This is an optimization exercise on Yosys and OpenROAD, whose aim is small area, a short achievable clock period and few clock cycles, not a production implementation. RTL that was checked went through simulation tests only; none was proved equivalent to the original. Some runs may be left out. An edit can pass the tests and still lose a function that they never use. The RTL of run 3 was laid out without a check of its function.

<file path="flow/config.mk">
export PLATFORM = sky130hd
export DESIGN_NAME = One_Core_CPU_Mips_Top
export DESIGN_NICKNAME = One_Core_CPU_Mips_Top
export VERILOG_FILES = /design/flow/design.v
export SDC_FILE = /design/flow/constraint.sdc
export NUM_CORES = 4
export LEC_CHECK = 0
export CAP_MARGIN = 20
export CORE_MARGIN = 2
export CORE_UTILIZATION = 40
export SLEW_MARGIN = 20
</file>
<file path="flow/constraint.sdc">
create_clock -name core_clock -period 11.0 [get_ports {Clk}]
set_input_delay 2.2000 -clock core_clock [delete_from_list [all_inputs] [get_ports {Clk}]]
set_output_delay 2.2000 -clock core_clock [all_outputs]
set_load 0.01 [all_outputs]
</file>
<file path="flow/design.v">
`timescale 1ns / 1ps
module ALU32Bit(
    input  wire [31:0] A, B,
    input  wire [3:0]  ALUControl,
    output reg  [31:0] ALUResult
);
    wire signed [31:0] sA = $signed(A);
    wire signed [31:0] sB = $signed(B);
    wire signed [63:0] MulResult = sA * sB;
    always @(*) begin
        case (ALUControl)
            4'h0: ALUResult = A + B;                         
            4'h1: ALUResult = A - B;                         
            4'h2: ALUResult = MulResult[31:0];               
            4'h3: ALUResult = A | B;                         
            4'h4: ALUResult = A ^ B;                         
            4'h5: ALUResult = ~(A | B);                      
            4'h6: ALUResult = A & B;                         
            4'h7: ALUResult = A << B[4:0];                   
            4'h8: ALUResult = A >> B[4:0];                   
            4'h9: ALUResult = (sA < sB) ? 32'd1 : 32'd0;     
            default: ALUResult = 32'd0;
        endcase
    end
endmodule
`timescale 1ns / 1ps
module ALUControlUnit(
    input  wire [1:0] ALUOp,
    input  wire [5:0] funct,
    input  wire [5:0] OpCode,
    output reg  [3:0] ALUControl
);
    always @* begin
        ALUControl = 4'hF;  
        case (ALUOp)
            2'b00: begin
                ALUControl = 4'h0;
            end
            2'b01: begin
                ALUControl = 4'h2;   
            end
            2'b10: begin
                case (funct)
                    6'h20: ALUControl = 4'h0;  
                    6'h22: ALUControl = 4'h1;  
                    6'h25: ALUControl = 4'h3;  
                    6'h26: ALUControl = 4'h4;  
                    6'h27: ALUControl = 4'h5;  
                    6'h24: ALUControl = 4'h6;  
                    6'h00: ALUControl = 4'h7;  
                    6'h02: ALUControl = 4'h8;  
                    6'h2a: ALUControl = 4'h9;  
                    default: ALUControl = 4'hF;  
                endcase
            end
            2'b11: begin
                case(OpCode)
                    6'b001100: ALUControl = 4'h6;      
                    6'b001101: ALUControl = 4'h3;      
                    6'b001110: ALUControl = 4'h4;      
                    6'b001010: ALUControl = 4'h9;      
                    default:    ALUControl = 4'hF;
                endcase
            end
            default: begin
                ALUControl = 4'hF;  
            end
        endcase
    end
endmodule
`timescale 1ns / 1ps
module BranchLogic(
    input  wire [31:0] A,           
    input  wire [31:0] B,           
    input  wire        Branch,      
    input  wire [2:0]  BranchType,  
    output reg         BranchTaken  
);
    localparam BEQ     = 3'b000,
               BNE     = 3'b001,
               BGEZ    = 3'b010,
               BGTZ    = 3'b011,
               BLEZ    = 3'b100,
               BLTZ    = 3'b101,
               BR_NONE = 3'b111;
    wire signed [31:0] sA = A;
    wire signed [31:0] sB = B;
    wire eq   = (sA == sB);
    wire neq  = ~eq;
    wire ltz  = (sA <  0);
    wire gtz  = (sA >  0);
    wire lez  = (sA <= 0);
    wire gez  = (sA >= 0);
    reg cond_match;
    always @* begin
        cond_match  = 1'b0;
        BranchTaken = 1'b0;
        case (BranchType)
            BEQ:     cond_match = eq;
            BNE:     cond_match = neq;
            BGEZ:    cond_match = gez;
            BGTZ:    cond_match = gtz;
            BLEZ:    cond_match = lez;
            BLTZ:    cond_match = ltz;
            default: cond_match = 1'b0;  
        endcase
        BranchTaken = Branch & cond_match;
    end
endmodule
`timescale 1ns / 1ps
module Controller(
  input  wire [31:0] instruction,
  output reg  [1:0]  RegDst, MemToReg,
  output reg         RegWrite, ALUSrc, Branch, extOp,
  output reg  [1:0]  ALUOp,                          
  output reg         MemRead, MemWrite,
  output reg  [2:0]  branchType,
  output reg  [1:0]  loadWidth,
  output reg         loadUnsigned,
  output reg  [1:0]  storeWidth,
  output reg         DoJump,
  output reg         DoJR,
  output reg         IsShift,
  output reg         UsesRs,
  output reg         UsesRt
);
  localparam OP_RTYPE = 6'b000000,
             OP_LW    = 6'b100011,
             OP_SW    = 6'b101011,
             OP_BEQ   = 6'b000100,
             OP_BNE   = 6'b000101,
             OP_ADDI  = 6'b001000,
             OP_ANDI  = 6'b001100,
             OP_ORI   = 6'b001101,
             OP_SLTI  = 6'b001010,
             OP_J     = 6'b000010,
             OP_JAL   = 6'b000011,
             OP_LB    = 6'b100000,
             OP_LH    = 6'b100001,
             OP_SB    = 6'b101000,
             OP_SH    = 6'b101001,
             OP_BLEZ  = 6'b000110,
             OP_BGTZ  = 6'b000111,
             OP_REGI  = 6'b000001,
             OP_XORI  = 6'b001110,
             OP_MUL   = 6'b011100;
  localparam FUNCT_JR   = 6'b001000,
             FUNCT_SLL  = 6'b000000,
             FUNCT_SRL  = 6'b000010;
  localparam BEQ     = 3'b000,
             BNE     = 3'b001,
             BGEZ    = 3'b010,
             BGTZ    = 3'b011,
             BLEZ    = 3'b100,
             BLTZ    = 3'b101,
             BR_NONE = 3'b111;
  localparam M2R_MEM = 2'b01,                 
             M2R_ALU = 2'b00,
             M2R_PC8 = 2'b10,
             M2R_ZERO = 2'b11;           
  localparam RD_RT = 2'b00,
             RD_RD = 2'b01,
             RD_RA = 2'b10;
  wire [5:0] opcode = instruction[31:26];
  wire [4:0] rt     = instruction[20:16];
  wire [5:0] funct  = instruction[5:0];
  wire [4:0] rs     = instruction[25:21];
  always @* begin
    RegDst       = RD_RT;
    RegWrite     = 1'b0;
    ALUSrc       = 1'b0;
    ALUOp        = 2'b00;
    MemRead      = 1'b0;
    MemWrite     = 1'b0;
    MemToReg     = M2R_ZERO;
    Branch       = 1'b0;
    branchType   = BR_NONE;
    loadWidth    = 2'b00;
    loadUnsigned = 1'b0;
    storeWidth   = 2'b00;
    extOp        = 1'b1;               
    DoJump       = 1'b0;
    DoJR         = 1'b0;
    IsShift      = 1'b0;
    UsesRs       = 1'b0;
    UsesRt       = 1'b0;
   if(instruction == 32'h0000_0000) begin    
    end
    else case (opcode)
      OP_RTYPE: begin
        if (funct == FUNCT_JR) begin
          DoJR = 1'b1;
          UsesRs = 1'b1;
        end
        else if ((funct == FUNCT_SLL || funct == FUNCT_SRL) && (rs == 5'b0)) begin     
            IsShift = 1'b1;
            RegDst   = RD_RD;
            RegWrite = 1'b1;
            ALUOp    = 2'b10;
            UsesRt   = 1'b1;
            MemToReg = M2R_ALU;
        end
        else begin                       
          RegDst   = RD_RD;
          RegWrite = 1'b1;
          ALUOp    = 2'b10;
          UsesRs   = 1'b1;
          UsesRt   = 1'b1;
          MemToReg = M2R_ALU;
        end
      end
      OP_MUL: begin
         RegDst   = RD_RD;
         RegWrite = 1'b1;
         ALUOp    = 2'b01;      
         UsesRs   = 1'b1;
         UsesRt   = 1'b1;
         MemToReg = M2R_ALU;
      end
      OP_BEQ: begin
        Branch     = 1'b1;
        branchType = BEQ;
        UsesRs     = 1'b1;
        UsesRt     = 1'b1;
      end
      OP_BNE: begin
        Branch     = 1'b1;
        branchType = BNE;
        UsesRs     = 1'b1;
        UsesRt     = 1'b1;
      end
      OP_BLEZ: begin
        Branch     = 1'b1;
        branchType = BLEZ;
        UsesRs     = 1'b1;
      end
      OP_BGTZ: begin
        Branch     = 1'b1;
        branchType = BGTZ;
        UsesRs     = 1'b1;
      end
      OP_REGI: begin
        Branch = 1'b1;
        UsesRs = 1'b1;
        case (rt)
          5'b00000: begin
             branchType = BLTZ;
          end
          5'b00001:begin
             branchType = BGEZ;
          end
        default:  branchType = BR_NONE;
       endcase
      end
      OP_J: begin
        DoJump = 1'b1;
      end
      OP_JAL: begin
        DoJump = 1'b1;         
        RegWrite = 1'b1;       
        RegDst   = RD_RA;      
        MemToReg = M2R_PC8;    
      end
      OP_ADDI: begin
        RegWrite = 1'b1;
        ALUSrc   = 1'b1;
        ALUOp    = 2'b00;
        UsesRs   = 1'b1;
        MemToReg = M2R_ALU;
      end
      OP_ANDI: begin
        RegWrite = 1'b1;
        ALUSrc   = 1'b1;
        ALUOp    = 2'b11;
        extOp    = 1'b0;
        UsesRs   = 1'b1;
        MemToReg = M2R_ALU;
      end
      OP_ORI: begin
        RegWrite = 1'b1;
        ALUSrc   = 1'b1;
        ALUOp    = 2'b11;
        extOp    = 1'b0;
        UsesRs   = 1'b1;
        MemToReg = M2R_ALU;
      end
      OP_XORI: begin
        RegWrite = 1'b1;
        ALUSrc   = 1'b1;
        ALUOp    = 2'b11;
        extOp    = 1'b0;
        UsesRs   = 1'b1;
        MemToReg = M2R_ALU;
      end
      OP_SLTI: begin
        RegWrite = 1'b1;
        ALUSrc   = 1'b1;
        ALUOp    = 2'b11;
        UsesRs   = 1'b1;
        MemToReg = M2R_ALU;
      end
      OP_LW: begin
        RegWrite   = 1'b1;
        ALUSrc     = 1'b1;
        MemRead    = 1'b1;
        MemToReg   = M2R_MEM;
        loadWidth  = 2'b00;
        UsesRs     = 1'b1;
      end
      OP_LB: begin
        RegWrite   = 1'b1;
        ALUSrc     = 1'b1;
        MemRead    = 1'b1;
        MemToReg   = M2R_MEM;
        loadWidth  = 2'b10;
        loadUnsigned = 1'b0;
        UsesRs       = 1'b1;
      end
      OP_LH: begin
        RegWrite   = 1'b1;
        ALUSrc     = 1'b1;
        MemRead    = 1'b1;
        MemToReg   = M2R_MEM;
        loadWidth  = 2'b01;
        loadUnsigned = 1'b0;
        UsesRs       = 1'b1;
      end
      OP_SW: begin
        ALUSrc    = 1'b1;
        MemWrite  = 1'b1;
        storeWidth = 2'b00;
        UsesRs     = 1'b1;
        UsesRt     = 1'b1;
      end
      OP_SB: begin
        ALUSrc    = 1'b1;
        MemWrite  = 1'b1;
        storeWidth = 2'b10;
        UsesRs     = 1'b1;
        UsesRt     = 1'b1;
      end
      OP_SH: begin
        ALUSrc    = 1'b1;
        MemWrite  = 1'b1;
        storeWidth = 2'b01;
        UsesRs     = 1'b1;
        UsesRt     = 1'b1;
      end
      default: begin
      end
    endcase
  end
endmodule
`timescale 1ns / 1ps
module EX_MEM (
    input  wire        clk,
    input  wire        reset,           
    input  wire        enable,          
    input  wire        flush,           
    input  wire [1:0]  MemToReg_in,
    input  wire        RegWrite_in,
    input  wire        MemRead_in,
    input  wire        MemWrite_in,
    input  wire [1:0]  loadWidth_in,     
    input  wire        loadUnsigned_in,  
    input  wire [1:0]  storeWidth_in,    
    input  wire [31:0] ALUResult_in,     
    input  wire [31:0] WriteData_in,     
    input  wire [4:0]  WriteReg_in,      
    input  wire [31:0] PCPlus8_in, PCPlus4_in,
    output wire [1:0]  MemToReg_out,
    output wire        RegWrite_out,
    output wire        MemRead_out,
    output wire        MemWrite_out,
    output wire [1:0]  loadWidth_out,
    output wire        loadUnsigned_out,
    output wire [1:0]  storeWidth_out,
    output wire [31:0] ALUResult_out,
    output wire [31:0] WriteData_out,
    output wire [4:0]  WriteReg_out,
    output  wire [31:0] PCPlus8_out, PCPlus4_out
);
    reg [1:0]  MemToReg_q;
    reg        RegWrite_q, MemRead_q, MemWrite_q;
    reg [1:0]  loadWidth_q, storeWidth_q;
    reg        loadUnsigned_q;
    reg [31:0] ALUResult_q, WriteData_q;
    reg [4:0]  WriteReg_q;
    reg [31:0] PCPlus8_q, PCPlus4_q;
    localparam [1:0]  Z2 = 2'b00;
    localparam [2:0]  Z3 = 3'b000;
    localparam [4:0]  Z5 = 5'b00000;
    localparam [31:0] Z32 = 32'h0000_0000;
    always @(posedge clk or posedge reset) begin
        if (reset) begin
            MemToReg_q      <= Z2;
            RegWrite_q      <= 1'b0;
            MemRead_q       <= 1'b0;
            MemWrite_q      <= 1'b0;
            loadWidth_q     <= Z2;
            loadUnsigned_q  <= 1'b0;
            storeWidth_q    <= Z2;
            ALUResult_q     <= Z32;
            WriteData_q     <= Z32;
            WriteReg_q      <= Z5;
            PCPlus8_q       <= Z32;  
            PCPlus4_q       <= Z32;
        end else if (enable) begin
            if (flush) begin
                MemToReg_q      <= Z2;
                RegWrite_q      <= 1'b0;
                MemRead_q       <= 1'b0;
                MemWrite_q      <= 1'b0;
                loadWidth_q     <= Z2;
                loadUnsigned_q  <= 1'b0;
                storeWidth_q    <= Z2;
                ALUResult_q     <= Z32;
                WriteData_q     <= Z32;
                WriteReg_q      <= Z5;
                PCPlus8_q       <= Z32;  
                PCPlus4_q       <= Z32;
            end
            else begin
                MemToReg_q      <= MemToReg_in;
                RegWrite_q      <= RegWrite_in;
                MemRead_q       <= MemRead_in;
                MemWrite_q      <= MemWrite_in;
                loadWidth_q     <= loadWidth_in;
                loadUnsigned_q  <= loadUnsigned_in;
                storeWidth_q    <= storeWidth_in;
                ALUResult_q     <= ALUResult_in;
                WriteData_q     <= WriteData_in;
                WriteReg_q      <= WriteReg_in;
                PCPlus8_q       <= PCPlus8_in; 
                PCPlus4_q       <= PCPlus4_in;
            end
        end
    end
    assign MemToReg_out     = MemToReg_q;
    assign RegWrite_out     = RegWrite_q;
    assign MemRead_out      = MemRead_q;
    assign MemWrite_out     = MemWrite_q;
    assign loadWidth_out    = loadWidth_q;
    assign loadUnsigned_out = loadUnsigned_q;
    assign storeWidth_out   = storeWidth_q;
    assign ALUResult_out    = ALUResult_q;
    assign WriteData_out    = WriteData_q;
    assign WriteReg_out     = WriteReg_q;
    assign PCPlus8_out      = PCPlus8_q; 
    assign PCPlus4_out      = PCPlus4_q;
endmodule
`timescale 1ns / 1ps
module ExecutionAdder(PCAddResult, LeftShiftResult, ExecutionAddResult);
    input [31:0] LeftShiftResult;
    input [31:0] PCAddResult;
    output reg [31:0] ExecutionAddResult;
    always@(*) begin
        ExecutionAddResult = LeftShiftResult + PCAddResult;
    end
endmodule
`timescale 1ns / 1ps
module HDU(
    input wire [4:0] ID_Rs, ID_Rt,
    input wire ID_UsesRs,                
    input wire ID_UsesRt,
    input wire EX_RegWrite,
    input wire [4:0] EX_WriteRegister,
    input wire MEM_RegWrite,
    input wire [4:0] MEM_WriteRegister,
    output reg PCWrite,
    output reg IF_ID_Write,
    output reg ID_EX_FlushCtrl
    );
   wire Haz_EX_Rs = (ID_UsesRs && EX_RegWrite && (EX_WriteRegister != 5'b0) && (EX_WriteRegister == ID_Rs));
   wire Haz_EX_Rt = (ID_UsesRt && EX_RegWrite && (EX_WriteRegister != 5'b0) && (EX_WriteRegister == ID_Rt));
   wire Haz_MEM_Rs = (ID_UsesRs && MEM_RegWrite && (MEM_WriteRegister != 5'b0) && (MEM_WriteRegister == ID_Rs));
   wire Haz_MEM_Rt = (ID_UsesRt && MEM_RegWrite && (MEM_WriteRegister != 5'b0) && (MEM_WriteRegister == ID_Rt));
   wire DataHazard = Haz_EX_Rs | Haz_EX_Rt | Haz_MEM_Rs | Haz_MEM_Rt;
   always @* begin
        if (DataHazard) begin
            PCWrite = 1'b0;                  
            IF_ID_Write = 1'b0;              
            ID_EX_FlushCtrl = 1'b1;          
        end else begin
            PCWrite = 1'b1;
            IF_ID_Write = 1'b1;
            ID_EX_FlushCtrl = 1'b0; 
       end
    end
endmodule
`timescale 1ns / 1ps
module ID_EX (
    input clk,
    input reset,         
    input enable,        
    input flush,         
    input  [1:0]       RegDst_in, MemToReg_in,
    input              RegWrite_in, ALUSrc_in, extOp_in,
    input  [1:0]       ALUOp_in,
    input              MemRead_in, MemWrite_in,
    input  [1:0]       loadWidth_in,
    input              loadUnsigned_in,
    input  [1:0]       storeWidth_in,
    input              IsShift_in,
    input      [31:0]  ReadData1_in,
    input      [31:0]  ReadData2_in,
    input      [31:0]  SignExtend_in,  
    input      [5:0]   OpCode_in,
    input      [4:0]   Rt_in,
    input      [4:0]   Rd_in,
    input      [5:0]   Funct_in,
    input      [31:0]  PC_in,          
    input      [31:0]  PCPlus8_in,
    input      [31:0]  Shamt_in,
    output wire   [1:0]       RegDst_out, MemToReg_out,
    output wire               RegWrite_out, ALUSrc_out, extOp_out,
    output wire   [1:0]       ALUOp_out,
    output wire               MemRead_out, MemWrite_out,
    output wire   [1:0]       loadWidth_out,
    output wire               loadUnsigned_out,
    output wire   [1:0]       storeWidth_out,
    output wire               IsShift_out,
    output wire [31:0] ReadData1_out,
    output wire [31:0] ReadData2_out,
    output wire [31:0] SignExtend_out,
    output wire  [5:0] OpCode_out,
    output wire  [4:0] Rt_out,
    output wire  [4:0] Rd_out,
    output wire  [5:0] Funct_out,
    output wire [31:0] PC_out,
    output wire [31:0] PCPlus8_out,
    output wire [31:0] Shamt_out
);
    reg [1:0]   RegDst_q, MemToReg_q;
    reg         RegWrite_q, ALUSrc_q, extOp_q;
    reg [1:0]   ALUOp_q;
    reg         MemRead_q, MemWrite_q;
    reg [1:0]   loadWidth_q;
    reg         loadUnsigned_q;
    reg [1:0]   storeWidth_q;  
    reg         IsShift_q;
    reg [31:0] ReadData1_q, ReadData2_q, SignExtend_q, PC_q;
    reg [5:0]  OpCode_q;
    reg [4:0]  Rt_q, Rd_q;
    reg [5:0]  Funct_q;
    reg [31:0] PCPlus8_q;
    reg [5:0]  Shamt_q;
    assign RegDst_out           =   RegDst_q;
    assign MemToReg_out         =   MemToReg_q;
    assign MemWrite_out         =   MemWrite_q;
    assign RegWrite_out         =   RegWrite_q;
    assign ALUSrc_out           =   ALUSrc_q;
    assign extOp_out            =   extOp_q;
    assign ALUOp_out            =   ALUOp_q;
    assign MemRead_out          =   MemRead_q;
    assign loadWidth_out        =   loadWidth_q;
    assign loadUnsigned_out     =   loadUnsigned_q;
    assign storeWidth_out       =   storeWidth_q;
    assign PCPlus8_out          =   PCPlus8_q;
    assign IsShift_out          =   IsShift_q;
    assign Shamt_out            =   Shamt_q;
    assign OpCode_out           =   OpCode_q;
    assign Rt_out               =   Rt_q;
    assign Rd_out               =   Rd_q;
    assign Funct_out            =   Funct_q;
    assign PC_out               =   PC_q;
    assign ReadData1_out        =   ReadData1_q;
    assign ReadData2_out        =   ReadData2_q;
    assign SignExtend_out       =   SignExtend_q;
    always @(posedge clk or posedge reset) begin
        if (reset)
         begin
            RegWrite_q   <= 1'b0;
            ALUSrc_q     <= 1'b0;
            MemWrite_q   <= 1'b0;
            MemRead_q    <= 1'b0;
            ALUOp_q      <= 2'b00;
            RegDst_q     <= 2'b00;
            MemToReg_q   <= 2'b00;
            loadWidth_q  <= 2'b00;
            loadUnsigned_q <= 1'b0;
            storeWidth_q <= 2'b00;
            extOp_q      <= 1'b0;
            IsShift_q    <= 1'b0;
            ReadData1_q  <= 32'b0;
            ReadData2_q  <= 32'b0;
            SignExtend_q <= 32'b0;
            OpCode_q     <= 6'b0;
            Rt_q         <= 5'b0;
            Rd_q         <= 5'b0;
            Funct_q      <= 6'b0;
            PC_q         <= 32'b0;
            PCPlus8_q    <= 32'b0;
            Shamt_q      <= 32'b0;
        end 
        else if (enable) begin
            if (flush)
            begin
                RegWrite_q   <= 1'b0;
                ALUSrc_q     <= 1'b0;
                MemWrite_q   <= 1'b0;
                MemRead_q    <= 1'b0;
                ALUOp_q      <= 2'b00;
                RegDst_q     <= 2'b00;
                MemToReg_q   <= 2'b00;
                loadWidth_q  <= 2'b00;
                loadUnsigned_q <= 1'b0;
                storeWidth_q <= 2'b00;
                extOp_q      <= 1'b0;
                IsShift_q    <= 1'b0;
                ReadData1_q  <= 32'b0;
                ReadData2_q  <= 32'b0;
                SignExtend_q <= 32'b0;
                OpCode_q     <= 6'b0;
                Rt_q         <= 5'b0;
                Rd_q         <= 5'b0;
                Funct_q      <= 6'b0;
                PC_q         <= 32'b0;
                PCPlus8_q    <= PCPlus8_in;
                Shamt_q      <= 32'b0;
            end 
            else begin
                RegDst_q            <= RegDst_in;       
                MemToReg_q          <= MemToReg_in;
                RegWrite_q          <= RegWrite_in;
                ALUSrc_q            <= ALUSrc_in;
                extOp_q             <= extOp_in;
                ALUOp_q             <= ALUOp_in;
                MemRead_q           <= MemRead_in;
                MemWrite_q          <= MemWrite_in;
                loadWidth_q         <= loadWidth_in;
                loadUnsigned_q      <= loadUnsigned_in;
                storeWidth_q        <= storeWidth_in;  
                IsShift_q           <= IsShift_in;
                ReadData1_q  <= ReadData1_in;
                ReadData2_q  <= ReadData2_in;
                SignExtend_q <= SignExtend_in;
                OpCode_q     <= OpCode_in;
                Rt_q         <= Rt_in;
                Rd_q         <= Rd_in;
                Funct_q      <= Funct_in;
                PC_q         <= PC_in;
                PCPlus8_q    <= PCPlus8_in;
                Shamt_q      <= Shamt_in;
            end
        end
    end
endmodule
`timescale 1ns / 1ps
module IF_ID (
    input         clk,
    input         reset,          
    input         enable,         
    input         flush,          
    input  [31:0] PC_in,          
    input  [31:0] Instruction_in,
    output wire [31:0] PC_out,
    output wire [31:0] Instruction_out
);
    reg [31:0] PC_q;
    reg [31:0] Instruction_q;
    assign PC_out         = PC_q;
    assign Instruction_out= Instruction_q;
    always @(posedge clk or posedge reset) begin
        if (reset) begin
            PC_q         <= 32'b0;
            Instruction_q<= 32'b0;
        end else if (enable) begin
            if (flush) begin
                PC_q          <= PC_in;
                Instruction_q <= 32'b0;
            end else begin
                PC_q          <= PC_in;
                Instruction_q <= Instruction_in;
            end
        end
    end
endmodule
`timescale 1ns / 1ps
module LeftShifter(LeftShiftInput, LeftShiftOutput);
    input [31:0] LeftShiftInput;
    output reg [31:0] LeftShiftOutput;
    always @(*) begin
        LeftShiftOutput = LeftShiftInput << 2;
    end
endmodule
`timescale 1ns / 1ps
module MEM_WB (
    input              clk,
    input              reset,               
    input              enable,              
    input              flush,               
    input              RegWrite_in,
    input       [1:0]  MemToReg_in,
    input      [31:0]  ReadDataMem_in,      
    input      [31:0]  ALUResult_in,        
    input       [4:0]  RegDestination_in,   
    input       [31:0] PCPlus8_in,
    output wire        RegWrite_out,
    output wire  [1:0] MemToReg_out,
    output wire [31:0] ReadDataMem_out,
    output wire [31:0] ALUResult_out,
    output wire  [4:0] RegDestination_out,
    output wire [31:0] PCPlus8_out
);
    reg        RegWrite_q; 
    reg  [1:0] MemToReg_q;
    reg [31:0] ReadDataMem_q, ALUResult_q;
    reg  [4:0] RegDestination_q;
    reg [31:0] PCPlus8_q;
    always @(posedge clk or posedge reset) begin
        if (reset) begin
            RegWrite_q        <= 1'b0;
            MemToReg_q        <= 2'b00;
            ReadDataMem_q     <= 32'b0;
            ALUResult_q       <= 32'b0;
            RegDestination_q  <= 5'b0;
            PCPlus8_q         <= 32'b0;
        end else if (enable) begin
            if (flush) begin
                RegWrite_q        <= 1'b0;
                MemToReg_q        <= 2'b00;
                ReadDataMem_q     <= 32'b0;
                ALUResult_q       <= 32'b0;
                RegDestination_q  <= 5'b0;
                PCPlus8_q         <= 32'b0;
            end else begin
                RegWrite_q        <= RegWrite_in;
                MemToReg_q        <= MemToReg_in;
                ReadDataMem_q     <= ReadDataMem_in;
                ALUResult_q       <= ALUResult_in;
                RegDestination_q  <= RegDestination_in;
                PCPlus8_q         <= PCPlus8_in;
            end
        end
    end
    assign RegWrite_out       = RegWrite_q;
    assign MemToReg_out       = MemToReg_q;
    assign ReadDataMem_out    = ReadDataMem_q;
    assign ALUResult_out      = ALUResult_q;
    assign RegDestination_out = RegDestination_q;
    assign PCPlus8_out        = PCPlus8_q;
endmodule
`timescale 1ns / 1ps
module Mux32Bit2To1(
    input  [31:0] inA,
    input  [31:0] inB,
    input         sel,
    output reg [31:0] out
);
always @(*) begin
    if (sel)
        out = inB;
    else
        out = inA;
end
endmodule
`timescale 1ns / 1ps
module PCAdder(PCResult, PCAddResult);
    input [31:0] PCResult;
    output [31:0] PCAddResult;
    reg [31:0] PCAddResult;
   always@ (PCResult)begin
        PCAddResult <= PCResult + 4;
    end
endmodule
`timescale 1ns / 1ps
module ProgramCounter(Address, Reset, PCWrite, Clk, PCResult);
	input [31:0] Address;
	input Reset, PCWrite, Clk;
	output reg [31:0] PCResult;
    always @(posedge Clk) begin
       if (Reset)begin
          PCResult <= 32'h00000000;
       end else if (PCWrite) begin
          PCResult <= Address;
       end
       else begin
       end
    end
endmodule
`timescale 1ns / 1ps
module RegisterFile(ReadRegister1, ReadRegister2, WriteRegister, WriteData, RegWrite, Clk, ReadData1, ReadData2);
    input [4:0] ReadRegister1;   
    input [4:0] ReadRegister2;   
    input [4:0] WriteRegister;   
    input [31:0] WriteData;
    input RegWrite;
    input Clk;
    output reg [31:0] ReadData1;
    output reg [31:0] ReadData2;
    reg [31:0] registers [31:0];
    always @(posedge Clk)
    begin
       if(RegWrite == 1 && (WriteRegister != 0))
           registers[WriteRegister] <= WriteData;
    end
    always @(*)
    begin
       if (ReadRegister1 == 5'd0)
           ReadData1 = 32'd0;
       else if (RegWrite && (WriteRegister == ReadRegister1))
           ReadData1 = WriteData;
       else
           ReadData1 = registers[ReadRegister1];
       if (ReadRegister2 == 5'd0)
           ReadData2 = 32'd0;
       else if (RegWrite && (WriteRegister == ReadRegister2))
           ReadData2 = WriteData;
       else
           ReadData2 = registers[ReadRegister2];
    end
endmodule
`timescale 1ns / 1ps
module SignExtension (
    input  [15:0] in,
    input         extOp,
    output reg [31:0] out
);
    always @(*) begin
        if (extOp)
            out = {{16{in[15]}}, in};   
        else
            out = {16'b0, in};          
    end
endmodule
 `timescale 1ns / 1ps
 module One_Core_CPU_Mips_Top(Clk, Reset, PCAddDisplay, WriteDataDisplay,
                              IMemAddr, IMemData,
                              DMemAddr, DMemWriteData, DMemByteEnable, DMemWrite, DMemReadData);
    input Clk, Reset;
    output [31:0] PCAddDisplay;
    output [31:0] WriteDataDisplay;
    output [9:0]  IMemAddr;
    input  [31:0] IMemData;
    output [9:0]  DMemAddr;
    output [31:0] DMemWriteData;
    output [3:0]  DMemByteEnable;
    output        DMemWrite;
    input  [31:0] DMemReadData;
    wire [31:0] IF_Instruction;
    wire [31:0] IF_PCResult;
    wire [31:0] IF_PCAddResult;
    wire IF_ID_Enable;
    wire IF_ID_Flush;
    wire ID_EX_Enable;       
    assign ID_EX_Enable = 1'b1;       
    wire ID_EX_Flush;
    wire ID_PCWrite;                         
    wire [31:0] ID_Instruction;
    wire [31:0] ID_InstSignExtOut;
    wire [31:0] ID_PCAddResult;
    wire [31:0] ID_ReadData1; 
    wire [31:0] ID_ReadData2;
    wire [31:0] ID_JumpTarget; 
    wire [31:0] ID_JRTarget;
    wire [31:0] ID_PCPlus8;         
    wire [31:0] ID_Shamt;
    wire [4:0]  ID_Rs;
    wire [4:0]  ID_Rt;
    wire [4:0]  ID_Rd;
    wire [5:0]  ID_Funct;
    wire [5:0]  ID_OpCode;
    wire        ID_BranchTaken;
    wire [31:0] ID_BranchTarget;
    wire [31:0] ID_NextPC;
    wire [31:0] EX_ReadData1;
    wire [31:0] EX_ReadData2;
    wire [31:0] EX_InstSignExtOut;
    wire [31:0] EX_LeftShiftOut;
    wire [31:0] EX_ExecutionAdderResult;
    wire [4:0]  EX_WriteRegister;
    wire [3:0]  EX_ALUControl;
    wire [31:0] EX_ALUResult;
    wire [31:0] EX_ALUInputA;
    wire [31:0] EX_ALUInputB;
    wire [31:0] EX_RdInstMuxOut;
    wire [31:0] EX_PCAddResult;
    wire [31:0] EX_PCPlus8;         
    wire [31:0] EX_PCPlus4;         
    wire [31:0] EX_Shamt;
    wire [4:0]  EX_Rt, EX_Rd;
    wire [5:0]  EX_Funct;
    wire [5:0]  EX_OpCode;
    wire [31:0] MEM_MemReadData;
    wire [31:0] MEM_ALUResult;
    wire [31:0] MEM_ReadData2;
    wire [4:0]  MEM_WriteRegister;
    wire [31:0] MEM_ExecutionAdderResult;
    wire [31:0] MEM_PCPlus8, MEM_PCPlus4;                     
    wire [31:0] MEM_StoreData;
    wire [31:0] WB_ALUResult;
    wire [31:0] WB_MemReadData;
    wire [4:0]  WB_WriteRegister;
    wire [31:0] WB_WriteData;
    wire [31:0] WB_PCPlus8;
  wire  [1:0]  ID_RegDst, ID_MemToReg;
  wire         ID_RegWrite, ID_ALUSrc, ID_Branch, ID_ExtOp;
  wire  [1:0]  ID_ALUOp;
  wire         ID_MemRead, ID_MemWrite;
  wire  [2:0]  ID_BranchType;
  wire  [1:0]  ID_LoadWidth;
  wire         ID_LoadUnsigned;
  wire  [1:0]  ID_StoreWidth;
  wire         ID_DoJump, ID_DoJR;
  wire         ID_IsShift;
  wire         ID_UsesRs;
  wire         ID_UsesRt;
  wire  [1:0]  EX_RegDst, EX_MemToReg;
  wire         EX_RegWrite, EX_ALUSrc, EX_ExtOp;
  wire  [1:0]  EX_ALUOp;
  wire         EX_MemRead, EX_MemWrite;
  wire  [1:0]  EX_LoadWidth;
  wire         EX_LoadUnsigned;
  wire  [1:0]  EX_StoreWidth;
  wire         EX_IsShift;
  wire  [1:0]  MEM_MemToReg;
  wire         MEM_RegWrite;
  wire         MEM_MemRead, MEM_MemWrite;
  wire  [1:0]  MEM_LoadWidth;
  wire         MEM_LoadUnsigned;
  wire  [1:0]  MEM_StoreWidth;
  wire [1:0]   a;                                    
  wire [3:0]   MEM_ByteEnable;                       
  wire  [1:0]  WB_MemToReg;
  wire         WB_RegWrite; 
  localparam BEQ     = 3'b000,
             BNE     = 3'b001,
             BGEZ    = 3'b010,
             BGTZ    = 3'b011,
             BLEZ    = 3'b100,
             BLTZ    = 3'b101,
             BR_NONE = 3'b111;
    ProgramCounter ProgramCounter_1(ID_NextPC, Reset, ID_PCWrite, Clk, IF_PCResult);
    PCAdder PCAdder_1(IF_PCResult, IF_PCAddResult);
    assign IMemAddr       = IF_PCResult[11:2];
    assign IF_Instruction = IMemData;
    IF_ID IF_ID_1(
        .clk           (Clk),
        .reset         (Reset),
        .enable        (IF_ID_Enable),              
        .flush         (IF_ID_Flush),               
        .PC_in         (IF_PCAddResult),            
        .Instruction_in(IF_Instruction),
        .PC_out        (ID_PCAddResult),
        .Instruction_out(ID_Instruction)
    );                 
    RegisterFile RegisterFile_1(ID_Instruction[25:21], ID_Instruction[20:16], WB_WriteRegister, WB_WriteData, WB_RegWrite, Clk, ID_ReadData1, ID_ReadData2);
    SignExtension SignExtension_1(ID_Instruction[15:0], ID_ExtOp, ID_InstSignExtOut);
    HDU HDU_1(
        .ID_Rs(ID_Rs),
        .ID_Rt(ID_Rt),
        .ID_UsesRs(ID_UsesRs),
        .ID_UsesRt(ID_UsesRt),
        .EX_RegWrite(EX_RegWrite),
        .EX_WriteRegister(EX_WriteRegister),
        .MEM_RegWrite(MEM_RegWrite),
        .MEM_WriteRegister(MEM_WriteRegister),
        .PCWrite(ID_PCWrite),
        .IF_ID_Write(IF_ID_Enable),
        .ID_EX_FlushCtrl(ID_EX_Flush)
        );
    BranchLogic BranchLogic1(ID_ReadData1, ID_ReadData2, ID_Branch, ID_BranchType, ID_BranchTaken); 
    assign ID_BranchTarget = {ID_InstSignExtOut << 2} + ID_PCAddResult;
    assign ID_JumpTarget  = { ID_PCAddResult[31:28], ID_Instruction[25:0], 2'b00};    
    assign ID_JRTarget    = ID_ReadData1;                  
    assign IF_ID_Flush    = (ID_BranchTaken | ID_DoJump | ID_DoJR) & ID_PCWrite;              
    reg [31:0] next_pc;
    always @* begin
        if(ID_DoJR) begin
            next_pc = ID_JRTarget;
        end
        else if(ID_DoJump) begin
            next_pc = ID_JumpTarget;
        end
        else if(ID_BranchTaken)begin
            next_pc = ID_BranchTarget;
        end
        else begin
            next_pc = IF_PCAddResult;                      
        end
     end 
     assign ID_NextPC = next_pc;
    assign ID_PCPlus8    = ID_PCAddResult + 32'd4;                                   
    assign ID_Shamt      = {27'b0, ID_Instruction[10:6]};
    assign ID_OpCode     = ID_Instruction[31:26];
    assign ID_Rs         = ID_Instruction[25:21];
    assign ID_Rt         = ID_Instruction[20:16];
    assign ID_Rd         = ID_Instruction[15:11];
    assign ID_Funct      = ID_Instruction[5:0];
    Controller Controller_1(
          .instruction(ID_Instruction),
          .RegDst(ID_RegDst),
          .MemToReg(ID_MemToReg),
          .RegWrite(ID_RegWrite),
          .ALUSrc(ID_ALUSrc),
          .Branch(ID_Branch),
          .extOp(ID_ExtOp),
          .ALUOp(ID_ALUOp),
          .MemRead(ID_MemRead),
          .MemWrite(ID_MemWrite),
          .branchType(ID_BranchType),
          .loadWidth(ID_LoadWidth),
          .loadUnsigned(ID_LoadUnsigned),
          .storeWidth(ID_StoreWidth),
          .DoJump(ID_DoJump),
          .DoJR(ID_DoJR),
          .IsShift(ID_IsShift),
          .UsesRs(ID_UsesRs),
          .UsesRt(ID_UsesRt)
        );
    ID_EX ID_EX_1(
        .clk(Clk),
        .reset(Reset),
        .enable(ID_EX_Enable),
        .flush(ID_EX_Flush),
        .RegDst_in(ID_RegDst),
        .MemToReg_in(ID_MemToReg),
        .RegWrite_in(ID_RegWrite),
        .ALUSrc_in(ID_ALUSrc),
        .extOp_in(ID_ExtOp),
        .ALUOp_in(ID_ALUOp),
        .MemRead_in(ID_MemRead),
        .MemWrite_in(ID_MemWrite),
        .loadWidth_in(ID_LoadWidth),
        .loadUnsigned_in(ID_LoadUnsigned),
        .storeWidth_in(ID_StoreWidth),
        .IsShift_in(ID_IsShift),
        .ReadData1_in(ID_ReadData1),
        .ReadData2_in(ID_ReadData2),
        .SignExtend_in(ID_InstSignExtOut),
        .OpCode_in(ID_OpCode),
        .Rt_in(ID_Rt),
        .Rd_in(ID_Rd),
        .Funct_in(ID_Funct),
        .PC_in(ID_PCAddResult),
        .PCPlus8_in(ID_PCPlus8),
        .Shamt_in(ID_Shamt),
        .RegDst_out(EX_RegDst),
        .MemToReg_out(EX_MemToReg),
        .RegWrite_out(EX_RegWrite),
        .ALUSrc_out(EX_ALUSrc),
        .extOp_out(EX_ExtOp),
        .ALUOp_out(EX_ALUOp),
        .MemRead_out(EX_MemRead),
        .MemWrite_out(EX_MemWrite),
        .loadWidth_out(EX_LoadWidth),
        .loadUnsigned_out(EX_LoadUnsigned),
        .storeWidth_out(EX_StoreWidth),
        .IsShift_out(EX_IsShift),
        .ReadData1_out(EX_ReadData1),
        .ReadData2_out(EX_ReadData2),
        .SignExtend_out(EX_InstSignExtOut),
        .OpCode_out(EX_OpCode),
        .Rt_out(EX_Rt),
        .Rd_out(EX_Rd),
        .Funct_out(EX_Funct),
        .PC_out(EX_PCAddResult),
        .PCPlus8_out(EX_PCPlus8),
        .Shamt_out(EX_Shamt)
);                
    ExecutionAdder ExecutionAdder_1(EX_PCAddResult, EX_LeftShiftOut, EX_ExecutionAdderResult);
    LeftShifter LeftShifter_1(EX_InstSignExtOut, EX_LeftShiftOut);
    Mux32Bit2To1 MuxToALUInputA(EX_ReadData1, EX_ReadData2, EX_IsShift, EX_ALUInputA);                   
    Mux32Bit2To1 RdInstMux(EX_ReadData2, EX_InstSignExtOut, EX_ALUSrc, EX_RdInstMuxOut);                 
    Mux32Bit2To1 MuxToALUInputB(EX_RdInstMuxOut, EX_Shamt, EX_IsShift, EX_ALUInputB);                    
    ALUControlUnit ALUControlUnit_1 (EX_ALUOp, EX_Funct, EX_OpCode, EX_ALUControl);
    ALU32Bit ALU32Bit_1(EX_ALUInputA, EX_ALUInputB, EX_ALUControl, EX_ALUResult);
    assign EX_PCPlus4     = EX_PCAddResult;  
    assign EX_WriteRegister = 
        (EX_RegDst == 2'b00)? EX_Rt :    
        (EX_RegDst == 2'b01)? EX_Rd :    
                                5'd31;                   
EX_MEM EX_MEM_1 (
    .clk(Clk),
    .reset(Reset),
    .enable(1'b1),
    .flush(1'b0),
    .MemToReg_in(EX_MemToReg),
    .RegWrite_in(EX_RegWrite),
    .MemRead_in(EX_MemRead),
    .MemWrite_in(EX_MemWrite),
    .loadWidth_in(EX_LoadWidth),
    .loadUnsigned_in(EX_LoadUnsigned),
    .storeWidth_in(EX_StoreWidth),
    .ALUResult_in(EX_ALUResult),
    .WriteData_in(EX_ReadData2),
    .WriteReg_in(EX_WriteRegister),
    .PCPlus8_in(EX_PCPlus8),
    .PCPlus4_in(EX_PCPlus4),
    .MemToReg_out(MEM_MemToReg),
    .RegWrite_out(MEM_RegWrite),
    .MemRead_out(MEM_MemRead),
    .MemWrite_out(MEM_MemWrite),
    .loadWidth_out(MEM_LoadWidth),
    .loadUnsigned_out(MEM_LoadUnsigned),
    .storeWidth_out(MEM_StoreWidth),
    .ALUResult_out(MEM_ALUResult),
    .WriteData_out(MEM_ReadData2),
    .WriteReg_out(MEM_WriteRegister),
    .PCPlus8_out(MEM_PCPlus8),
    .PCPlus4_out(MEM_PCPlus4)
);
    assign DMemAddr        = MEM_ALUResult[11:2];
    assign DMemWriteData   = MEM_StoreData;
    assign DMemByteEnable  = MEM_ByteEnable;
    assign DMemWrite       = MEM_MemWrite & (MEM_ByteEnable != 4'b0000);
    assign MEM_MemReadData = MEM_MemRead ? DMemReadData : 32'h0000_0000;
    assign a = MEM_ALUResult[1:0];    
    reg  [31:0] raw;           
    wire [31:0] MEM_LoadData;  
    always @* begin
      raw = 32'b0;
      case (MEM_LoadWidth)
        2'b00: begin
          raw = MEM_MemReadData;
        end
        2'b01: begin
          raw = (a[1] == 1'b0) ? {16'b0, MEM_MemReadData[15:0]}
                               : {16'b0, MEM_MemReadData[31:16]};
        end
        2'b10: begin
          case (a)
            2'b00: raw = {24'b0, MEM_MemReadData[7:0]};
            2'b01: raw = {24'b0, MEM_MemReadData[15:8]};
            2'b10: raw = {24'b0, MEM_MemReadData[23:16]};
            2'b11: raw = {24'b0, MEM_MemReadData[31:24]};
            default: raw = 32'b0;
          endcase
        end
        default: raw = 32'b0;
      endcase
    end
    assign MEM_LoadData =
      (MEM_LoadWidth == 2'b01) ? (MEM_LoadUnsigned ? raw
                                                   : {{16{raw[15]}}, raw[15:0]}) :
      (MEM_LoadWidth == 2'b10) ? (MEM_LoadUnsigned ? raw
                                                   : {{24{raw[7]}},  raw[7:0]})  :
                                 raw;  
    reg[31:0] rt_raw;
    reg [3:0] byte_enable;
    always @* begin
        rt_raw = 32'b0;             
        byte_enable = 4'b0000; 
        case(MEM_StoreWidth)
            2'b00: begin
                 rt_raw = MEM_ReadData2; 
                 byte_enable = 4'b1111;
            end
            2'b01: begin
                if(a[1] == 1'b0)begin
                    rt_raw = {16'b0, MEM_ReadData2[15:0]};
                    byte_enable = 4'b0011;
                end
                else begin
                    rt_raw = {MEM_ReadData2[15:0], 16'b0};
                    byte_enable = 4'b1100;
                end
            end
            2'b10: 
                case(a)
                    2'b00: begin
                         rt_raw = {24'b0, MEM_ReadData2[7:0]};
                         byte_enable = 4'b0001;
                    end
                    2'b01: begin
                        rt_raw = {16'b0, MEM_ReadData2[7:0], 8'b0};
                        byte_enable = 4'b0010;
                    end 
                    2'b10: begin
                        rt_raw = {8'b0, MEM_ReadData2[7:0], 16'b0};
                        byte_enable = 4'b0100;
                    end
                    2'b11: begin
                        rt_raw = {MEM_ReadData2[7:0], 24'b0};
                        byte_enable = 4'b1000;
                    end
                    default: begin 
                        rt_raw = 32'b0;
                        byte_enable = 4'b0000;
                    end
                   endcase
            default: begin
            end
        endcase
      end
      assign MEM_StoreData = rt_raw;
      assign MEM_ByteEnable = byte_enable;
    MEM_WB MEM_WB_1(
        .clk(Clk),
        .reset(Reset),
        .enable(1'b1),
        .flush(1'b0),
        .RegWrite_in(MEM_RegWrite),
        .MemToReg_in(MEM_MemToReg),
        .ReadDataMem_in(MEM_LoadData),                   
        .ALUResult_in(MEM_ALUResult),
        .RegDestination_in(MEM_WriteRegister),          
        .PCPlus8_in(MEM_PCPlus8),
        .RegWrite_out(WB_RegWrite),
        .MemToReg_out(WB_MemToReg),
        .ReadDataMem_out(WB_MemReadData),
        .ALUResult_out(WB_ALUResult),
        .RegDestination_out(WB_WriteRegister),
        .PCPlus8_out(WB_PCPlus8)          
        );
    assign WB_WriteData =
        (WB_MemToReg == 2'b00)? WB_ALUResult :
        (WB_MemToReg == 2'b01)? WB_MemReadData  :
        (WB_MemToReg == 2'b10)?(WB_PCPlus8-4) :
                               32'b0 ;          
   reg [31:0] v0_shadow, v1_shadow;               
   always @(posedge Clk or posedge Reset) begin
        if(Reset) begin
            v0_shadow <= 32'd0;     
            v1_shadow <= 32'd0;
        end
        else if(WB_RegWrite) begin                             
            if(WB_WriteRegister == 5'd2)begin
                v0_shadow <= WB_WriteData;
            end
            if (WB_WriteRegister == 5'd3) begin
                v1_shadow <= WB_WriteData;
            end
        end
    end
   assign PCAddDisplay      = v0_shadow;     
   assign WriteDataDisplay  = v1_shadow;     
endmodule
</file>
<file path="flow/run.sh">
#!/bin/bash
# synth_recipe.tcl (not shown) runs the flow's synth.tcl, then flattens the netlist and writes it again
# the make line also repeats each setting of config.mk as NAME=value (left out here)
make -C /OpenROAD-flow-scripts/flow DESIGN_CONFIG=/design/flow/config.mk WORK_HOME=/design/flow/orfs CLKGATE_MAP_FILE= SYNTH_SCRIPT=/design/flow/synth_recipe.tcl finish
</file>
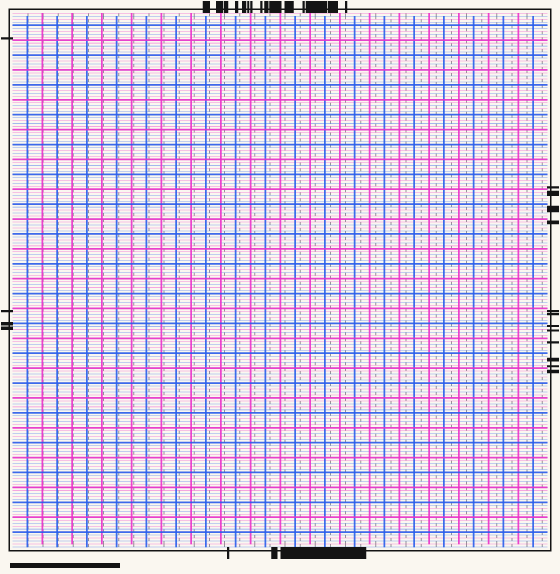
(run_1/pdn.png)
Scale bar: 100 um. Pins as bars on the die edge. Tap cells in gray.
Magenta marks VDD. Blue marks VSS.
3,167 tap cells. 187 signal pins sit on the boundary. 35 straps on met5.
die height: 493 um
core outline area: 0.238 mm^2

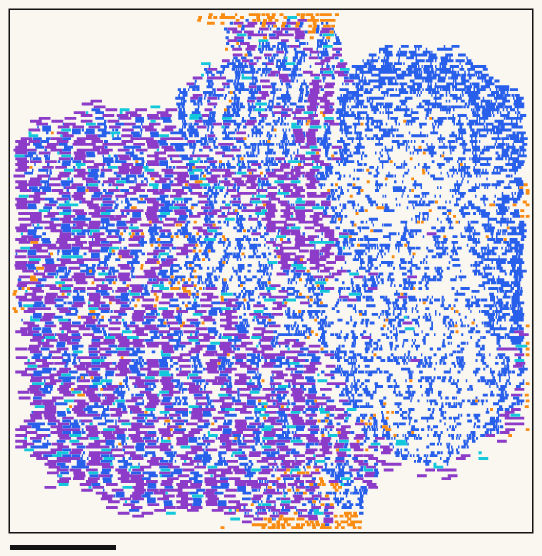
(run_1/cell_classes.png)
Scale bar: 100 um.
Orange marks other buffers and delay cells, cells 435, share of their area 3.7%. Cyan marks clock drivers and dummy loads, cells 308, share of their area 5.5%. Blue marks all other logic, cells 5,920, share of their area 49%. Purple marks flip-flops, cells 1,537, share of their area 42%.
Rows: 179
post-layout util: 0.451
fin area: 0.107 mm^2

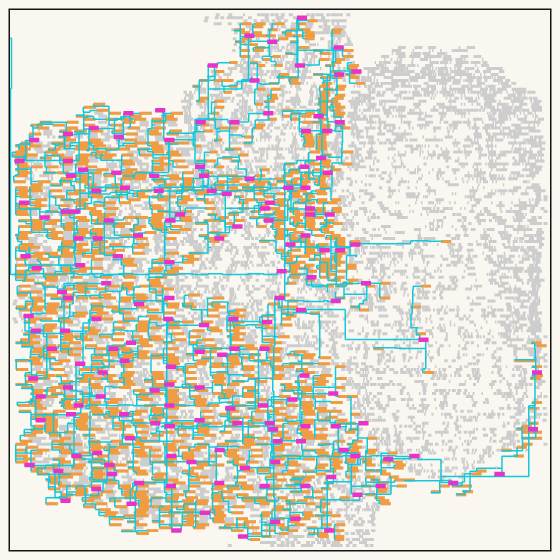
(run_1/clock_map.png)
Cyan marks clock wires, length 19,600 um. Magenta marks cells driving clock nets, count 166. Orange marks flip-flops, count 1,537.
There are 167 routed clock nets.
Setup Skew: 0.0701 ns
Clk Latency, worst-skew pair: 0.85 ns

==> results.json, run 1 <==
{
  "mostFrequentLayoutCell": "edfxtp_1",
  "rsz0062_at_grt": "false",
  "cpMostUsedCell": "fa_1",
  "synth_ff_type": "edfxtp_1",
  "drv_cap": 0,
  "avgRoutedWirePerCell_um": 37.0,
  "initial_core_util": 0.402,
  "io_pins": 187,
  "area_growth_pct": 12.3,
  "cts_sinks": 1537,
  "nets": 8816,
  "ys_seq_elements": 1537,
  "finalCriticalPeriod_ns": 9.84,
  "path_class": "flip-flop to flip-flop",
  "fin_cells": 11400,
  "synth-simple-area-share": 0.101,
  "status": "no timing/DRC/antenna violations",
  "critPathArrivalTime_ns": 10.51,
  "path_depth": 24,
  "timing.rr.end": "EX_MEM_1.ALUResult_q[31]",
  "reg2regPathDepth": 24,
  "muxShareOfSynthArea": 0.149,
  "synth_top_family_by_area": "multiplexers",
  "largest_reg_flops": 1024,
  "seq_area_frac_synth": 0.455,
  "dp.cells": 11100,
  "worst_slack_ns": 1.16,
  "worstReg2RegStart": "ID_EX_1.IsShift_q",
  "cp-endpoint": "EX_MEM_1.ALUResult_q[31]",
  "cts_hold_buf": 0,
  "htree_levels": 4,
  "dp_hpwl_um": 306000,
  "drv_slew": 0,
  "startpoint_type": "flip-flop",
  "synth_edf_count": 1024,
  "multi_input_area_mm2": 0.0480,
  "async_flop_share": 0.313,
  "synth_xor_area_frac": 0.0208,
  "maxSlewHeadroom": 0.135,
  "via_per_inst": 6.36,
  "yosys_warnings": 17,
  "track_usage": 0.343,
  "cts_tree": "done",
  "crit_slowest_cell": "clkinv_1"
}
Testbench counts for the RTL of run 1, summed over its fixed seeds: cycles 112,579.
[run 1: layout make-up]
type,count,share of cell area
clock inverters,106,0.0114
flip-flops and latches,1537,0.405
well taps,3167,0.0370
inverters,590,0.0208
diodes,15,0.000350
repair buffers,435,0.0357
multi-input cells,5330,0.448
clock buffers,202,0.0415
[run 1: synthesized netlist by cell type, drive strengths merged, types with 17 or more instances]
cell type	count	area, um^2
ha	279	3490
a21oi	303	1550
fa	411	8230
a22oi	109	818
o221ai	33	289
a32oi	20	183
nand2b	51	319
o2111ai	22	193
a221o	24	240
o211ai	47	353
mux4	471	10600
nor4	35	234
o22ai	73	463
or4	17	131
xor2	60	526
or3	24	150
a31oi	54	338
buf	225	1430
nor2	788	2960
o21bai	19	143
nor2b	96	601
o21ai	321	1610
xnor2	167	1460
a211oi	63	490
a222oi	17	170
mux2i	266	2660
edfxtp	1024	30700
nand4	53	338
inv	575	2160
nand3	121	618
or2	22	138
a22o	51	447
o21a	22	165
dfrtp	481	12000
and2	73	457
clkbuf	274	1030
a21o	64	480
a221oi	44	410
nor3	121	617
and3	49	307
nand2	613	2310
dfxtp	32	641
mux2	82	923
[run 1: worst min path at each step]
| stage | startpoint | endpoint | slack (ns) | depth (start not counted) |
|---|---|---|---|---|
| 5_1_grt | ID_EX_1.PCPlus8_q[30] | EX_MEM_1.PCPlus8_q[30] | 0.34 | 0 |
| 2_1_floorplan | ID_EX_1.MemRead_q | EX_MEM_1.MemRead_q | 0.33 | 0 |
| 6_report | ID_EX_1.PCPlus8_q[9] | EX_MEM_1.PCPlus8_q[9] | 0.32 | 0 |
| 3_3_place_gp | EX_MEM_1.ALUResult_q[16] | MEM_WB_1.ALUResult_q[16] | 0.33 | 0 |
| 3_5_place_dp | EX_MEM_1.PCPlus8_q[22] | MEM_WB_1.PCPlus8_q[22] | 0.33 | 0 |
| 4_1_cts | EX_MEM_1.ALUResult_q[15] | MEM_WB_1.ALUResult_q[15] | 0.33 | 0 |
[run 1: worst register-to-register path: cells and delay by family (launching register included)]
family          cells  cell delay [ns]
fa+ha+maj           9             4.25
compound gates      6             2.19
simple gates        3             1.28
buf+inv             5             1.17
flops               1             0.73
xor+xnor            1             0.11
==> run_1/final_all.png <==
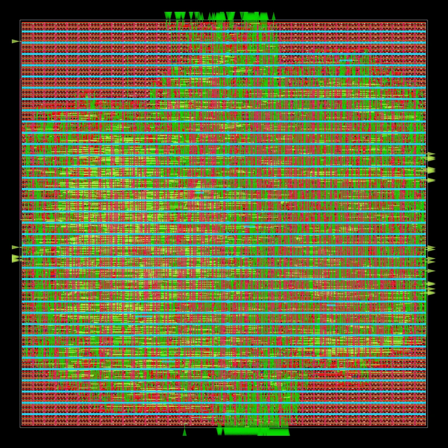

## Run 2: large edit since run 1, in outline
flow/design.v: 1229 -> 996 lines; modules unchanged: 0
  MulTree: new, 691 lines
  RegisterFile: edited, 31 -> 48 lines
  One_Core_CPU_Mips_Top: edited, 402 -> 251 lines
  CSA32: new, 4 lines
  removed: ALU32Bit, ALUControlUnit, BranchLogic, Controller, EX_MEM, ExecutionAdder, HDU, ID_EX, IF_ID, LeftShifter, MEM_WB, Mux32Bit2To1, PCAdder, ProgramCounter, SignExtension
==> module CSA32 as of run 2 <==
module CSA32(input wire [31:0] x, y, z, output wire [31:0] s, c);
    assign s = x ^ y ^ z;
    assign c = {(x[30:0] & y[30:0]) | (x[30:0] & z[30:0]) | (y[30:0] & z[30:0]), 1'b0};
endmodule
==> module One_Core_CPU_Mips_Top as of run 2 <==
module One_Core_CPU_Mips_Top(Clk, Reset, PCAddDisplay, WriteDataDisplay,
                             IMemAddr, IMemData,
                             DMemAddr, DMemWriteData, DMemByteEnable, DMemWrite, DMemReadData);
    input Clk, Reset;
    output [31:0] PCAddDisplay;
    output [31:0] WriteDataDisplay;
    output [9:0]  IMemAddr;
    input  [31:0] IMemData;
    output [9:0]  DMemAddr;
    output [31:0] DMemWriteData;
    output [3:0]  DMemByteEnable;
    output        DMemWrite;
    input  [31:0] DMemReadData;
    reg  [31:0] pc;
    wire [31:0] pc4 = pc + 32'd4;
    assign IMemAddr = pc[11:2];
    wire        if_jump    = (IMemData[31:27] == 5'b00001);           
    wire [31:0] if_jtarget = {pc4[31:28], IMemData[25:0], 2'b00};
    wire [5:0] f_op = IMemData[31:26];
    wire [5:0] f_fn = IMemData[5:0];
    wire f_r      = (f_op == 6'h00);
    wire f_jr     = f_r & (f_fn == 6'h08);
    wire f_shift  = f_r & ((f_fn == 6'h00) | (f_fn == 6'h02)) & (IMemData[25:21] == 5'd0);
    wire f_ralu   = f_r & ~f_jr & ~f_shift;
    wire f_mul    = (f_op == 6'h1c);
    wire f_br     = (f_op == 6'h04) | (f_op == 6'h05) | (f_op == 6'h06) | (f_op == 6'h07) | (f_op == 6'h01);
    wire f_immalu = (f_op == 6'h08) | (f_op == 6'h0a) | (f_op == 6'h0c) | (f_op == 6'h0d) | (f_op == 6'h0e);
    wire f_load   = (f_op == 6'h23) | (f_op == 6'h21) | (f_op == 6'h20);
    wire f_store  = (f_op == 6'h2b) | (f_op == 6'h29) | (f_op == 6'h28);
    wire f_jal    = (f_op == 6'h03);
    wire f_ret    = f_jr & (IMemData[25:21] == 5'd31);     
    wire f_uses_rs = f_ralu | f_mul | f_br | f_jr | f_immalu | f_load | f_store;
    wire f_uses_rt = f_ralu | f_mul | f_shift | (f_op == 6'h04) | (f_op == 6'h05) | f_store;
    wire [4:0] f_dest = f_jal ? 5'd31 : (f_immalu | f_load) ? IMemData[20:16] : IMemData[15:11];
    wire f_wr = (f_ralu | f_shift | f_mul | f_immalu | f_load | f_jal) & (f_dest != 5'd0);
    reg         d_valid;
    reg         d_pred;            
    reg  [31:0] ras;               
    reg         ras_v;
    reg         d_uses_rs, d_uses_rt, d_needs_id, d_wrp;
    reg  [4:0]  d_destp;
    reg  [31:0] d_instr;
    reg  [3:0]  d_rs_hi, d_rt_hi;      
    reg  [7:0]  d_rs_lo, d_rt_lo;
    wire [5:0]  d_op    = d_instr[31:26];
    wire [4:0]  d_rs    = d_instr[25:21];
    wire [4:0]  d_rt    = d_instr[20:16];
    wire [4:0]  d_rdf   = d_instr[15:11];
    wire [5:0]  d_funct = d_instr[5:0];
    wire [15:0] d_imm   = d_instr[15:0];
    wire op_r    = (d_op == 6'h00);
    wire op_mul  = (d_op == 6'h1c);
    wire op_beq  = (d_op == 6'h04);
    wire op_bne  = (d_op == 6'h05);
    wire op_blez = (d_op == 6'h06);
    wire op_bgtz = (d_op == 6'h07);
    wire op_regi = (d_op == 6'h01);
    wire op_jal  = (d_op == 6'h03);
    wire op_addi = (d_op == 6'h08);
    wire op_slti = (d_op == 6'h0a);
    wire op_andi = (d_op == 6'h0c);
    wire op_ori  = (d_op == 6'h0d);
    wire op_xori = (d_op == 6'h0e);
    wire op_lw   = (d_op == 6'h23);
    wire op_lh   = (d_op == 6'h21);
    wire op_lb   = (d_op == 6'h20);
    wire op_sw   = (d_op == 6'h2b);
    wire op_sh   = (d_op == 6'h29);
    wire op_sb   = (d_op == 6'h28);
    wire is_jr    = op_r & (d_funct == 6'h08);
    wire is_shift = op_r & ((d_funct == 6'h00) | (d_funct == 6'h02)) & (d_rs == 5'd0);
    wire is_ralu  = op_r & ~is_jr & ~is_shift;
    wire is_branch = op_beq | op_bne | op_blez | op_bgtz | op_regi;
    wire is_immalu = op_addi | op_slti | op_andi | op_ori | op_xori;
    wire is_load  = op_lw | op_lh | op_lb;
    wire is_store = op_sw | op_sh | op_sb;
    wire uses_rs = d_uses_rs;
    wire uses_rt = d_uses_rt;
    wire [4:0] d_dest = d_destp;
    wire d_wr = d_valid & d_wrp;
    reg         e_wr, e_load, e_store, e_mul;
    reg  [4:0]  e_rd;
    reg  [31:0] e_a, e_b;
    reg  [15:0] e_imm;
    reg         e_fa, e_fb, e_wa, e_wb, e_useimm, e_sext;
    reg         e_add, e_sub, e_slt, e_and, e_or, e_xor, e_nor, e_sll, e_srl, e_pass;
    reg  [1:0]  e_width;
    reg         m_wr, m_load, m_store, m_mul;
    reg  [4:0]  m_rd;
    reg  [31:0] m_res, m_c1, m_c2, m_c3, m_sdata;
    reg         w_wr;
    reg  [4:0]  w_rd;
    reg  [31:0] w_data;
    reg  [1:0]  m_width;
    wire e_late = e_load | e_mul;
    wire m_late = m_load | m_mul;
    wire hit_e_rs = uses_rs & e_wr & (e_rd == d_rs);
    wire hit_e_rt = uses_rt & e_wr & (e_rd == d_rt);
    wire m_is_rs  = m_wr & (m_rd == d_rs);
    wire m_is_rt  = m_wr & (m_rd == d_rt);
    wire w_is_rs  = w_wr & (w_rd == d_rs);
    wire w_is_rt  = w_wr & (w_rd == d_rt);
    wire needs_id = d_needs_id;
    wire stall = d_valid & (((hit_e_rs | hit_e_rt) & (needs_id | e_late)) |
                            (((m_is_rs & uses_rs) | (m_is_rt & uses_rt)) & needs_id & m_late));
    wire [31:0] m_wdata;
    wire [31:0] rf_rs, rf_rt;
    RegisterFile RegisterFile_1(.Clk(Clk), .Reset(Reset),
                                .ra_hi(d_rs_hi), .ra_lo(d_rs_lo), .rb_hi(d_rt_hi), .rb_lo(d_rt_lo),
                                .we(w_wr), .wa(w_rd), .wd(w_data),
                                .qa(rf_rs), .qb(rf_rt), .r2(PCAddDisplay), .r3(WriteDataDisplay));
    wire [31:0] byp_rs = w_is_rs ? w_data : rf_rs;     
    wire [31:0] byp_rt = w_is_rt ? w_data : rf_rt;
    wire [31:0] cmp_rs = m_is_rs ? m_res : byp_rs;     
    wire [31:0] cmp_rt = m_is_rt ? m_res : byp_rt;
    wire eq   = (cmp_rs == cmp_rt);
    wire ltz  = cmp_rs[31];
    wire zero = (cmp_rs == 32'd0);
    wire cond = (op_beq & eq) | (op_bne & ~eq) | (op_blez & (ltz | zero)) |
                (op_bgtz & ~ltz & ~zero) |
                (op_regi & (d_rt == 5'd0) & ltz) | (op_regi & (d_rt == 5'd1) & ~ltz);
    wire jr_ok    = d_pred & (cmp_rs == pc);     
    wire redirect = d_valid & ~stall & (cond | (is_jr & ~jr_ok));
    wire [31:0] br_target = pc + {{14{d_imm[15]}}, d_imm, 2'b00};
    wire [31:0] jal_link  = {pc[31:28], d_instr[25:0], 2'b00};
    wire [31:0] target = is_jr ? cmp_rs : br_target;
    always @(posedge Clk or posedge Reset) begin
        if (Reset) begin
            pc      <= 32'd0;
            d_valid <= 1'b0;
            ras_v   <= 1'b0;
        end else begin
            if (redirect)      pc <= target;
            else if (!stall)   pc <= if_jump ? if_jtarget : (f_ret & ras_v) ? ras : pc4;
            if (redirect)      d_valid <= 1'b0;
            else if (!stall)   d_valid <= 1'b1;
            if (!redirect && !stall && f_jal) ras_v <= 1'b1;
        end
    end
    always @(posedge Clk) begin
        if (!redirect && !stall && f_jal) ras <= pc4;
        if (!stall) begin
            d_pred  <= f_ret & ras_v;
            d_instr <= f_jal ? {IMemData[31:26], pc4[27:2]} : IMemData;
            d_uses_rs  <= f_uses_rs;
            d_uses_rt  <= f_uses_rt;
            d_needs_id <= f_br | f_jr;
            d_wrp      <= f_wr;
            d_destp    <= f_dest;
            d_rs_hi <= 4'b0001 << IMemData[25:24];
            d_rs_lo <= 8'b00000001 << IMemData[23:21];
            d_rt_hi <= 4'b0001 << IMemData[20:19];
            d_rt_lo <= 8'b00000001 << IMemData[18:16];
        end
    end
    wire go = ~stall;
    always @(posedge Clk or posedge Reset) begin
        if (Reset) begin
            e_wr <= 1'b0; e_load <= 1'b0; e_store <= 1'b0; e_mul <= 1'b0;
        end else begin
            e_wr    <= d_wr & go;
            e_load  <= d_valid & is_load & go;
            e_store <= d_valid & is_store & go;
            e_mul   <= d_valid & op_mul & go;
        end
    end
    always @(posedge Clk) begin
        e_rd    <= d_dest;
        e_a     <= op_jal ? jal_link : byp_rs;
        e_b     <= byp_rt;
        e_imm   <= d_imm;
        e_fa    <= hit_e_rs;
        e_fb    <= hit_e_rt;
        e_wa    <= m_is_rs & uses_rs;
        e_wb    <= m_is_rt & uses_rt;
        e_useimm <= is_immalu | is_load | is_store;
        e_sext  <= ~(op_andi | op_ori | op_xori);
        e_add   <= (is_ralu & (d_funct == 6'h20)) | op_addi | is_load | is_store;
        e_sub   <= is_ralu & (d_funct == 6'h22);
        e_slt   <= (is_ralu & (d_funct == 6'h2a)) | op_slti;
        e_and   <= (is_ralu & (d_funct == 6'h24)) | op_andi;
        e_or    <= (is_ralu & (d_funct == 6'h25)) | op_ori;
        e_xor   <= (is_ralu & (d_funct == 6'h26)) | op_xori;
        e_nor   <= is_ralu & (d_funct == 6'h27);
        e_sll   <= is_shift & (d_funct == 6'h00);
        e_srl   <= is_shift & (d_funct == 6'h02);
        e_pass  <= op_jal;
        e_width <= (op_lh | op_sh) ? 2'd1 : (op_lb | op_sb) ? 2'd2 : 2'd0;
    end
    wire [31:0] ex_a = e_fa ? m_res : e_wa ? w_data : e_a;
    wire [31:0] ex_b = e_fb ? m_res : e_wb ? w_data : e_b;
    wire [31:0] immx = {e_sext ? {16{e_imm[15]}} : 16'h0000, e_imm};
    wire [31:0] opb  = e_useimm ? immx : ex_b;
    wire        inv  = e_sub | e_slt;
    wire [31:0] sum  = ex_a + (opb ^ {32{inv}}) + {31'd0, inv};
    wire        lt   = (ex_a[31] ^ opb[31]) ? ex_a[31] : sum[31];
    wire [4:0]  shamt = e_imm[10:6];
    wire [31:0] alu =
        ({32{e_add | e_sub}} & sum) |
        ({32{e_slt}} & {31'd0, lt}) |
        ({32{e_and}} & (ex_a & opb)) |
        ({32{e_or}}  & (ex_a | opb)) |
        ({32{e_xor}} & (ex_a ^ opb)) |
        ({32{e_nor}} & ~(ex_a | opb)) |
        ({32{e_sll}} & (ex_b << shamt)) |
        ({32{e_srl}} & (ex_b >> shamt)) |
        ({32{e_pass}} & ex_a);
    wire [31:0] mr0, mr1, mr2, mr3;
    MulTree MulTree_1(.a(ex_a), .b(ex_b), .r0(mr0), .r1(mr1), .r2(mr2), .r3(mr3));
    always @(posedge Clk or posedge Reset) begin
        if (Reset) begin
            m_wr <= 1'b0; m_load <= 1'b0; m_store <= 1'b0; m_mul <= 1'b0;
        end else begin
            m_wr <= e_wr; m_load <= e_load; m_store <= e_store; m_mul <= e_mul;
        end
    end
    always @(posedge Clk) begin
        m_rd    <= e_rd;
        m_res   <= e_mul ? mr0 : alu;
        m_c1    <= mr1;
        m_c2    <= mr2;
        m_c3    <= mr3;
        m_sdata <= ex_b;
        m_width <= e_width;
    end
    wire [1:0] ab = m_res[1:0];
    assign DMemAddr  = m_res[11:2];
    assign DMemWrite = m_store;
    assign DMemByteEnable = (m_width == 2'd0) ? 4'b1111 :
                            (m_width == 2'd1) ? (ab[1] ? 4'b1100 : 4'b0011) :
                            (4'b0001 << ab);
    assign DMemWriteData  = (m_width == 2'd0) ? m_sdata :
                            (m_width == 2'd1) ? {2{m_sdata[15:0]}} : {4{m_sdata[7:0]}};
    wire [15:0] lhalf = ab[1] ? DMemReadData[31:16] : DMemReadData[15:0];
    wire [7:0]  lbyte = ab[0] ? lhalf[15:8] : lhalf[7:0];
    wire [31:0] ldata = (m_width == 2'd0) ? DMemReadData :
                        (m_width == 2'd1) ? {{16{lhalf[15]}}, lhalf} : {{24{lbyte[7]}}, lbyte};
    wire [31:0] csa_s, csa_c, csb_s, csb_c;
    CSA32 CSA_a(.x(m_res), .y(m_c1),  .z(m_c2), .s(csa_s), .c(csa_c));
    CSA32 CSA_b(.x(csa_s), .y(csa_c), .z(m_c3), .s(csb_s), .c(csb_c));
    wire [31:0] mprod = csb_s + csb_c;
    assign m_wdata = m_load ? ldata : m_mul ? mprod : m_res;
    always @(posedge Clk or posedge Reset) begin
        if (Reset) w_wr <= 1'b0;
        else       w_wr <= m_wr;
    end
    always @(posedge Clk) begin
        w_rd   <= m_rd;
        w_data <= m_wdata;
    end
endmodule
==> module RegisterFile as of run 2 <==
module RegisterFile(
    input  wire        Clk, Reset,
    input  wire [3:0]  ra_hi, rb_hi,
    input  wire [7:0]  ra_lo, rb_lo,
    input  wire        we,
    input  wire [4:0]  wa,
    input  wire [31:0] wd,
    output wire [31:0] qa, qb,
    output wire [31:0] r2, r3
);
    wire [31:0] rv [0:31];
    assign rv[0] = 32'd0;
    genvar i, g;
    generate
        for (i = 1; i < 32; i = i + 1) begin : R
            reg [31:0] q;
            if (i == 2 || i == 3) begin : rst
                always @(posedge Clk or posedge Reset)
                    if (Reset) q <= 32'd0;
                    else if (we && wa == i) q <= wd;
            end else begin : nrst
                always @(posedge Clk)
                    if (we && wa == i) q <= wd;
            end
            assign rv[i] = q;
        end
    endgenerate
    wire [31:0] ga [0:3];
    wire [31:0] gb [0:3];
    generate
        for (g = 0; g < 4; g = g + 1) begin : G
            assign ga[g] = ({32{ra_lo[0]}} & rv[8*g+0]) | ({32{ra_lo[1]}} & rv[8*g+1]) |
                           ({32{ra_lo[2]}} & rv[8*g+2]) | ({32{ra_lo[3]}} & rv[8*g+3]) |
                           ({32{ra_lo[4]}} & rv[8*g+4]) | ({32{ra_lo[5]}} & rv[8*g+5]) |
                           ({32{ra_lo[6]}} & rv[8*g+6]) | ({32{ra_lo[7]}} & rv[8*g+7]);
            assign gb[g] = ({32{rb_lo[0]}} & rv[8*g+0]) | ({32{rb_lo[1]}} & rv[8*g+1]) |
                           ({32{rb_lo[2]}} & rv[8*g+2]) | ({32{rb_lo[3]}} & rv[8*g+3]) |
                           ({32{rb_lo[4]}} & rv[8*g+4]) | ({32{rb_lo[5]}} & rv[8*g+5]) |
                           ({32{rb_lo[6]}} & rv[8*g+6]) | ({32{rb_lo[7]}} & rv[8*g+7]);
        end
    endgenerate
    assign qa = ({32{ra_hi[0]}} & ga[0]) | ({32{ra_hi[1]}} & ga[1]) |
                ({32{ra_hi[2]}} & ga[2]) | ({32{ra_hi[3]}} & ga[3]);
    assign qb = ({32{rb_hi[0]}} & gb[0]) | ({32{rb_hi[1]}} & gb[1]) |
                ({32{rb_hi[2]}} & gb[2]) | ({32{rb_hi[3]}} & gb[3]);
    assign r2 = rv[2];
    assign r3 = rv[3];
endmodule
==> flow/flow/run.sh (new file) <==
#!/bin/bash
set -o pipefail
bash standard.sh SETUP_SLACK_MARGIN=6.6 \
  "CTS_ARGS=-sink_clustering_enable -repair_clock_nets -dont_use_dummy_load -buf_list sky130_fd_sc_hd__clkbuf_8 -root_buf sky130_fd_sc_hd__clkbuf_16" \
  finish > standard_flow.log 2>&1
==> flow/standard.sh (new file) <==
#!/bin/bash
# synth_recipe.tcl (not shown) runs the flow's synth.tcl, then flattens the netlist and writes it again
# the make line also repeats each setting of config.mk as NAME=value (left out here)
make -C /OpenROAD-flow-scripts/flow DESIGN_CONFIG=/design/flow/config.mk WORK_HOME=/design/flow/orfs CLKGATE_MAP_FILE= SYNTH_SCRIPT=/design/flow/synth_recipe.tcl "${@:-finish}"
--- a/flow/config.mk
+++ b/flow/config.mk
@@ -8,4 +8,4 @@
 export CAP_MARGIN = 20
 export CORE_MARGIN = 2
-export CORE_UTILIZATION = 40
+export CORE_UTILIZATION = 50
 export SLEW_MARGIN = 20
removed: flow/run.sh
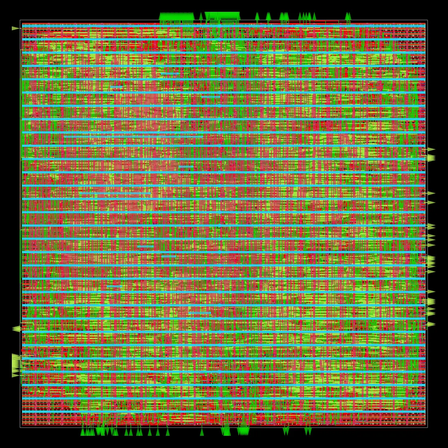
(run_2/final_all.png)
die width: 417 um
Post-Route WL: 440,000 um
fin cells: 10,600
post-layout util: 0.600

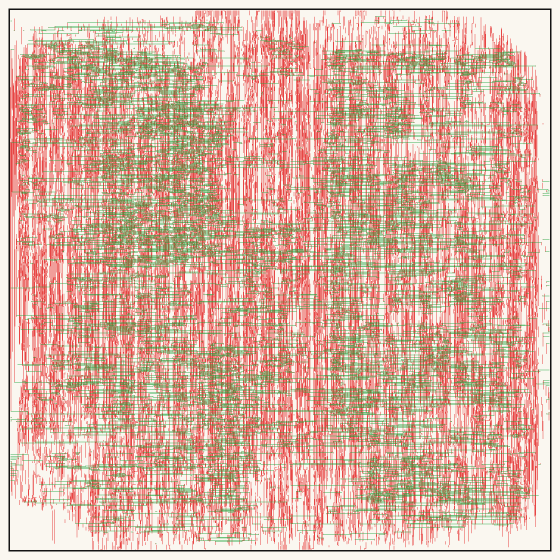
(run_2/metal_stack.png)
Two of the layers only.
Red marks met2, wire length 180 mm. Green marks met3, wire length 64.8 mm.

==> results.json, run 2 <==
{
  "timing.rr.end": "ras[18]",
  "synth_edf_count": 1026,
  "synth-simple-area-share": 0.0680,
  "ys_seq_elements": 1426,
  "area_growth_pct": 19.1,
  "drv_cap": 0,
  "status": "no timing/DRC/antenna violations",
  "seq_area_frac_synth": 0.462,
  "rsz0062_at_grt": "true",
  "crit_slowest_cell": "or4_4",
  "reg2regPathDepth": 18,
  "stdcell_area_mm2": 0.102,
  "min_to": "e_rd[3]",
  "io_pins": 187,
  "finalCriticalPeriod_ns": 5.37,
  "synth_top_area_frac": 0.361,
  "track_usage": 0.481,
  "core-area_mm2": 0.169,
  "synth_ff_type": "edfxtp_1",
  "synth.most_common_cell": "edfxtp_1",
  "dp.cells": 9907,
  "min_path_cells": 0,
  "async_flop_share": 0.0750,
  "muxShareOfSynthArea": 0.0468,
  "synth_xor_area_frac": 0.0298,
  "worst_slack_ns": 5.63
}
Testbench counts for the RTL of run 2, summed over its fixed seeds: cycles 77,796.
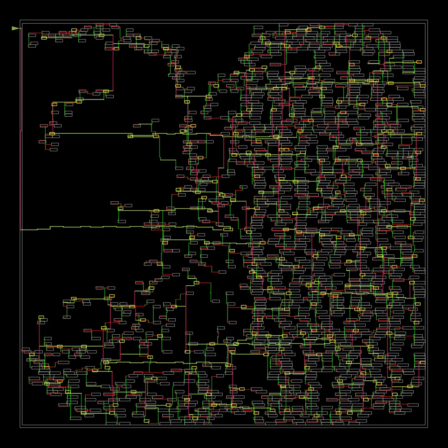
(run_2/final_clocks.png)
Setup Skew: 0.215 ns
clkbuf count: 238
Clk Latency, worst-skew pair: 0.92 ns
clock sinks: 1,426

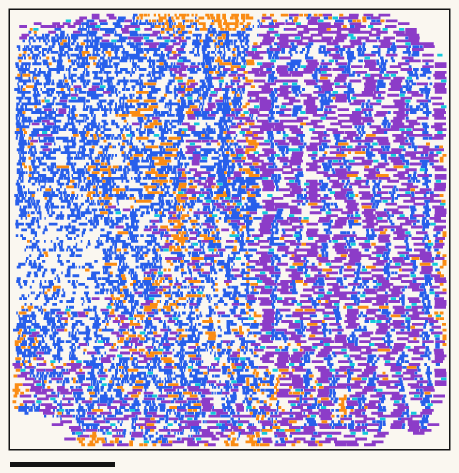
(run_2/cell_classes.png)
Scale bar: 100 um.
Purple marks flip-flops, cells 1,426, share of their area 40%. Cyan marks cells driving clock nets, cells 238, share of their area 3.3%. Orange marks other buffers and delay cells, cells 872, share of their area 10%. Blue marks all other logic, cells 5,824, share of their area 47%.

-- run 2: changes by cell type after synthesis, sizes merged, moves of 172 or more --
cell	delta
a22oi	+846
mux4	-468
nor2	-386
dfrtp	-374
clkbuf	+319
inv	-272
dfxtp	+261
fa	-218
nand2	-199
a41oi	+188
a221oi	+172
-- run 2: repair_timing --
action / CTS / global route
buffers inserted: 251 / 109
hold buffers: 0 / 0
pin swaps: 135 / 139
gates resized for setup: 752 / 336
gates cloned: 50 / 22
endpoints found under the setup margin: 231 / 170
-- run 2: how the worst max path moves through the flow --
stage	start	end	slack, ns	cells after the start
floorplan	w_data[17]	m_res[30]	6.35	16
global placement	d_rt_lo[1]	ras[2]	3.92	15
detailed placement	e_wb	m_res[31]	3.87	21
CTS	d_rs_lo[1]	ras[25]	5.85	19
global route	d_rs_lo[1]	ras[12]	5.75	18
finish	d_rs_lo[0]	ras[18]	5.63	18
-- run 2: kinds of logic (layout without fill, tap and decap cells) --
group,after synthesis,in the layout
XOR/XNOR,290,290
buffers and inverters,1145,1428
adder cells (fa/ha/maj),376,376
AO/OA/AOI/OAI,3206,3206
flip-flops,1426,1426
multiplexers,368,368
AND/OR/NAND/NOR,1258,1266
other,0,22
-- run 2: area by class of cell --
cell class	count	area share
flip-flops and latches	1426	0.389
repair inverters	5	0.000333
well taps	2218	0.0273
repair buffers	872	0.0983
clock buffers	238	0.0324
inverters	313	0.0138
multi-input cells	5506	0.439
diodes	22	0.000542
-- run 2: layer usage --
| metal | share of wire | routed length [um] | GRT usage |
|---|---|---|---|
| met1 | 0.33 | 146000 | 0.582 |
| met2 | 0.41 | 180000 | 0.694 |
| met3 | 0.15 | 64800 | 0.164 |
| met4 | 0.11 | 48500 | 0.396 |
| met5 | 0.00075 | 330 | 0.0117 |
==> run 3: changes to the inputs <==
--- a/flow/design.v
+++ b/flow/design.v
@@ -770,5 +770,4 @@
     wire f_store  = (f_op == 6'h2b) | (f_op == 6'h29) | (f_op == 6'h28);
     wire f_jal    = (f_op == 6'h03);
-    wire f_ret    = f_jr & (IMemData[25:21] == 5'd31);     
     wire f_uses_rs = f_ralu | f_mul | f_br | f_jr | f_immalu | f_load | f_store;
     wire f_uses_rt = f_ralu | f_mul | f_shift | (f_op == 6'h04) | (f_op == 6'h05) | f_store;
@@ -776,7 +775,4 @@
     wire f_wr = (f_ralu | f_shift | f_mul | f_immalu | f_load | f_jal) & (f_dest != 5'd0);
     reg         d_valid;
-    reg         d_pred;            
-    reg  [31:0] ras;               
-    reg         ras_v;
     reg         d_uses_rs, d_uses_rt, d_needs_id, d_wrp;
     reg  [4:0]  d_destp;
@@ -824,5 +820,5 @@
     reg  [31:0] e_a, e_b;
     reg  [15:0] e_imm;
-    reg         e_fa, e_fb, e_wa, e_wb, e_useimm, e_sext;
+    reg         e_fa, e_fb, e_useimm, e_sext;
     reg         e_add, e_sub, e_slt, e_and, e_or, e_xor, e_nor, e_sll, e_srl, e_pass;
     reg  [1:0]  e_width;
@@ -830,7 +826,4 @@
     reg  [4:0]  m_rd;
     reg  [31:0] m_res, m_c1, m_c2, m_c3, m_sdata;
-    reg         w_wr;
-    reg  [4:0]  w_rd;
-    reg  [31:0] w_data;
     reg  [1:0]  m_width;
     wire e_late = e_load | e_mul;
@@ -840,6 +833,4 @@
     wire m_is_rs  = m_wr & (m_rd == d_rs);
     wire m_is_rt  = m_wr & (m_rd == d_rt);
-    wire w_is_rs  = w_wr & (w_rd == d_rs);
-    wire w_is_rt  = w_wr & (w_rd == d_rt);
     wire needs_id = d_needs_id;
     wire stall = d_valid & (((hit_e_rs | hit_e_rt) & (needs_id | e_late)) |
@@ -849,10 +840,10 @@
     RegisterFile RegisterFile_1(.Clk(Clk), .Reset(Reset),
                                 .ra_hi(d_rs_hi), .ra_lo(d_rs_lo), .rb_hi(d_rt_hi), .rb_lo(d_rt_lo),
-                                .we(w_wr), .wa(w_rd), .wd(w_data),
+                                .we(m_wr), .wa(m_rd), .wd(m_wdata),
                                 .qa(rf_rs), .qb(rf_rt), .r2(PCAddDisplay), .r3(WriteDataDisplay));
-    wire [31:0] byp_rs = w_is_rs ? w_data : rf_rs;     
-    wire [31:0] byp_rt = w_is_rt ? w_data : rf_rt;
-    wire [31:0] cmp_rs = m_is_rs ? m_res : byp_rs;     
-    wire [31:0] cmp_rt = m_is_rt ? m_res : byp_rt;
+    wire [31:0] byp_rs = m_is_rs ? m_wdata : rf_rs;    
+    wire [31:0] byp_rt = m_is_rt ? m_wdata : rf_rt;
+    wire [31:0] cmp_rs = m_is_rs ? m_res : rf_rs;      
+    wire [31:0] cmp_rt = m_is_rt ? m_res : rf_rt;
     wire eq   = (cmp_rs == cmp_rt);
     wire ltz  = cmp_rs[31];
@@ -861,6 +852,5 @@
                 (op_bgtz & ~ltz & ~zero) |
                 (op_regi & (d_rt == 5'd0) & ltz) | (op_regi & (d_rt == 5'd1) & ~ltz);
-    wire jr_ok    = d_pred & (cmp_rs == pc);     
-    wire redirect = d_valid & ~stall & (cond | (is_jr & ~jr_ok));
+    wire redirect = d_valid & ~stall & (cond | is_jr);
     wire [31:0] br_target = pc + {{14{d_imm[15]}}, d_imm, 2'b00};
     wire [31:0] jal_link  = {pc[31:28], d_instr[25:0], 2'b00};
@@ -870,17 +860,13 @@
             pc      <= 32'd0;
             d_valid <= 1'b0;
-            ras_v   <= 1'b0;
         end else begin
             if (redirect)      pc <= target;
-            else if (!stall)   pc <= if_jump ? if_jtarget : (f_ret & ras_v) ? ras : pc4;
+            else if (!stall)   pc <= if_jump ? if_jtarget : pc4;
             if (redirect)      d_valid <= 1'b0;
             else if (!stall)   d_valid <= 1'b1;
-            if (!redirect && !stall && f_jal) ras_v <= 1'b1;
         end
     end
     always @(posedge Clk) begin
-        if (!redirect && !stall && f_jal) ras <= pc4;
         if (!stall) begin
-            d_pred  <= f_ret & ras_v;
             d_instr <= f_jal ? {IMemData[31:26], pc4[27:2]} : IMemData;
             d_uses_rs  <= f_uses_rs;
@@ -913,6 +899,4 @@
         e_fa    <= hit_e_rs;
         e_fb    <= hit_e_rt;
-        e_wa    <= m_is_rs & uses_rs;
-        e_wb    <= m_is_rt & uses_rt;
         e_useimm <= is_immalu | is_load | is_store;
         e_sext  <= ~(op_andi | op_ori | op_xori);
@@ -929,6 +913,6 @@
         e_width <= (op_lh | op_sh) ? 2'd1 : (op_lb | op_sb) ? 2'd2 : 2'd0;
     end
-    wire [31:0] ex_a = e_fa ? m_res : e_wa ? w_data : e_a;
-    wire [31:0] ex_b = e_fb ? m_res : e_wb ? w_data : e_b;
+    wire [31:0] ex_a = e_fa ? m_res : e_a;
+    wire [31:0] ex_b = e_fb ? m_res : e_b;
     wire [31:0] immx = {e_sext ? {16{e_imm[15]}} : 16'h0000, e_imm};
     wire [31:0] opb  = e_useimm ? immx : ex_b;
@@ -977,20 +961,9 @@
     wire [31:0] ldata = (m_width == 2'd0) ? DMemReadData :
                         (m_width == 2'd1) ? {{16{lhalf[15]}}, lhalf} : {{24{lbyte[7]}}, lbyte};
-    wire [31:0] csa_s, csa_c, csb_s, csb_c;
-    CSA32 CSA_a(.x(m_res), .y(m_c1),  .z(m_c2), .s(csa_s), .c(csa_c));
-    CSA32 CSA_b(.x(csa_s), .y(csa_c), .z(m_c3), .s(csb_s), .c(csb_c));
-    wire [31:0] mprod = csb_s + csb_c;
+    wire [31:0] cs1_s = m_res ^ m_c1 ^ m_c2;
+    wire [31:0] cs1_c = {(m_res[30:0] & m_c1[30:0]) | (m_res[30:0] & m_c2[30:0]) | (m_c1[30:0] & m_c2[30:0]), 1'b0};
+    wire [31:0] cs2_s = cs1_s ^ cs1_c ^ m_c3;
+    wire [31:0] cs2_c = {(cs1_s[30:0] & cs1_c[30:0]) | (cs1_s[30:0] & m_c3[30:0]) | (cs1_c[30:0] & m_c3[30:0]), 1'b0};
+    wire [31:0] mprod = cs2_s + cs2_c;
     assign m_wdata = m_load ? ldata : m_mul ? mprod : m_res;
-    always @(posedge Clk or posedge Reset) begin
-        if (Reset) w_wr <= 1'b0;
-        else       w_wr <= m_wr;
-    end
-    always @(posedge Clk) begin
-        w_rd   <= m_rd;
-        w_data <= m_wdata;
-    end
-endmodule
-module CSA32(input wire [31:0] x, y, z, output wire [31:0] s, c);
-    assign s = x ^ y ^ z;
-    assign c = {(x[30:0] & y[30:0]) | (x[30:0] & z[30:0]) | (y[30:0] & z[30:0]), 1'b0};
 endmodule
==> flow/flow/run.sh (replaced) <==
#!/bin/bash
set -o pipefail
bash standard.sh SETUP_SLACK_MARGIN=7 \
  "CTS_ARGS=-sink_clustering_enable -repair_clock_nets -dont_use_dummy_load" \
  finish > standard_flow.log 2>&1
--- a/flow/config.mk
+++ b/flow/config.mk
@@ -8,4 +8,4 @@
 export CAP_MARGIN = 20
 export CORE_MARGIN = 2
-export CORE_UTILIZATION = 50
+export CORE_UTILIZATION = 60
 export SLEW_MARGIN = 20
==> results.json, run 3 <==
{
  "cts_buffer_depth": 3,
  "cts_sinks": 1350,
  "cts_buffers": 144,
  "die_x_um": 371,
  "syn-cell-area_mm2": 0.0806,
  "synth_top_area_frac": 0.370,
  "io_buffers": 186,
  "clock-root-buffer": "clkbuf_16",
  "initial_core_util": 0.604,
  "dieHeight_um": 371,
  "lastStage": "5_1_grt",
  "place_congestion": 1.11,
  "track_usage": 0.714,
  "syn_inst": 7832,
  "ys_seq_elements": 1350,
  "yosys_warnings": 2,
  "yosysTopAreaCell": "edfxtp_1",
  "synth_commonest_cells": "a22oi_1, edfxtp_1, clkbuf_1",
  "firstError": "[ERROR GRT-0232] Routing congestion too high. Check the congestion heatmap in the GUI.",
  "dp.cells": 9287,
  "io_pins": 187,
  "cts_hold_buf": 0,
  "synth_area_leaders": "edfxtp_1, a22oi_1, dfxtp_1",
  "status": "stopped before the end",
  "seq_area_frac_synth": 0.465,
  "synth_ff_type": "edfxtp_1",
  "async_flop_share": 0.0763,
  "dp_hpwl_um": 251000,
  "htree_levels": 4,
  "rows": 134,
  "synth.most_common_cell": "a22oi_1",
  "synth_edf_count": 993
}
run 3: changes by cell type after synthesis, sizes merged, moves of 58 or more:
| cell | previous run | this run |
|---|---|---|
| a21oi | 464 | 546 |
| a221oi | 216 | 88 |
| a41oi | 193 | 35 |
| buf | 239 | 157 |
| inv | 303 | 245 |
| mux2i | 291 | 196 |
| nand3 | 59 | 202 |
| nand4 | 30 | 187 |
| o21a | 81 | 21 |
| o21ai | 444 | 538 |
run 3: metal layers:
metal	global-route usage	GRT overflow
met1	0.743	0
met4	0.655	0
met2	0.869	1
met5	0.329	0
met3	0.556	0
run 3: worst max path at each step:
stage	end	slack, ns	cells after the start
after floorplan	e_a[24]	6.59	13
after CTS	e_b[28]	6.36	19
after detailed placement	m_res[26]	5.02	15
after global placement	pc[5]	4.93	14
run 3: metrics by stage:
stage               cell area [um^2]  setup slack (ns)  hold slack (ns)
floorplan                      81300              6.59            0.310
global placement               84600              4.93            0.314
detailed placement             84700              5.02            0.316
CTS                            99700              6.36            0.326
run 3: repair_timing:
| item | CTS |
|---|---|
| endpoints found under the hold margin | 0 |
| endpoints found under the setup margin | 1110 |
| resized for setup | 1422 |
| gates cloned | 124 |
| pin swaps | 270 |
| buffers inserted | 441 |
run 3: cells by family after synthesis:
family          after synthesis  share of synthesized area
fa+ha+maj                   376                     0.0763
compound gates             3067                      0.256
simple gates               1477                     0.0865
mux                         286                     0.0388
xor+xnor                    253                     0.0275
buf+inv                    1023                     0.0498
flops                      1350                      0.465
==> run 4: changes to the inputs <==
--- a/flow/design.v
+++ b/flow/design.v
@@ -773,5 +773,6 @@
     wire f_uses_rt = f_ralu | f_mul | f_shift | (f_op == 6'h04) | (f_op == 6'h05) | f_store;
     wire [4:0] f_dest = f_jal ? 5'd31 : (f_immalu | f_load) ? IMemData[20:16] : IMemData[15:11];
-    wire f_wr = (f_ralu | f_shift | f_mul | f_immalu | f_load | f_jal) & (f_dest != 5'd0);
+    wire f_wr = ((f_ralu | f_shift | f_mul) & (IMemData[15:11] != 5'd0)) |
+                ((f_immalu | f_load) & (IMemData[20:16] != 5'd0)) | f_jal;
     reg         d_valid;
     reg         d_uses_rs, d_uses_rt, d_needs_id, d_wrp;
@@ -820,5 +821,6 @@
     reg  [31:0] e_a, e_b;
     reg  [15:0] e_imm;
-    reg         e_fa, e_fb, e_useimm, e_sext;
+    reg         e_fb, e_wb, e_immhi;
+    reg         e_am, e_aw, e_ar, e_bm, e_bw, e_bi, e_br;      
     reg         e_add, e_sub, e_slt, e_and, e_or, e_xor, e_nor, e_sll, e_srl, e_pass;
     reg  [1:0]  e_width;
@@ -826,4 +828,8 @@
     reg  [4:0]  m_rd;
     reg  [31:0] m_res, m_c1, m_c2, m_c3, m_sdata;
+    reg  [3:0]  m_be;
+    reg         w_wr;
+    reg  [4:0]  w_rd;
+    reg  [31:0] w_data;
     reg  [1:0]  m_width;
     wire e_late = e_load | e_mul;
@@ -833,4 +839,6 @@
     wire m_is_rs  = m_wr & (m_rd == d_rs);
     wire m_is_rt  = m_wr & (m_rd == d_rt);
+    wire w_is_rs  = w_wr & (w_rd == d_rs);
+    wire w_is_rt  = w_wr & (w_rd == d_rt);
     wire needs_id = d_needs_id;
     wire stall = d_valid & (((hit_e_rs | hit_e_rt) & (needs_id | e_late)) |
@@ -840,10 +848,10 @@
     RegisterFile RegisterFile_1(.Clk(Clk), .Reset(Reset),
                                 .ra_hi(d_rs_hi), .ra_lo(d_rs_lo), .rb_hi(d_rt_hi), .rb_lo(d_rt_lo),
-                                .we(m_wr), .wa(m_rd), .wd(m_wdata),
+                                .we(w_wr), .wa(w_rd), .wd(w_data),
                                 .qa(rf_rs), .qb(rf_rt), .r2(PCAddDisplay), .r3(WriteDataDisplay));
-    wire [31:0] byp_rs = m_is_rs ? m_wdata : rf_rs;    
-    wire [31:0] byp_rt = m_is_rt ? m_wdata : rf_rt;
-    wire [31:0] cmp_rs = m_is_rs ? m_res : rf_rs;      
-    wire [31:0] cmp_rt = m_is_rt ? m_res : rf_rt;
+    wire [31:0] byp_rs = w_is_rs ? w_data : rf_rs;     
+    wire [31:0] byp_rt = w_is_rt ? w_data : rf_rt;
+    wire [31:0] cmp_rs = m_is_rs ? m_res : byp_rs;     
+    wire [31:0] cmp_rt = m_is_rt ? m_res : byp_rt;
     wire eq   = (cmp_rs == cmp_rt);
     wire ltz  = cmp_rs[31];
@@ -882,4 +890,5 @@
     end
     wire go = ~stall;
+    wire d_useimm = is_immalu | is_load | is_store;
     always @(posedge Clk or posedge Reset) begin
         if (Reset) begin
@@ -897,8 +906,14 @@
         e_b     <= byp_rt;
         e_imm   <= d_imm;
-        e_fa    <= hit_e_rs;
         e_fb    <= hit_e_rt;
-        e_useimm <= is_immalu | is_load | is_store;
-        e_sext  <= ~(op_andi | op_ori | op_xori);
+        e_wb    <= m_is_rt & uses_rt;
+        e_am    <= hit_e_rs;
+        e_aw    <= ~hit_e_rs & m_is_rs & uses_rs;
+        e_ar    <= ~hit_e_rs & ~(m_is_rs & uses_rs);
+        e_bi    <= d_useimm;
+        e_bm    <= ~d_useimm & hit_e_rt;
+        e_bw    <= ~d_useimm & ~hit_e_rt & m_is_rt & uses_rt;
+        e_br    <= ~d_useimm & ~hit_e_rt & ~(m_is_rt & uses_rt);
+        e_immhi <= ~(op_andi | op_ori | op_xori) & d_imm[15];
         e_add   <= (is_ralu & (d_funct == 6'h20)) | op_addi | is_load | is_store;
         e_sub   <= is_ralu & (d_funct == 6'h22);
@@ -913,8 +928,9 @@
         e_width <= (op_lh | op_sh) ? 2'd1 : (op_lb | op_sb) ? 2'd2 : 2'd0;
     end
-    wire [31:0] ex_a = e_fa ? m_res : e_a;
-    wire [31:0] ex_b = e_fb ? m_res : e_b;
-    wire [31:0] immx = {e_sext ? {16{e_imm[15]}} : 16'h0000, e_imm};
-    wire [31:0] opb  = e_useimm ? immx : ex_b;
+    wire [31:0] ex_a = ({32{e_am}} & m_res) | ({32{e_aw}} & w_data) | ({32{e_ar}} & e_a);
+    wire [31:0] ex_b = e_fb ? m_res : e_wb ? w_data : e_b;          
+    wire [31:0] immx = {{16{e_immhi}}, e_imm};
+    wire [31:0] opb  = ({32{e_bm}} & m_res) | ({32{e_bw}} & w_data) |
+                       ({32{e_bi}} & immx)  | ({32{e_br}} & e_b);
     wire        inv  = e_sub | e_slt;
     wire [31:0] sum  = ex_a + (opb ^ {32{inv}}) + {31'd0, inv};
@@ -946,5 +962,9 @@
         m_c2    <= mr2;
         m_c3    <= mr3;
-        m_sdata <= ex_b;
+        m_sdata <= (e_width == 2'd0) ? ex_b :
+                   (e_width == 2'd1) ? {2{ex_b[15:0]}} : {4{ex_b[7:0]}};
+        m_be    <= (e_width == 2'd0) ? 4'b1111 :
+                   (e_width == 2'd1) ? (sum[1] ? 4'b1100 : 4'b0011) :
+                   (4'b0001 << sum[1:0]);
         m_width <= e_width;
     end
@@ -952,18 +972,26 @@
     assign DMemAddr  = m_res[11:2];
     assign DMemWrite = m_store;
-    assign DMemByteEnable = (m_width == 2'd0) ? 4'b1111 :
-                            (m_width == 2'd1) ? (ab[1] ? 4'b1100 : 4'b0011) :
-                            (4'b0001 << ab);
-    assign DMemWriteData  = (m_width == 2'd0) ? m_sdata :
-                            (m_width == 2'd1) ? {2{m_sdata[15:0]}} : {4{m_sdata[7:0]}};
+    assign DMemByteEnable = m_be;
+    assign DMemWriteData  = m_sdata;
     wire [15:0] lhalf = ab[1] ? DMemReadData[31:16] : DMemReadData[15:0];
     wire [7:0]  lbyte = ab[0] ? lhalf[15:8] : lhalf[7:0];
     wire [31:0] ldata = (m_width == 2'd0) ? DMemReadData :
                         (m_width == 2'd1) ? {{16{lhalf[15]}}, lhalf} : {{24{lbyte[7]}}, lbyte};
-    wire [31:0] cs1_s = m_res ^ m_c1 ^ m_c2;
-    wire [31:0] cs1_c = {(m_res[30:0] & m_c1[30:0]) | (m_res[30:0] & m_c2[30:0]) | (m_c1[30:0] & m_c2[30:0]), 1'b0};
-    wire [31:0] cs2_s = cs1_s ^ cs1_c ^ m_c3;
-    wire [31:0] cs2_c = {(cs1_s[30:0] & cs1_c[30:0]) | (cs1_s[30:0] & m_c3[30:0]) | (cs1_c[30:0] & m_c3[30:0]), 1'b0};
-    wire [31:0] mprod = cs2_s + cs2_c;
+    wire [31:0] csa_s, csa_c, csb_s, csb_c;
+    CSA32 CSA_a(.x(m_res), .y(m_c1),  .z(m_c2), .s(csa_s), .c(csa_c));
+    CSA32 CSA_b(.x(csa_s), .y(csa_c), .z(m_c3), .s(csb_s), .c(csb_c));
+    wire [31:0] mprod = csb_s + csb_c;
     assign m_wdata = m_load ? ldata : m_mul ? mprod : m_res;
+    always @(posedge Clk or posedge Reset) begin
+        if (Reset) w_wr <= 1'b0;
+        else       w_wr <= m_wr;
+    end
+    always @(posedge Clk) begin
+        w_rd   <= m_rd;
+        w_data <= m_wdata;
+    end
+endmodule
+module CSA32(input wire [31:0] x, y, z, output wire [31:0] s, c);
+    assign s = x ^ y ^ z;
+    assign c = {(x[30:0] & y[30:0]) | (x[30:0] & z[30:0]) | (y[30:0] & z[30:0]), 1'b0};
 endmodule
==> flow/flow/run.sh (replaced) <==
#!/bin/bash
set -o pipefail
bash standard.sh SETUP_SLACK_MARGIN=7 TNS_END_PERCENT=10 \
  "CTS_ARGS=-sink_clustering_enable -repair_clock_nets -dont_use_dummy_load -buf_list sky130_fd_sc_hd__clkbuf_8 -root_buf sky130_fd_sc_hd__clkbuf_16" \
  "BUFFER_PORTS_ARGS=-buffer_cell sky130_fd_sc_hd__buf_2" \
  finish > standard_flow.log 2>&1
--- a/flow/config.mk
+++ b/flow/config.mk
@@ -8,4 +8,4 @@
 export CAP_MARGIN = 20
 export CORE_MARGIN = 2
-export CORE_UTILIZATION = 60
+export CORE_UTILIZATION = 50
 export SLEW_MARGIN = 20
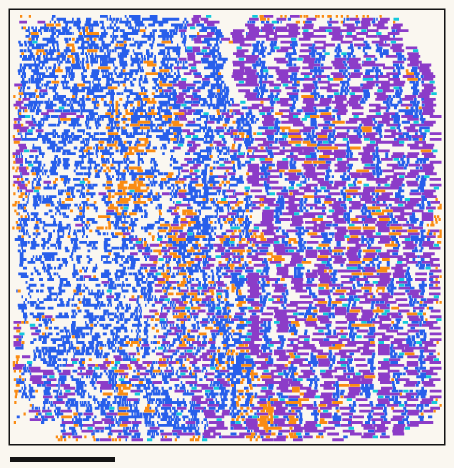
(run_4/cell_classes.png)
Scale bar: 100 um.
Blue marks all other logic, cells 5,798, share of their area 46%. Purple marks flip-flops, cells 1,399, share of their area 40%. Cyan marks cells driving clock nets, cells 227, share of their area 3.2%. Orange marks other buffers and delay cells, cells 884, share of their area 11%.
Rows: 149
Seq/total area: 0.388
fin area: 0.0994 mm^2
core outline area: 0.165 mm^2

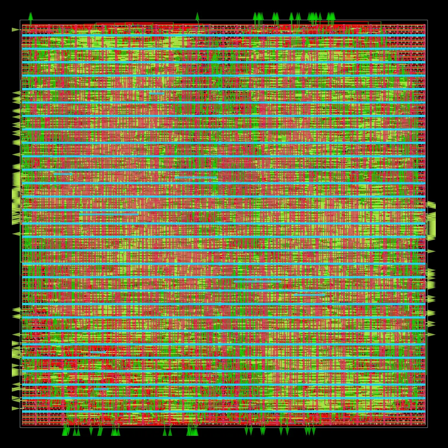
(run_4/final_all.png)
die area: 0.170 mm^2
die width: 413 um
Ports: 187
fin cells: 10,500

==> results.json, run 4 <==
{
  "synth_area_leaders": "edfxtp_1, a22oi_1, dfxtp_1",
  "status": "no timing/DRC/antenna violations",
  "via_per_inst": 7.93,
  "yosys_warnings": 2,
  "cts_tree": "done",
  "multi_input_cells": 5527,
  "worstReg2RegStart": "d_rs_lo[7]",
  "worst_slack_ns": 6.06,
  "cp-endpoint": "pc[5]",
  "n_all_buffers": 884,
  "place_congestion": 1.04,
  "path_class": "flip-flop to flip-flop",
  "maxSlewHeadroom": 0.0843,
  "seq_area_frac_synth": 0.461,
  "yosysTopAreaCell": "edfxtp_1",
  "fin_worst_skew_ns": 0.189,
  "synth_top_area_frac": 0.357,
  "clk_share": 0.0315,
  "synth_commonest_cells": "edfxtp_1, a22oi_1, clkbuf_1",
  "cts_sinks": 1399,
  "largest_reg_flops": 992,
  "htree_levels": 4,
  "drv_slew": 0,
  "critPathArrivalTime_ns": 5.59,
  "mostFrequentLayoutCell": "edfxtp_1",
  "nets": 8752,
  "rsz0062_at_grt": "true",
  "synth_ff_type": "edfxtp_1",
  "buf_share": 0.102,
  "synth_edf_count": 993,
  "biggestCellCategory": "multi-input gates",
  "cts_buffers": 227,
  "startpoint_type": "flip-flop",
  "routed.top_layer": "met5",
  "io_buffers": 186,
  "met1Wirelength_um": 150000,
  "wl_met3_um": 76100,
  "area_growth_pct": 19.0,
  "non_clock_inverter_count": 271,
  "timing.rr.end": "pc[5]",
  "async_flop_share": 0.0743,
  "initial_core_util": 0.505,
  "clock-root-buffer": "clkbuf_16",
  "diodes": 30
}
Testbench counts for the RTL of run 4, summed over its fixed seeds: cycles 79,147.
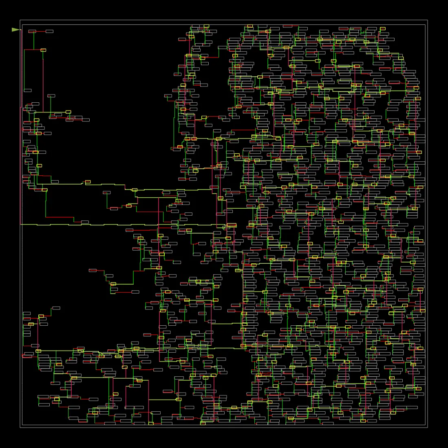
(run_4/final_clocks.png)
Clk Latency, worst-skew pair: 0.93 ns
sequential cells: 1,399
clkbuf count: 227

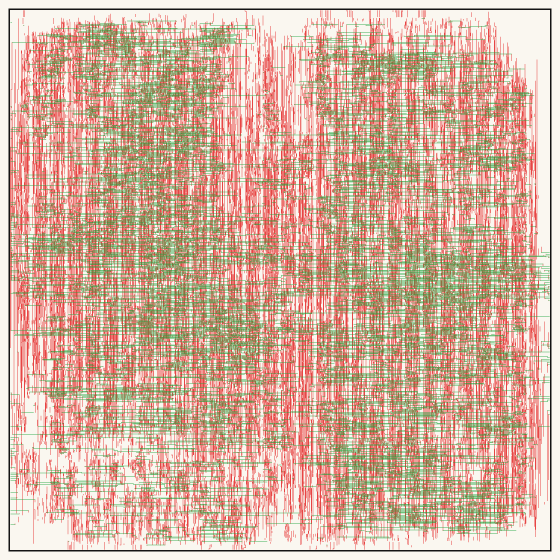
(run_4/metal_stack.png)
Two of the layers only.
Green marks met3, wire length 76.1 mm. Red marks met2, wire length 179 mm.
gr usage total: 0.503
total number of vias: 83,500

## run 4: cell count changes after synthesis, moves of 41 or more
| cell | delta |
|---|---|
| nand2_1 | +126 |
| o221ai_1 | +68 |
| a21oi_1 | -45 |
| nor3_1 | -50 |
| a41oi_1 | +160 |
| nor2_1 | -41 |
| nand3_1 | -120 |
| buf_2 | +108 |
| nand4_1 | -163 |
| nor4_1 | +41 |
| clkbuf_1 | -61 |
| dfxtp_1 | +48 |
## run 4: through the flow
stage	std cells	util	hold slack [ns]	area (um^2)
floorplan	8016	-	0.323	83900
global placement	9814	0.521	0.326	86200
detailed placement	9814	0.521	0.328	86200
CTS	10300	0.573	0.335	94800
global route	10500	0.601	0.353	99400
finish	10500	0.601	0.337	99400
## run 4: kinds of logic after synthesis
| family | synth area share |
|---|---|
| AO/OA/AOI/OAI | 0.275 |
| XOR/XNOR | 0.0276 |
| buffers and inverters | 0.0549 |
| flip-flops | 0.461 |
| adder cells (fa/ha/maj) | 0.0738 |
| multiplexers | 0.0391 |
| AND/OR/NAND/NOR | 0.0693 |
## run 4: worst max-delay path, stage by stage, from the launching register on
cell and delay (ns):
edfxtp_1 0.39, buf_4 0.16, buf_12 0.18, clkbuf_16 0.32, a22oi_1 0.17, a41oi_1 0.15, or4_4 0.58, mux2i_4 0.22
a221oi_1 0.13, o221ai_1 0.29, nand4_1 0.26, or4_4 0.61, o41ai_4 0.20, buf_4 0.21, o21bai_4 0.14, buf_12 0.19
clkbuf_16 0.17, o2111ai_2 0.10, o311ai_2 0.13
## run 4: worst min path at each step
stage | startpoint | end | slack [ns] | cells after the start
after floorplan | d_destp[0] | e_rd[0] | 0.32 | 0
after global placement | d_destp[1] | e_rd[1] | 0.33 | 0
after detailed placement | d_destp[2] | e_rd[2] | 0.33 | 0
after CTS | d_destp[2] | e_rd[2] | 0.33 | 0
after global routing | d_destp[2] | e_rd[2] | 0.35 | 0
final | d_destp[2] | e_rd[2] | 0.34 | 0
## run 4: what timing repair did
item	CTS	global route
hold buffers	0	0
setup buffers	151	188
setup endpoints to repair	194	194
cloned	67	50
gates resized for setup	524	415
pin swaps	54	174
==> run_4/pdn.png <==
Scale bar: 100 um. Pins as bars on the die edge. Tap cells in gray.
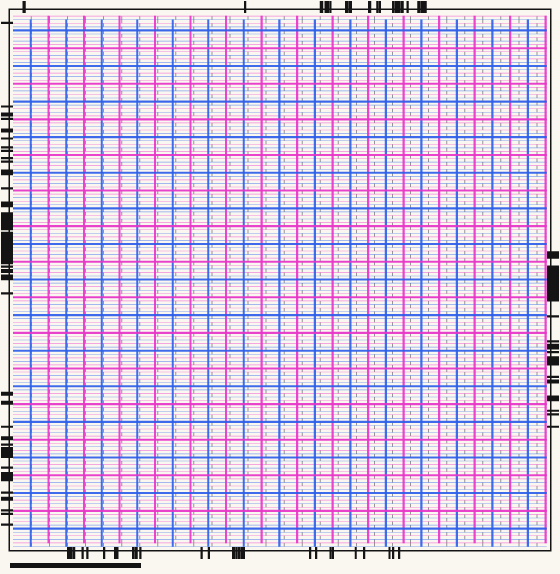

==> run 5: changes to the inputs <==
==> flow/run.sh (new file) <==
#!/bin/bash
# synth_recipe.tcl (not shown) runs the flow's synth.tcl, then flattens the netlist and writes it again
# the make line also repeats each setting of config.mk as NAME=value (left out here)
make -C /OpenROAD-flow-scripts/flow DESIGN_CONFIG=/design/flow/config.mk WORK_HOME=/design/flow/orfs CLKGATE_MAP_FILE= SYNTH_SCRIPT=/design/flow/synth_recipe.tcl finish
--- a/flow/config.mk
+++ b/flow/config.mk
@@ -9,3 +9,6 @@
 export CORE_MARGIN = 2
 export CORE_UTILIZATION = 50
+export CTS_BUF_LIST = sky130_fd_sc_hd__clkbuf_8
+export SETUP_SLACK_MARGIN = 5
 export SLEW_MARGIN = 20
+export TNS_END_PERCENT = 10
removed: flow/flow/run.sh
removed: flow/standard.sh
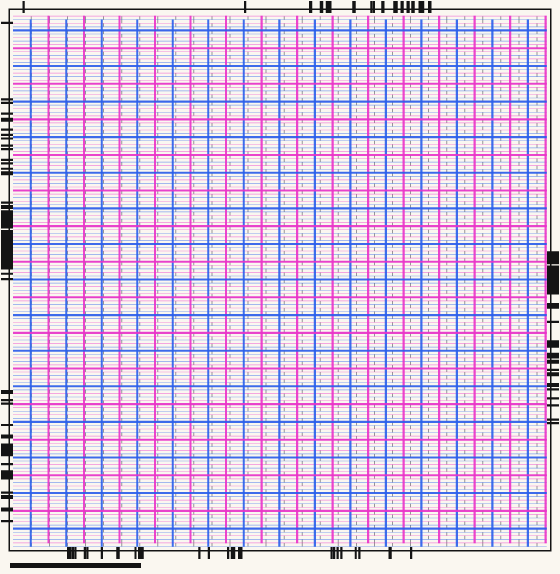
(run_5/pdn.png)
Scale bar: 100 um. Pins as bars on the die edge. Tap cells in gray.
Magenta marks VDD. Blue marks VSS.
The core has 149 rows. 150 met1 rails follow the rows.
die height: 413 um

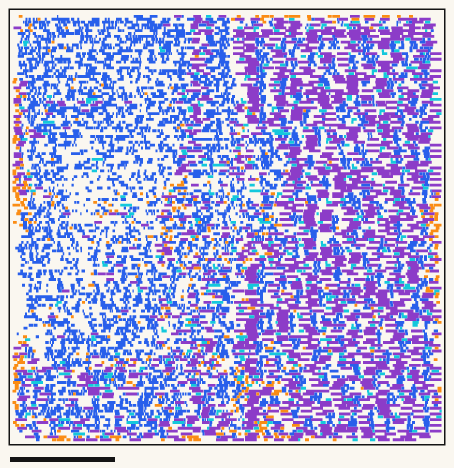
(run_5/cell_classes.png)
Scale bar: 100 um.
Blue marks all other logic, cells 5,785, share of their area 47%. Purple marks flip-flops, cells 1,399, share of their area 43%. Cyan marks clock drivers and dummy loads, cells 438, share of their area 5.5%. Orange marks other buffers and delay cells, cells 462, share of their area 4.7%.
fin area: 0.0923 mm^2
post-layout util: 0.558

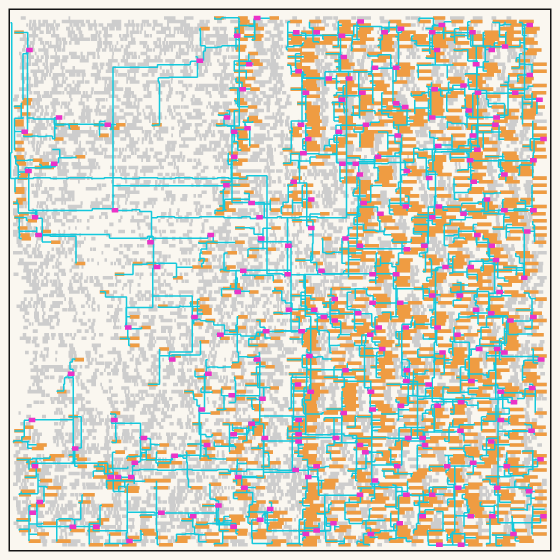
(run_5/clock_map.png)
Orange marks flip-flops, count 1,399. Magenta marks cells driving clock nets, count 232. Cyan marks clock wires, length 19,700 um.
There are 233 routed clock nets.

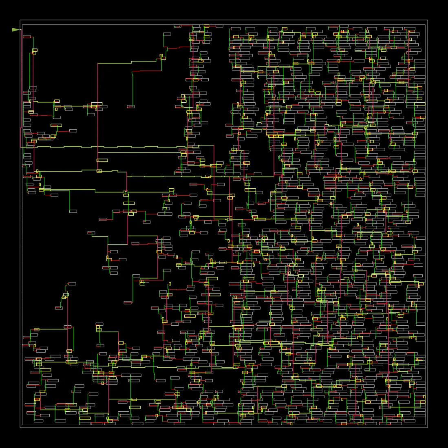
(run_5/final_clocks.png)
Clk Latency, worst-skew pair: 1.08 ns
Setup Skew: 0.130 ns
Num CTS Buffers: 232
clkbuf count: 249

==> results.json, run 5 <==
{
  "vias": 78200,
  "synth_xor_area_frac": 0.0276,
  "yosys_warnings": 2,
  "synth.most_common_cell": "edfxtp_1",
  "min_path_cells": 0,
  "cts_buffer_depth": 3,
  "muxShareOfSynthArea": 0.0391,
  "synth-simple-area-share": 0.0693,
  "io_pins": 187,
  "nets": 8322,
  "largest_reg_flops": 992,
  "synth_area_leaders": "edfxtp_1, a22oi_1, dfxtp_1",
  "rows": 149,
  "cpMostUsedCell": "buf_4",
  "dieArea_mm2": 0.170,
  "synth_ff_type": "edfxtp_1",
  "track_usage": 0.470,
  "synth_adder_area_share": 0.0738,
  "crit_slowest_cell": "fa_1",
  "synth_compound_area_frac": 0.275,
  "crit_chain": "buf_4, nand2_1, nand2_1, buf_4, clkinv_1, buf_4, a222oi_1, nor2_1, a221oi_1, ha_1, fa_1, fa_1, o22a_1",
  "cts_sinks": 1399,
  "critPathArrivalTime_ns": 7.07,
  "mostFrequentLayoutCell": "edfxtp_1",
  "status": "no timing/DRC/antenna violations",
  "cts_tree": "done",
  "routed_wl_um": 412000,
  "syn-cell-area_mm2": 0.0835,
  "dp_slack_ns": 4.50,
  "yosysTopAreaCell": "edfxtp_1",
  "fin_crit_sh": 0.554,
  "worstReg2RegStart": "m_res[10]",
  "synth_edf_count": 993,
  "htree_levels": 4,
  "synth_commonest_cells": "edfxtp_1, a22oi_1, clkbuf_1",
  "via_per_inst": 7.59,
  "io_buffers": 186,
  "cp_max_fo": 21,
  "avgRoutedWirePerCell_um": 40.0,
  "syn_inst": 8016,
  "place_congestion": 1.05,
  "dp_hpwl_um": 260000,
  "ys_seq_elements": 1399,
  "initial_core_util": 0.505,
  "critPathMaxStageDelay_ns": 1.08,
  "crit_buf_inv": 4,
  "path_class": "flip-flop to flip-flop",
  "hp-start": "d_destp[4]",
  "area_growth_pct": 10.6,
  "reg2regPathDepth": 13,
  "maxSlewHeadroom": 0.0805,
  "clock-root-buffer": "clkbuf_8",
  "worst_slack_ns": 4.91,
  "min_to": "e_rd[4]",
  "core-area_mm2": 0.165,
  "timing.rr.end": "m_res[18]"
}
==> run 5: cell count changes in the layout (fill, tap and decap cells not counted), sizes merged, moves of 21 or more <==
cell	change
bufinv	+21
bufbuf	-27
clkinv	+96
clkdlybuf4s50	+186
buf	-534
inv	+83
clkbuf	-25
==> run 5: per-stage QoR <==
stage	hold slack (ns)	instances	cell area, um^2
after floorplan	0.323	8016	83500
after global placement	0.335	9826	87100
after detailed placement	0.338	9831	87200
after CTS	0.353	10300	92200
after global routing	0.364	10300	92300
final	0.353	10300	92300
==> run 5: worst register-to-register path: stages, from the launching register on <==
cell and delay [ns]:
dfxtp_1 0.87, buf_4 0.41, nand2_1 0.08, nand2_1 0.09, buf_4 0.33, clkinv_1 0.62, buf_4 0.49, a222oi_1 0.39
nor2_1 0.07, a221oi_1 0.54, ha_1 0.36, fa_1 0.48, fa_1 1.08, o22a_1 0.23
==> run 5: what timing repair did <==
| action | in CTS | in global routing |
|---|---|---|
| endpoints found under the setup margin | 32 | 43 |
| cloned | 0 | 1 |
| setup buffers | 0 | 3 |
| resized for setup | 11 | 18 |
| pin swaps | 0 | 3 |
==> run 5: logic make-up after synthesis <==
logic type               Yosys count
adder cells (fa/ha/maj)          377
flip-flops                      1399
buffers and inverters           1099
AO/OA/AOI/OAI                   3301
XOR/XNOR                         263
multiplexers                     295
AND/OR/NAND/NOR                 1282
==> run 5: area by class of cell <==
cell class              instances  area (um^2)
diodes                         19         47.5
clock buffers                 249         3430
clock inverters               189         1530
fillers                     14300        73000
inverters                     266         1010
multi-input cells            5519        41000
flip-flops and latches       1399        38500
well taps                    2189         2740
repair buffers                462         4170
==> run 5: routing by layer <==
layer  GRT usage  part of all wire  up-vias
met4       0.323             0.086       20
met3       0.176              0.15     1828
met1       0.589              0.35    37800
met2       0.669              0.41     7200
met5     0.00480           0.00092        -
li1            -                 -    31300
==> run 5: how the worst max path moves through the flow <==
| stage | start | end | cells after the start |
|---|---|---|---|
| global placement | d_rs_lo[2] | pc[3] | 16 |
| finish | m_res[10] | m_res[18] | 13 |
| CTS | d_instr[25] | pc[18] | 16 |
| global route | e_fb | m_res[31] | 20 |
| floorplan | e_wb | m_res[31] | 23 |
| detailed placement | d_rs_lo[2] | pc[3] | 16 |
==> run_5/metal_stack.png <==
Two of the layers only.
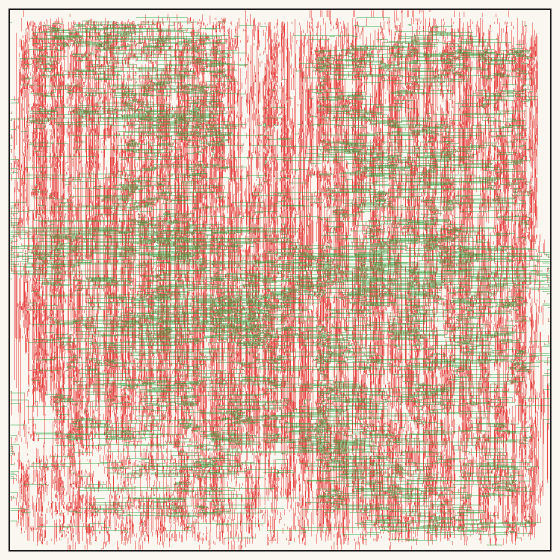

==> run 6: changes to the inputs <==
--- a/flow/design.v
+++ b/flow/design.v
@@ -860,8 +860,12 @@
                 (op_bgtz & ~ltz & ~zero) |
                 (op_regi & (d_rt == 5'd0) & ltz) | (op_regi & (d_rt == 5'd1) & ~ltz);
-    wire redirect = d_valid & ~stall & (cond | is_jr);
+    wire id_go    = d_valid & ~stall;
+    wire br_take  = id_go & cond;                  
+    wire jr_take  = id_go & is_jr;
+    wire redirect = br_take | jr_take;
     wire [31:0] br_target = pc + {{14{d_imm[15]}}, d_imm, 2'b00};
     wire [31:0] jal_link  = {pc[31:28], d_instr[25:0], 2'b00};
-    wire [31:0] target = is_jr ? cmp_rs : br_target;
+    wire [31:0] pc_alt = jr_take ? cmp_rs : stall ? pc : if_jump ? if_jtarget : pc4;
+    wire [31:0] pc_nxt = br_take ? br_target : pc_alt;
     always @(posedge Clk or posedge Reset) begin
         if (Reset) begin
@@ -869,6 +873,5 @@
             d_valid <= 1'b0;
         end else begin
-            if (redirect)      pc <= target;
-            else if (!stall)   pc <= if_jump ? if_jtarget : pc4;
+            pc <= pc_nxt;
             if (redirect)      d_valid <= 1'b0;
             else if (!stall)   d_valid <= 1'b1;
==> flow/flow/run.sh (new file) <==
#!/bin/bash
set -o pipefail
bash standard.sh SETUP_SLACK_MARGIN=7 TNS_END_PERCENT=10 \
  "CTS_ARGS=-sink_clustering_enable -repair_clock_nets -dont_use_dummy_load -buf_list sky130_fd_sc_hd__clkbuf_8 -root_buf sky130_fd_sc_hd__clkbuf_16" \
  "BUFFER_PORTS_ARGS=-buffer_cell sky130_fd_sc_hd__buf_2" \
  finish > standard_flow.log 2>&1
==> flow/standard.sh (new file) <==
#!/bin/bash
# synth_recipe.tcl (not shown) runs the flow's synth.tcl, then flattens the netlist and writes it again
# the make line also repeats each setting of config.mk as NAME=value (left out here)
make -C /OpenROAD-flow-scripts/flow DESIGN_CONFIG=/design/flow/config.mk WORK_HOME=/design/flow/orfs CLKGATE_MAP_FILE= SYNTH_SCRIPT=/design/flow/synth_recipe.tcl "${@:-finish}"
--- a/flow/config.mk
+++ b/flow/config.mk
@@ -9,6 +9,3 @@
 export CORE_MARGIN = 2
 export CORE_UTILIZATION = 50
-export CTS_BUF_LIST = sky130_fd_sc_hd__clkbuf_8
-export SETUP_SLACK_MARGIN = 5
 export SLEW_MARGIN = 20
-export TNS_END_PERCENT = 10
removed: flow/run.sh
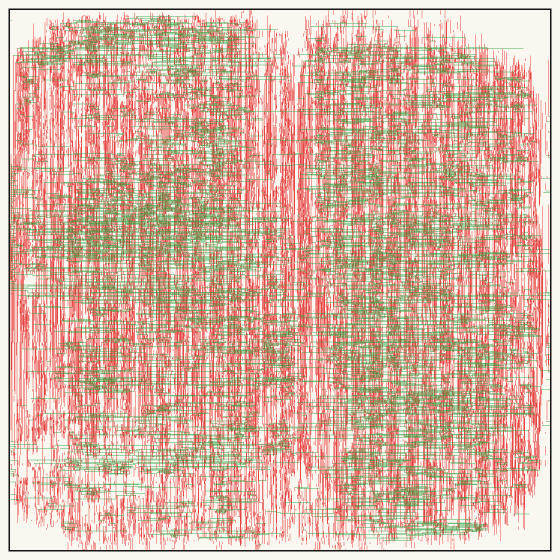
(run_6/metal_stack.png)
Two of the layers only.
Green marks met3, wire length 66.1 mm. Red marks met2, wire length 176 mm.

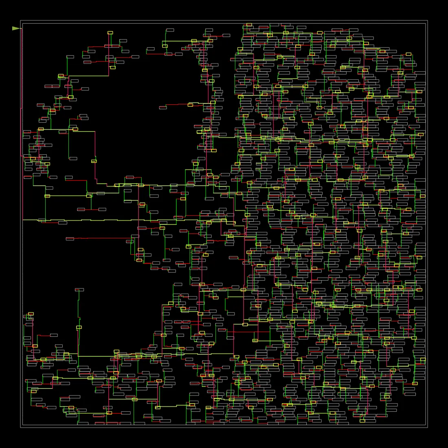
(run_6/final_clocks.png)
Setup Skew: 0.176 ns
clock sinks: 1,399
Num CTS Buffers: 233
Clk Latency, worst-skew pair: 0.91 ns

==> results.json, run 6 <==
{
  "grt_util_met2": 0.687,
  "hp-start": "d_destp[1]",
  "synth_edf_count": 993,
  "via_per_inst": 7.72,
  "initial_core_util": 0.503,
  "fin_crit_sh": 0.467,
  "area_growth_pct": 14.0,
  "nets": 8575,
  "synth_area_leaders": "edfxtp_1, a22oi_1, dfxtp_1",
  "dp_hpwl_um": 257000,
  "gr-usage-met3": 0.184,
  "cts_tree": "done",
  "track_usage": 0.482,
  "crit_slowest_cell": "or4_4",
  "synth_ff_type": "edfxtp_1",
  "hold_ws_ns": 0.341,
  "routed_wl_um": 434000,
  "rows": 150,
  "io_pins": 187,
  "status": "no timing/DRC/antenna violations",
  "cts_hold_buf": 0,
  "largest_reg_flops": 992,
  "path_class": "flip-flop to flip-flop",
  "htree_levels": 4,
  "io_buffers": 186,
  "yosys_warnings": 2,
  "finalCriticalPeriod_ns": 5.14,
  "cts_buffer_depth": 3,
  "dieArea_mm2": 0.171,
  "vias": 79800,
  "stdcell_area_mm2": 0.0957,
  "met1_usage": 0.580,
  "crit_chain": "buf_6, buf_8, a22oi_1, a41oi_1, or4_4, mux2i_4, a221oi_1, o221ai_1, nand4_1, nor4_2, nand4b_1, mux2_4, a31o_4, clkbuf_16, mux2i_1, mux2_2",
  "yosysTopAreaCell": "edfxtp_1",
  "synth.most_common_cell": "a22oi_1",
  "drv_cap": 0,
  "async_flop_share": 0.0743,
  "critPathMaxStageDelay_ns": 0.62,
  "synth_top_area_frac": 0.355,
  "drv_slew": 0,
  "synth_commonest_cells": "a22oi_1, edfxtp_1, a21oi_1"
}
Testbench counts for the RTL of run 6, summed over its fixed seeds: cycles 79,147.
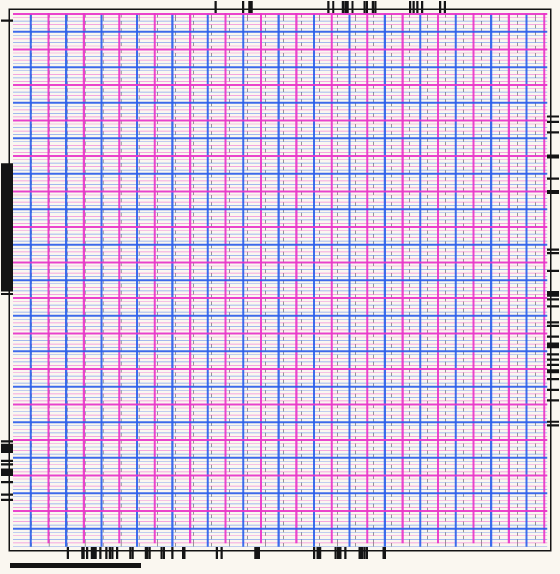
(run_6/pdn.png)
Scale bar: 100 um. Pins as bars on the die edge. Tap cells in gray.
Magenta marks VDD. Blue marks VSS.
187 signal pins sit on the boundary. 151 met1 rails follow the rows.
core outline area: 0.167 mm^2
die width: 414 um

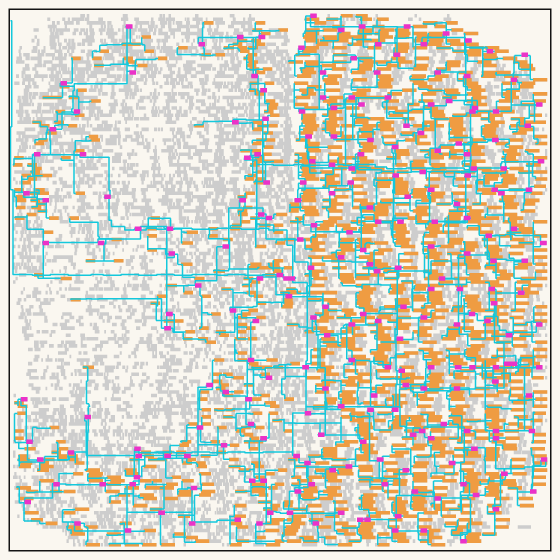
(run_6/clock_map.png)
Cyan marks clock wires, length 18,900 um. Magenta marks cells driving clock nets, count 233. Orange marks flip-flops, count 1,399.
There are 234 routed clock nets.

run 6: cell types whose count changed in the layout (fill, tap and decap cells not counted), sizes merged, moves of 36 or more:
cell,delta
buf,+355
clkdlybuf4s50,-186
clkinv,-94
inv,-76
a22oi,+41
a21oi,+38
o22ai,-37
o21ai,-36
run 6: repair_timing:
item | CTS | global route
pin swaps | 43 | 74
setup endpoints to repair | 177 | 157
resized for setup | 414 | 137
gates cloned | 42 | 29
endpoints found under the hold margin | 0 | 0
buffers inserted | 85 | 63
run 6: through the flow:
| stage | setup slack [ns] | std cells | utilization |
|---|---|---|---|
| floorplan | 6.43 | 8028 | - |
| global placement | 4.25 | 9881 | 0.520 |
| detailed placement | 4.25 | 9883 | 0.520 |
| CTS | 6.01 | 10200 | 0.562 |
| global route | 5.92 | 10300 | 0.573 |
| finish | 5.86 | 10300 | 0.573 |
run 6: path summary, 6_finish.rpt:
path                                             end  slack, ns  depth (start not counted)
max reg2reg                                   pc[16]       5.86                         16
max in group asynchronous  RegisterFile_1.R[2].q[17]       8.18                          3
min in group asynchronous  RegisterFile_1.R[3].q[25]       1.38                          2
min                                          e_rd[1]       0.34                          0
min reg2reg                                  e_rd[1]       0.34                          0
max                                           pc[16]       5.86                         16
run 6: worst max-delay path: cells and delay by family (launching register included):
family          cells  cell delay, ns
buf+inv             3            0.71
compound gates      5            1.02
mux                 4            1.15
flops               1            0.49
simple gates        4            1.53
run 6: cell families after synthesis:
group,count (synthesis),synth area share
muxes,324,0.0431
DFF,1399,0.458
buffers and inverters,1088,0.0554
AOI/OAI and AO/OA,3262,0.269
xor gates and xnor gates,266,0.0277
and+or+nand+nor,1306,0.0720
adders and majority gates,383,0.0741
run 6: metal layers:
| layer | wire [um] | vias to the layer above |
|---|---|---|
| met4 | 46300 | 38 |
| met5 | 363 | - |
| li1 | - | 31600 |
| met3 | 66100 | 2106 |
| met1 | 145000 | 38400 |
| met2 | 176000 | 7626 |
run 6: cell type report:
type	count	area, um^2
timing repair inverter	2	10.0
timing repair buffer	683	7160
clock buffer	233	3220
inverter	267	1100
sequential	1399	38600
antenna	12	30.0
fill	14200	71300
multi-input combinational	5547	42800
tap	2204	2760

[afterwards: timing with drivers on the ports]
The results above use ideal ports. As a check the final layouts listed here were re-extracted and re-timed, cells and wires unchanged. Step 1 assumes that a clkbuf_16 drives the clock port and a buf_2 every other input. Step 2, shift: input delay + t, output delay - t, t = (earliest + latest rising clock arrival at the registers) / 2. This alone moves slack from input paths to output paths. Slacks: no drivers / after step 1 / after step 2; pairs: no drivers / after step 1.
run | t (ns) | setup slack, ns | worst setup path after step 2
run 1 | 0.903 | 1.164 / 1.164 / 1.164 | register to register
run 2 | 0.903 | 5.627 / 5.627 / 5.576 | input to register
run 4 | 0.936 | 6.059 / 6.059 / 5.896 | input to register
run 5 | 1.103 | 4.910 / 4.910 / 4.910 | register to register
run 6 | 0.916 | 5.858 / 5.858 / 5.858 | register to register
After both steps setup and hold are still met in every run listed. For run 4, which loses most, drivers alone change the setup slack by 0.000 ns; drivers and shift together by -0.163 ns.
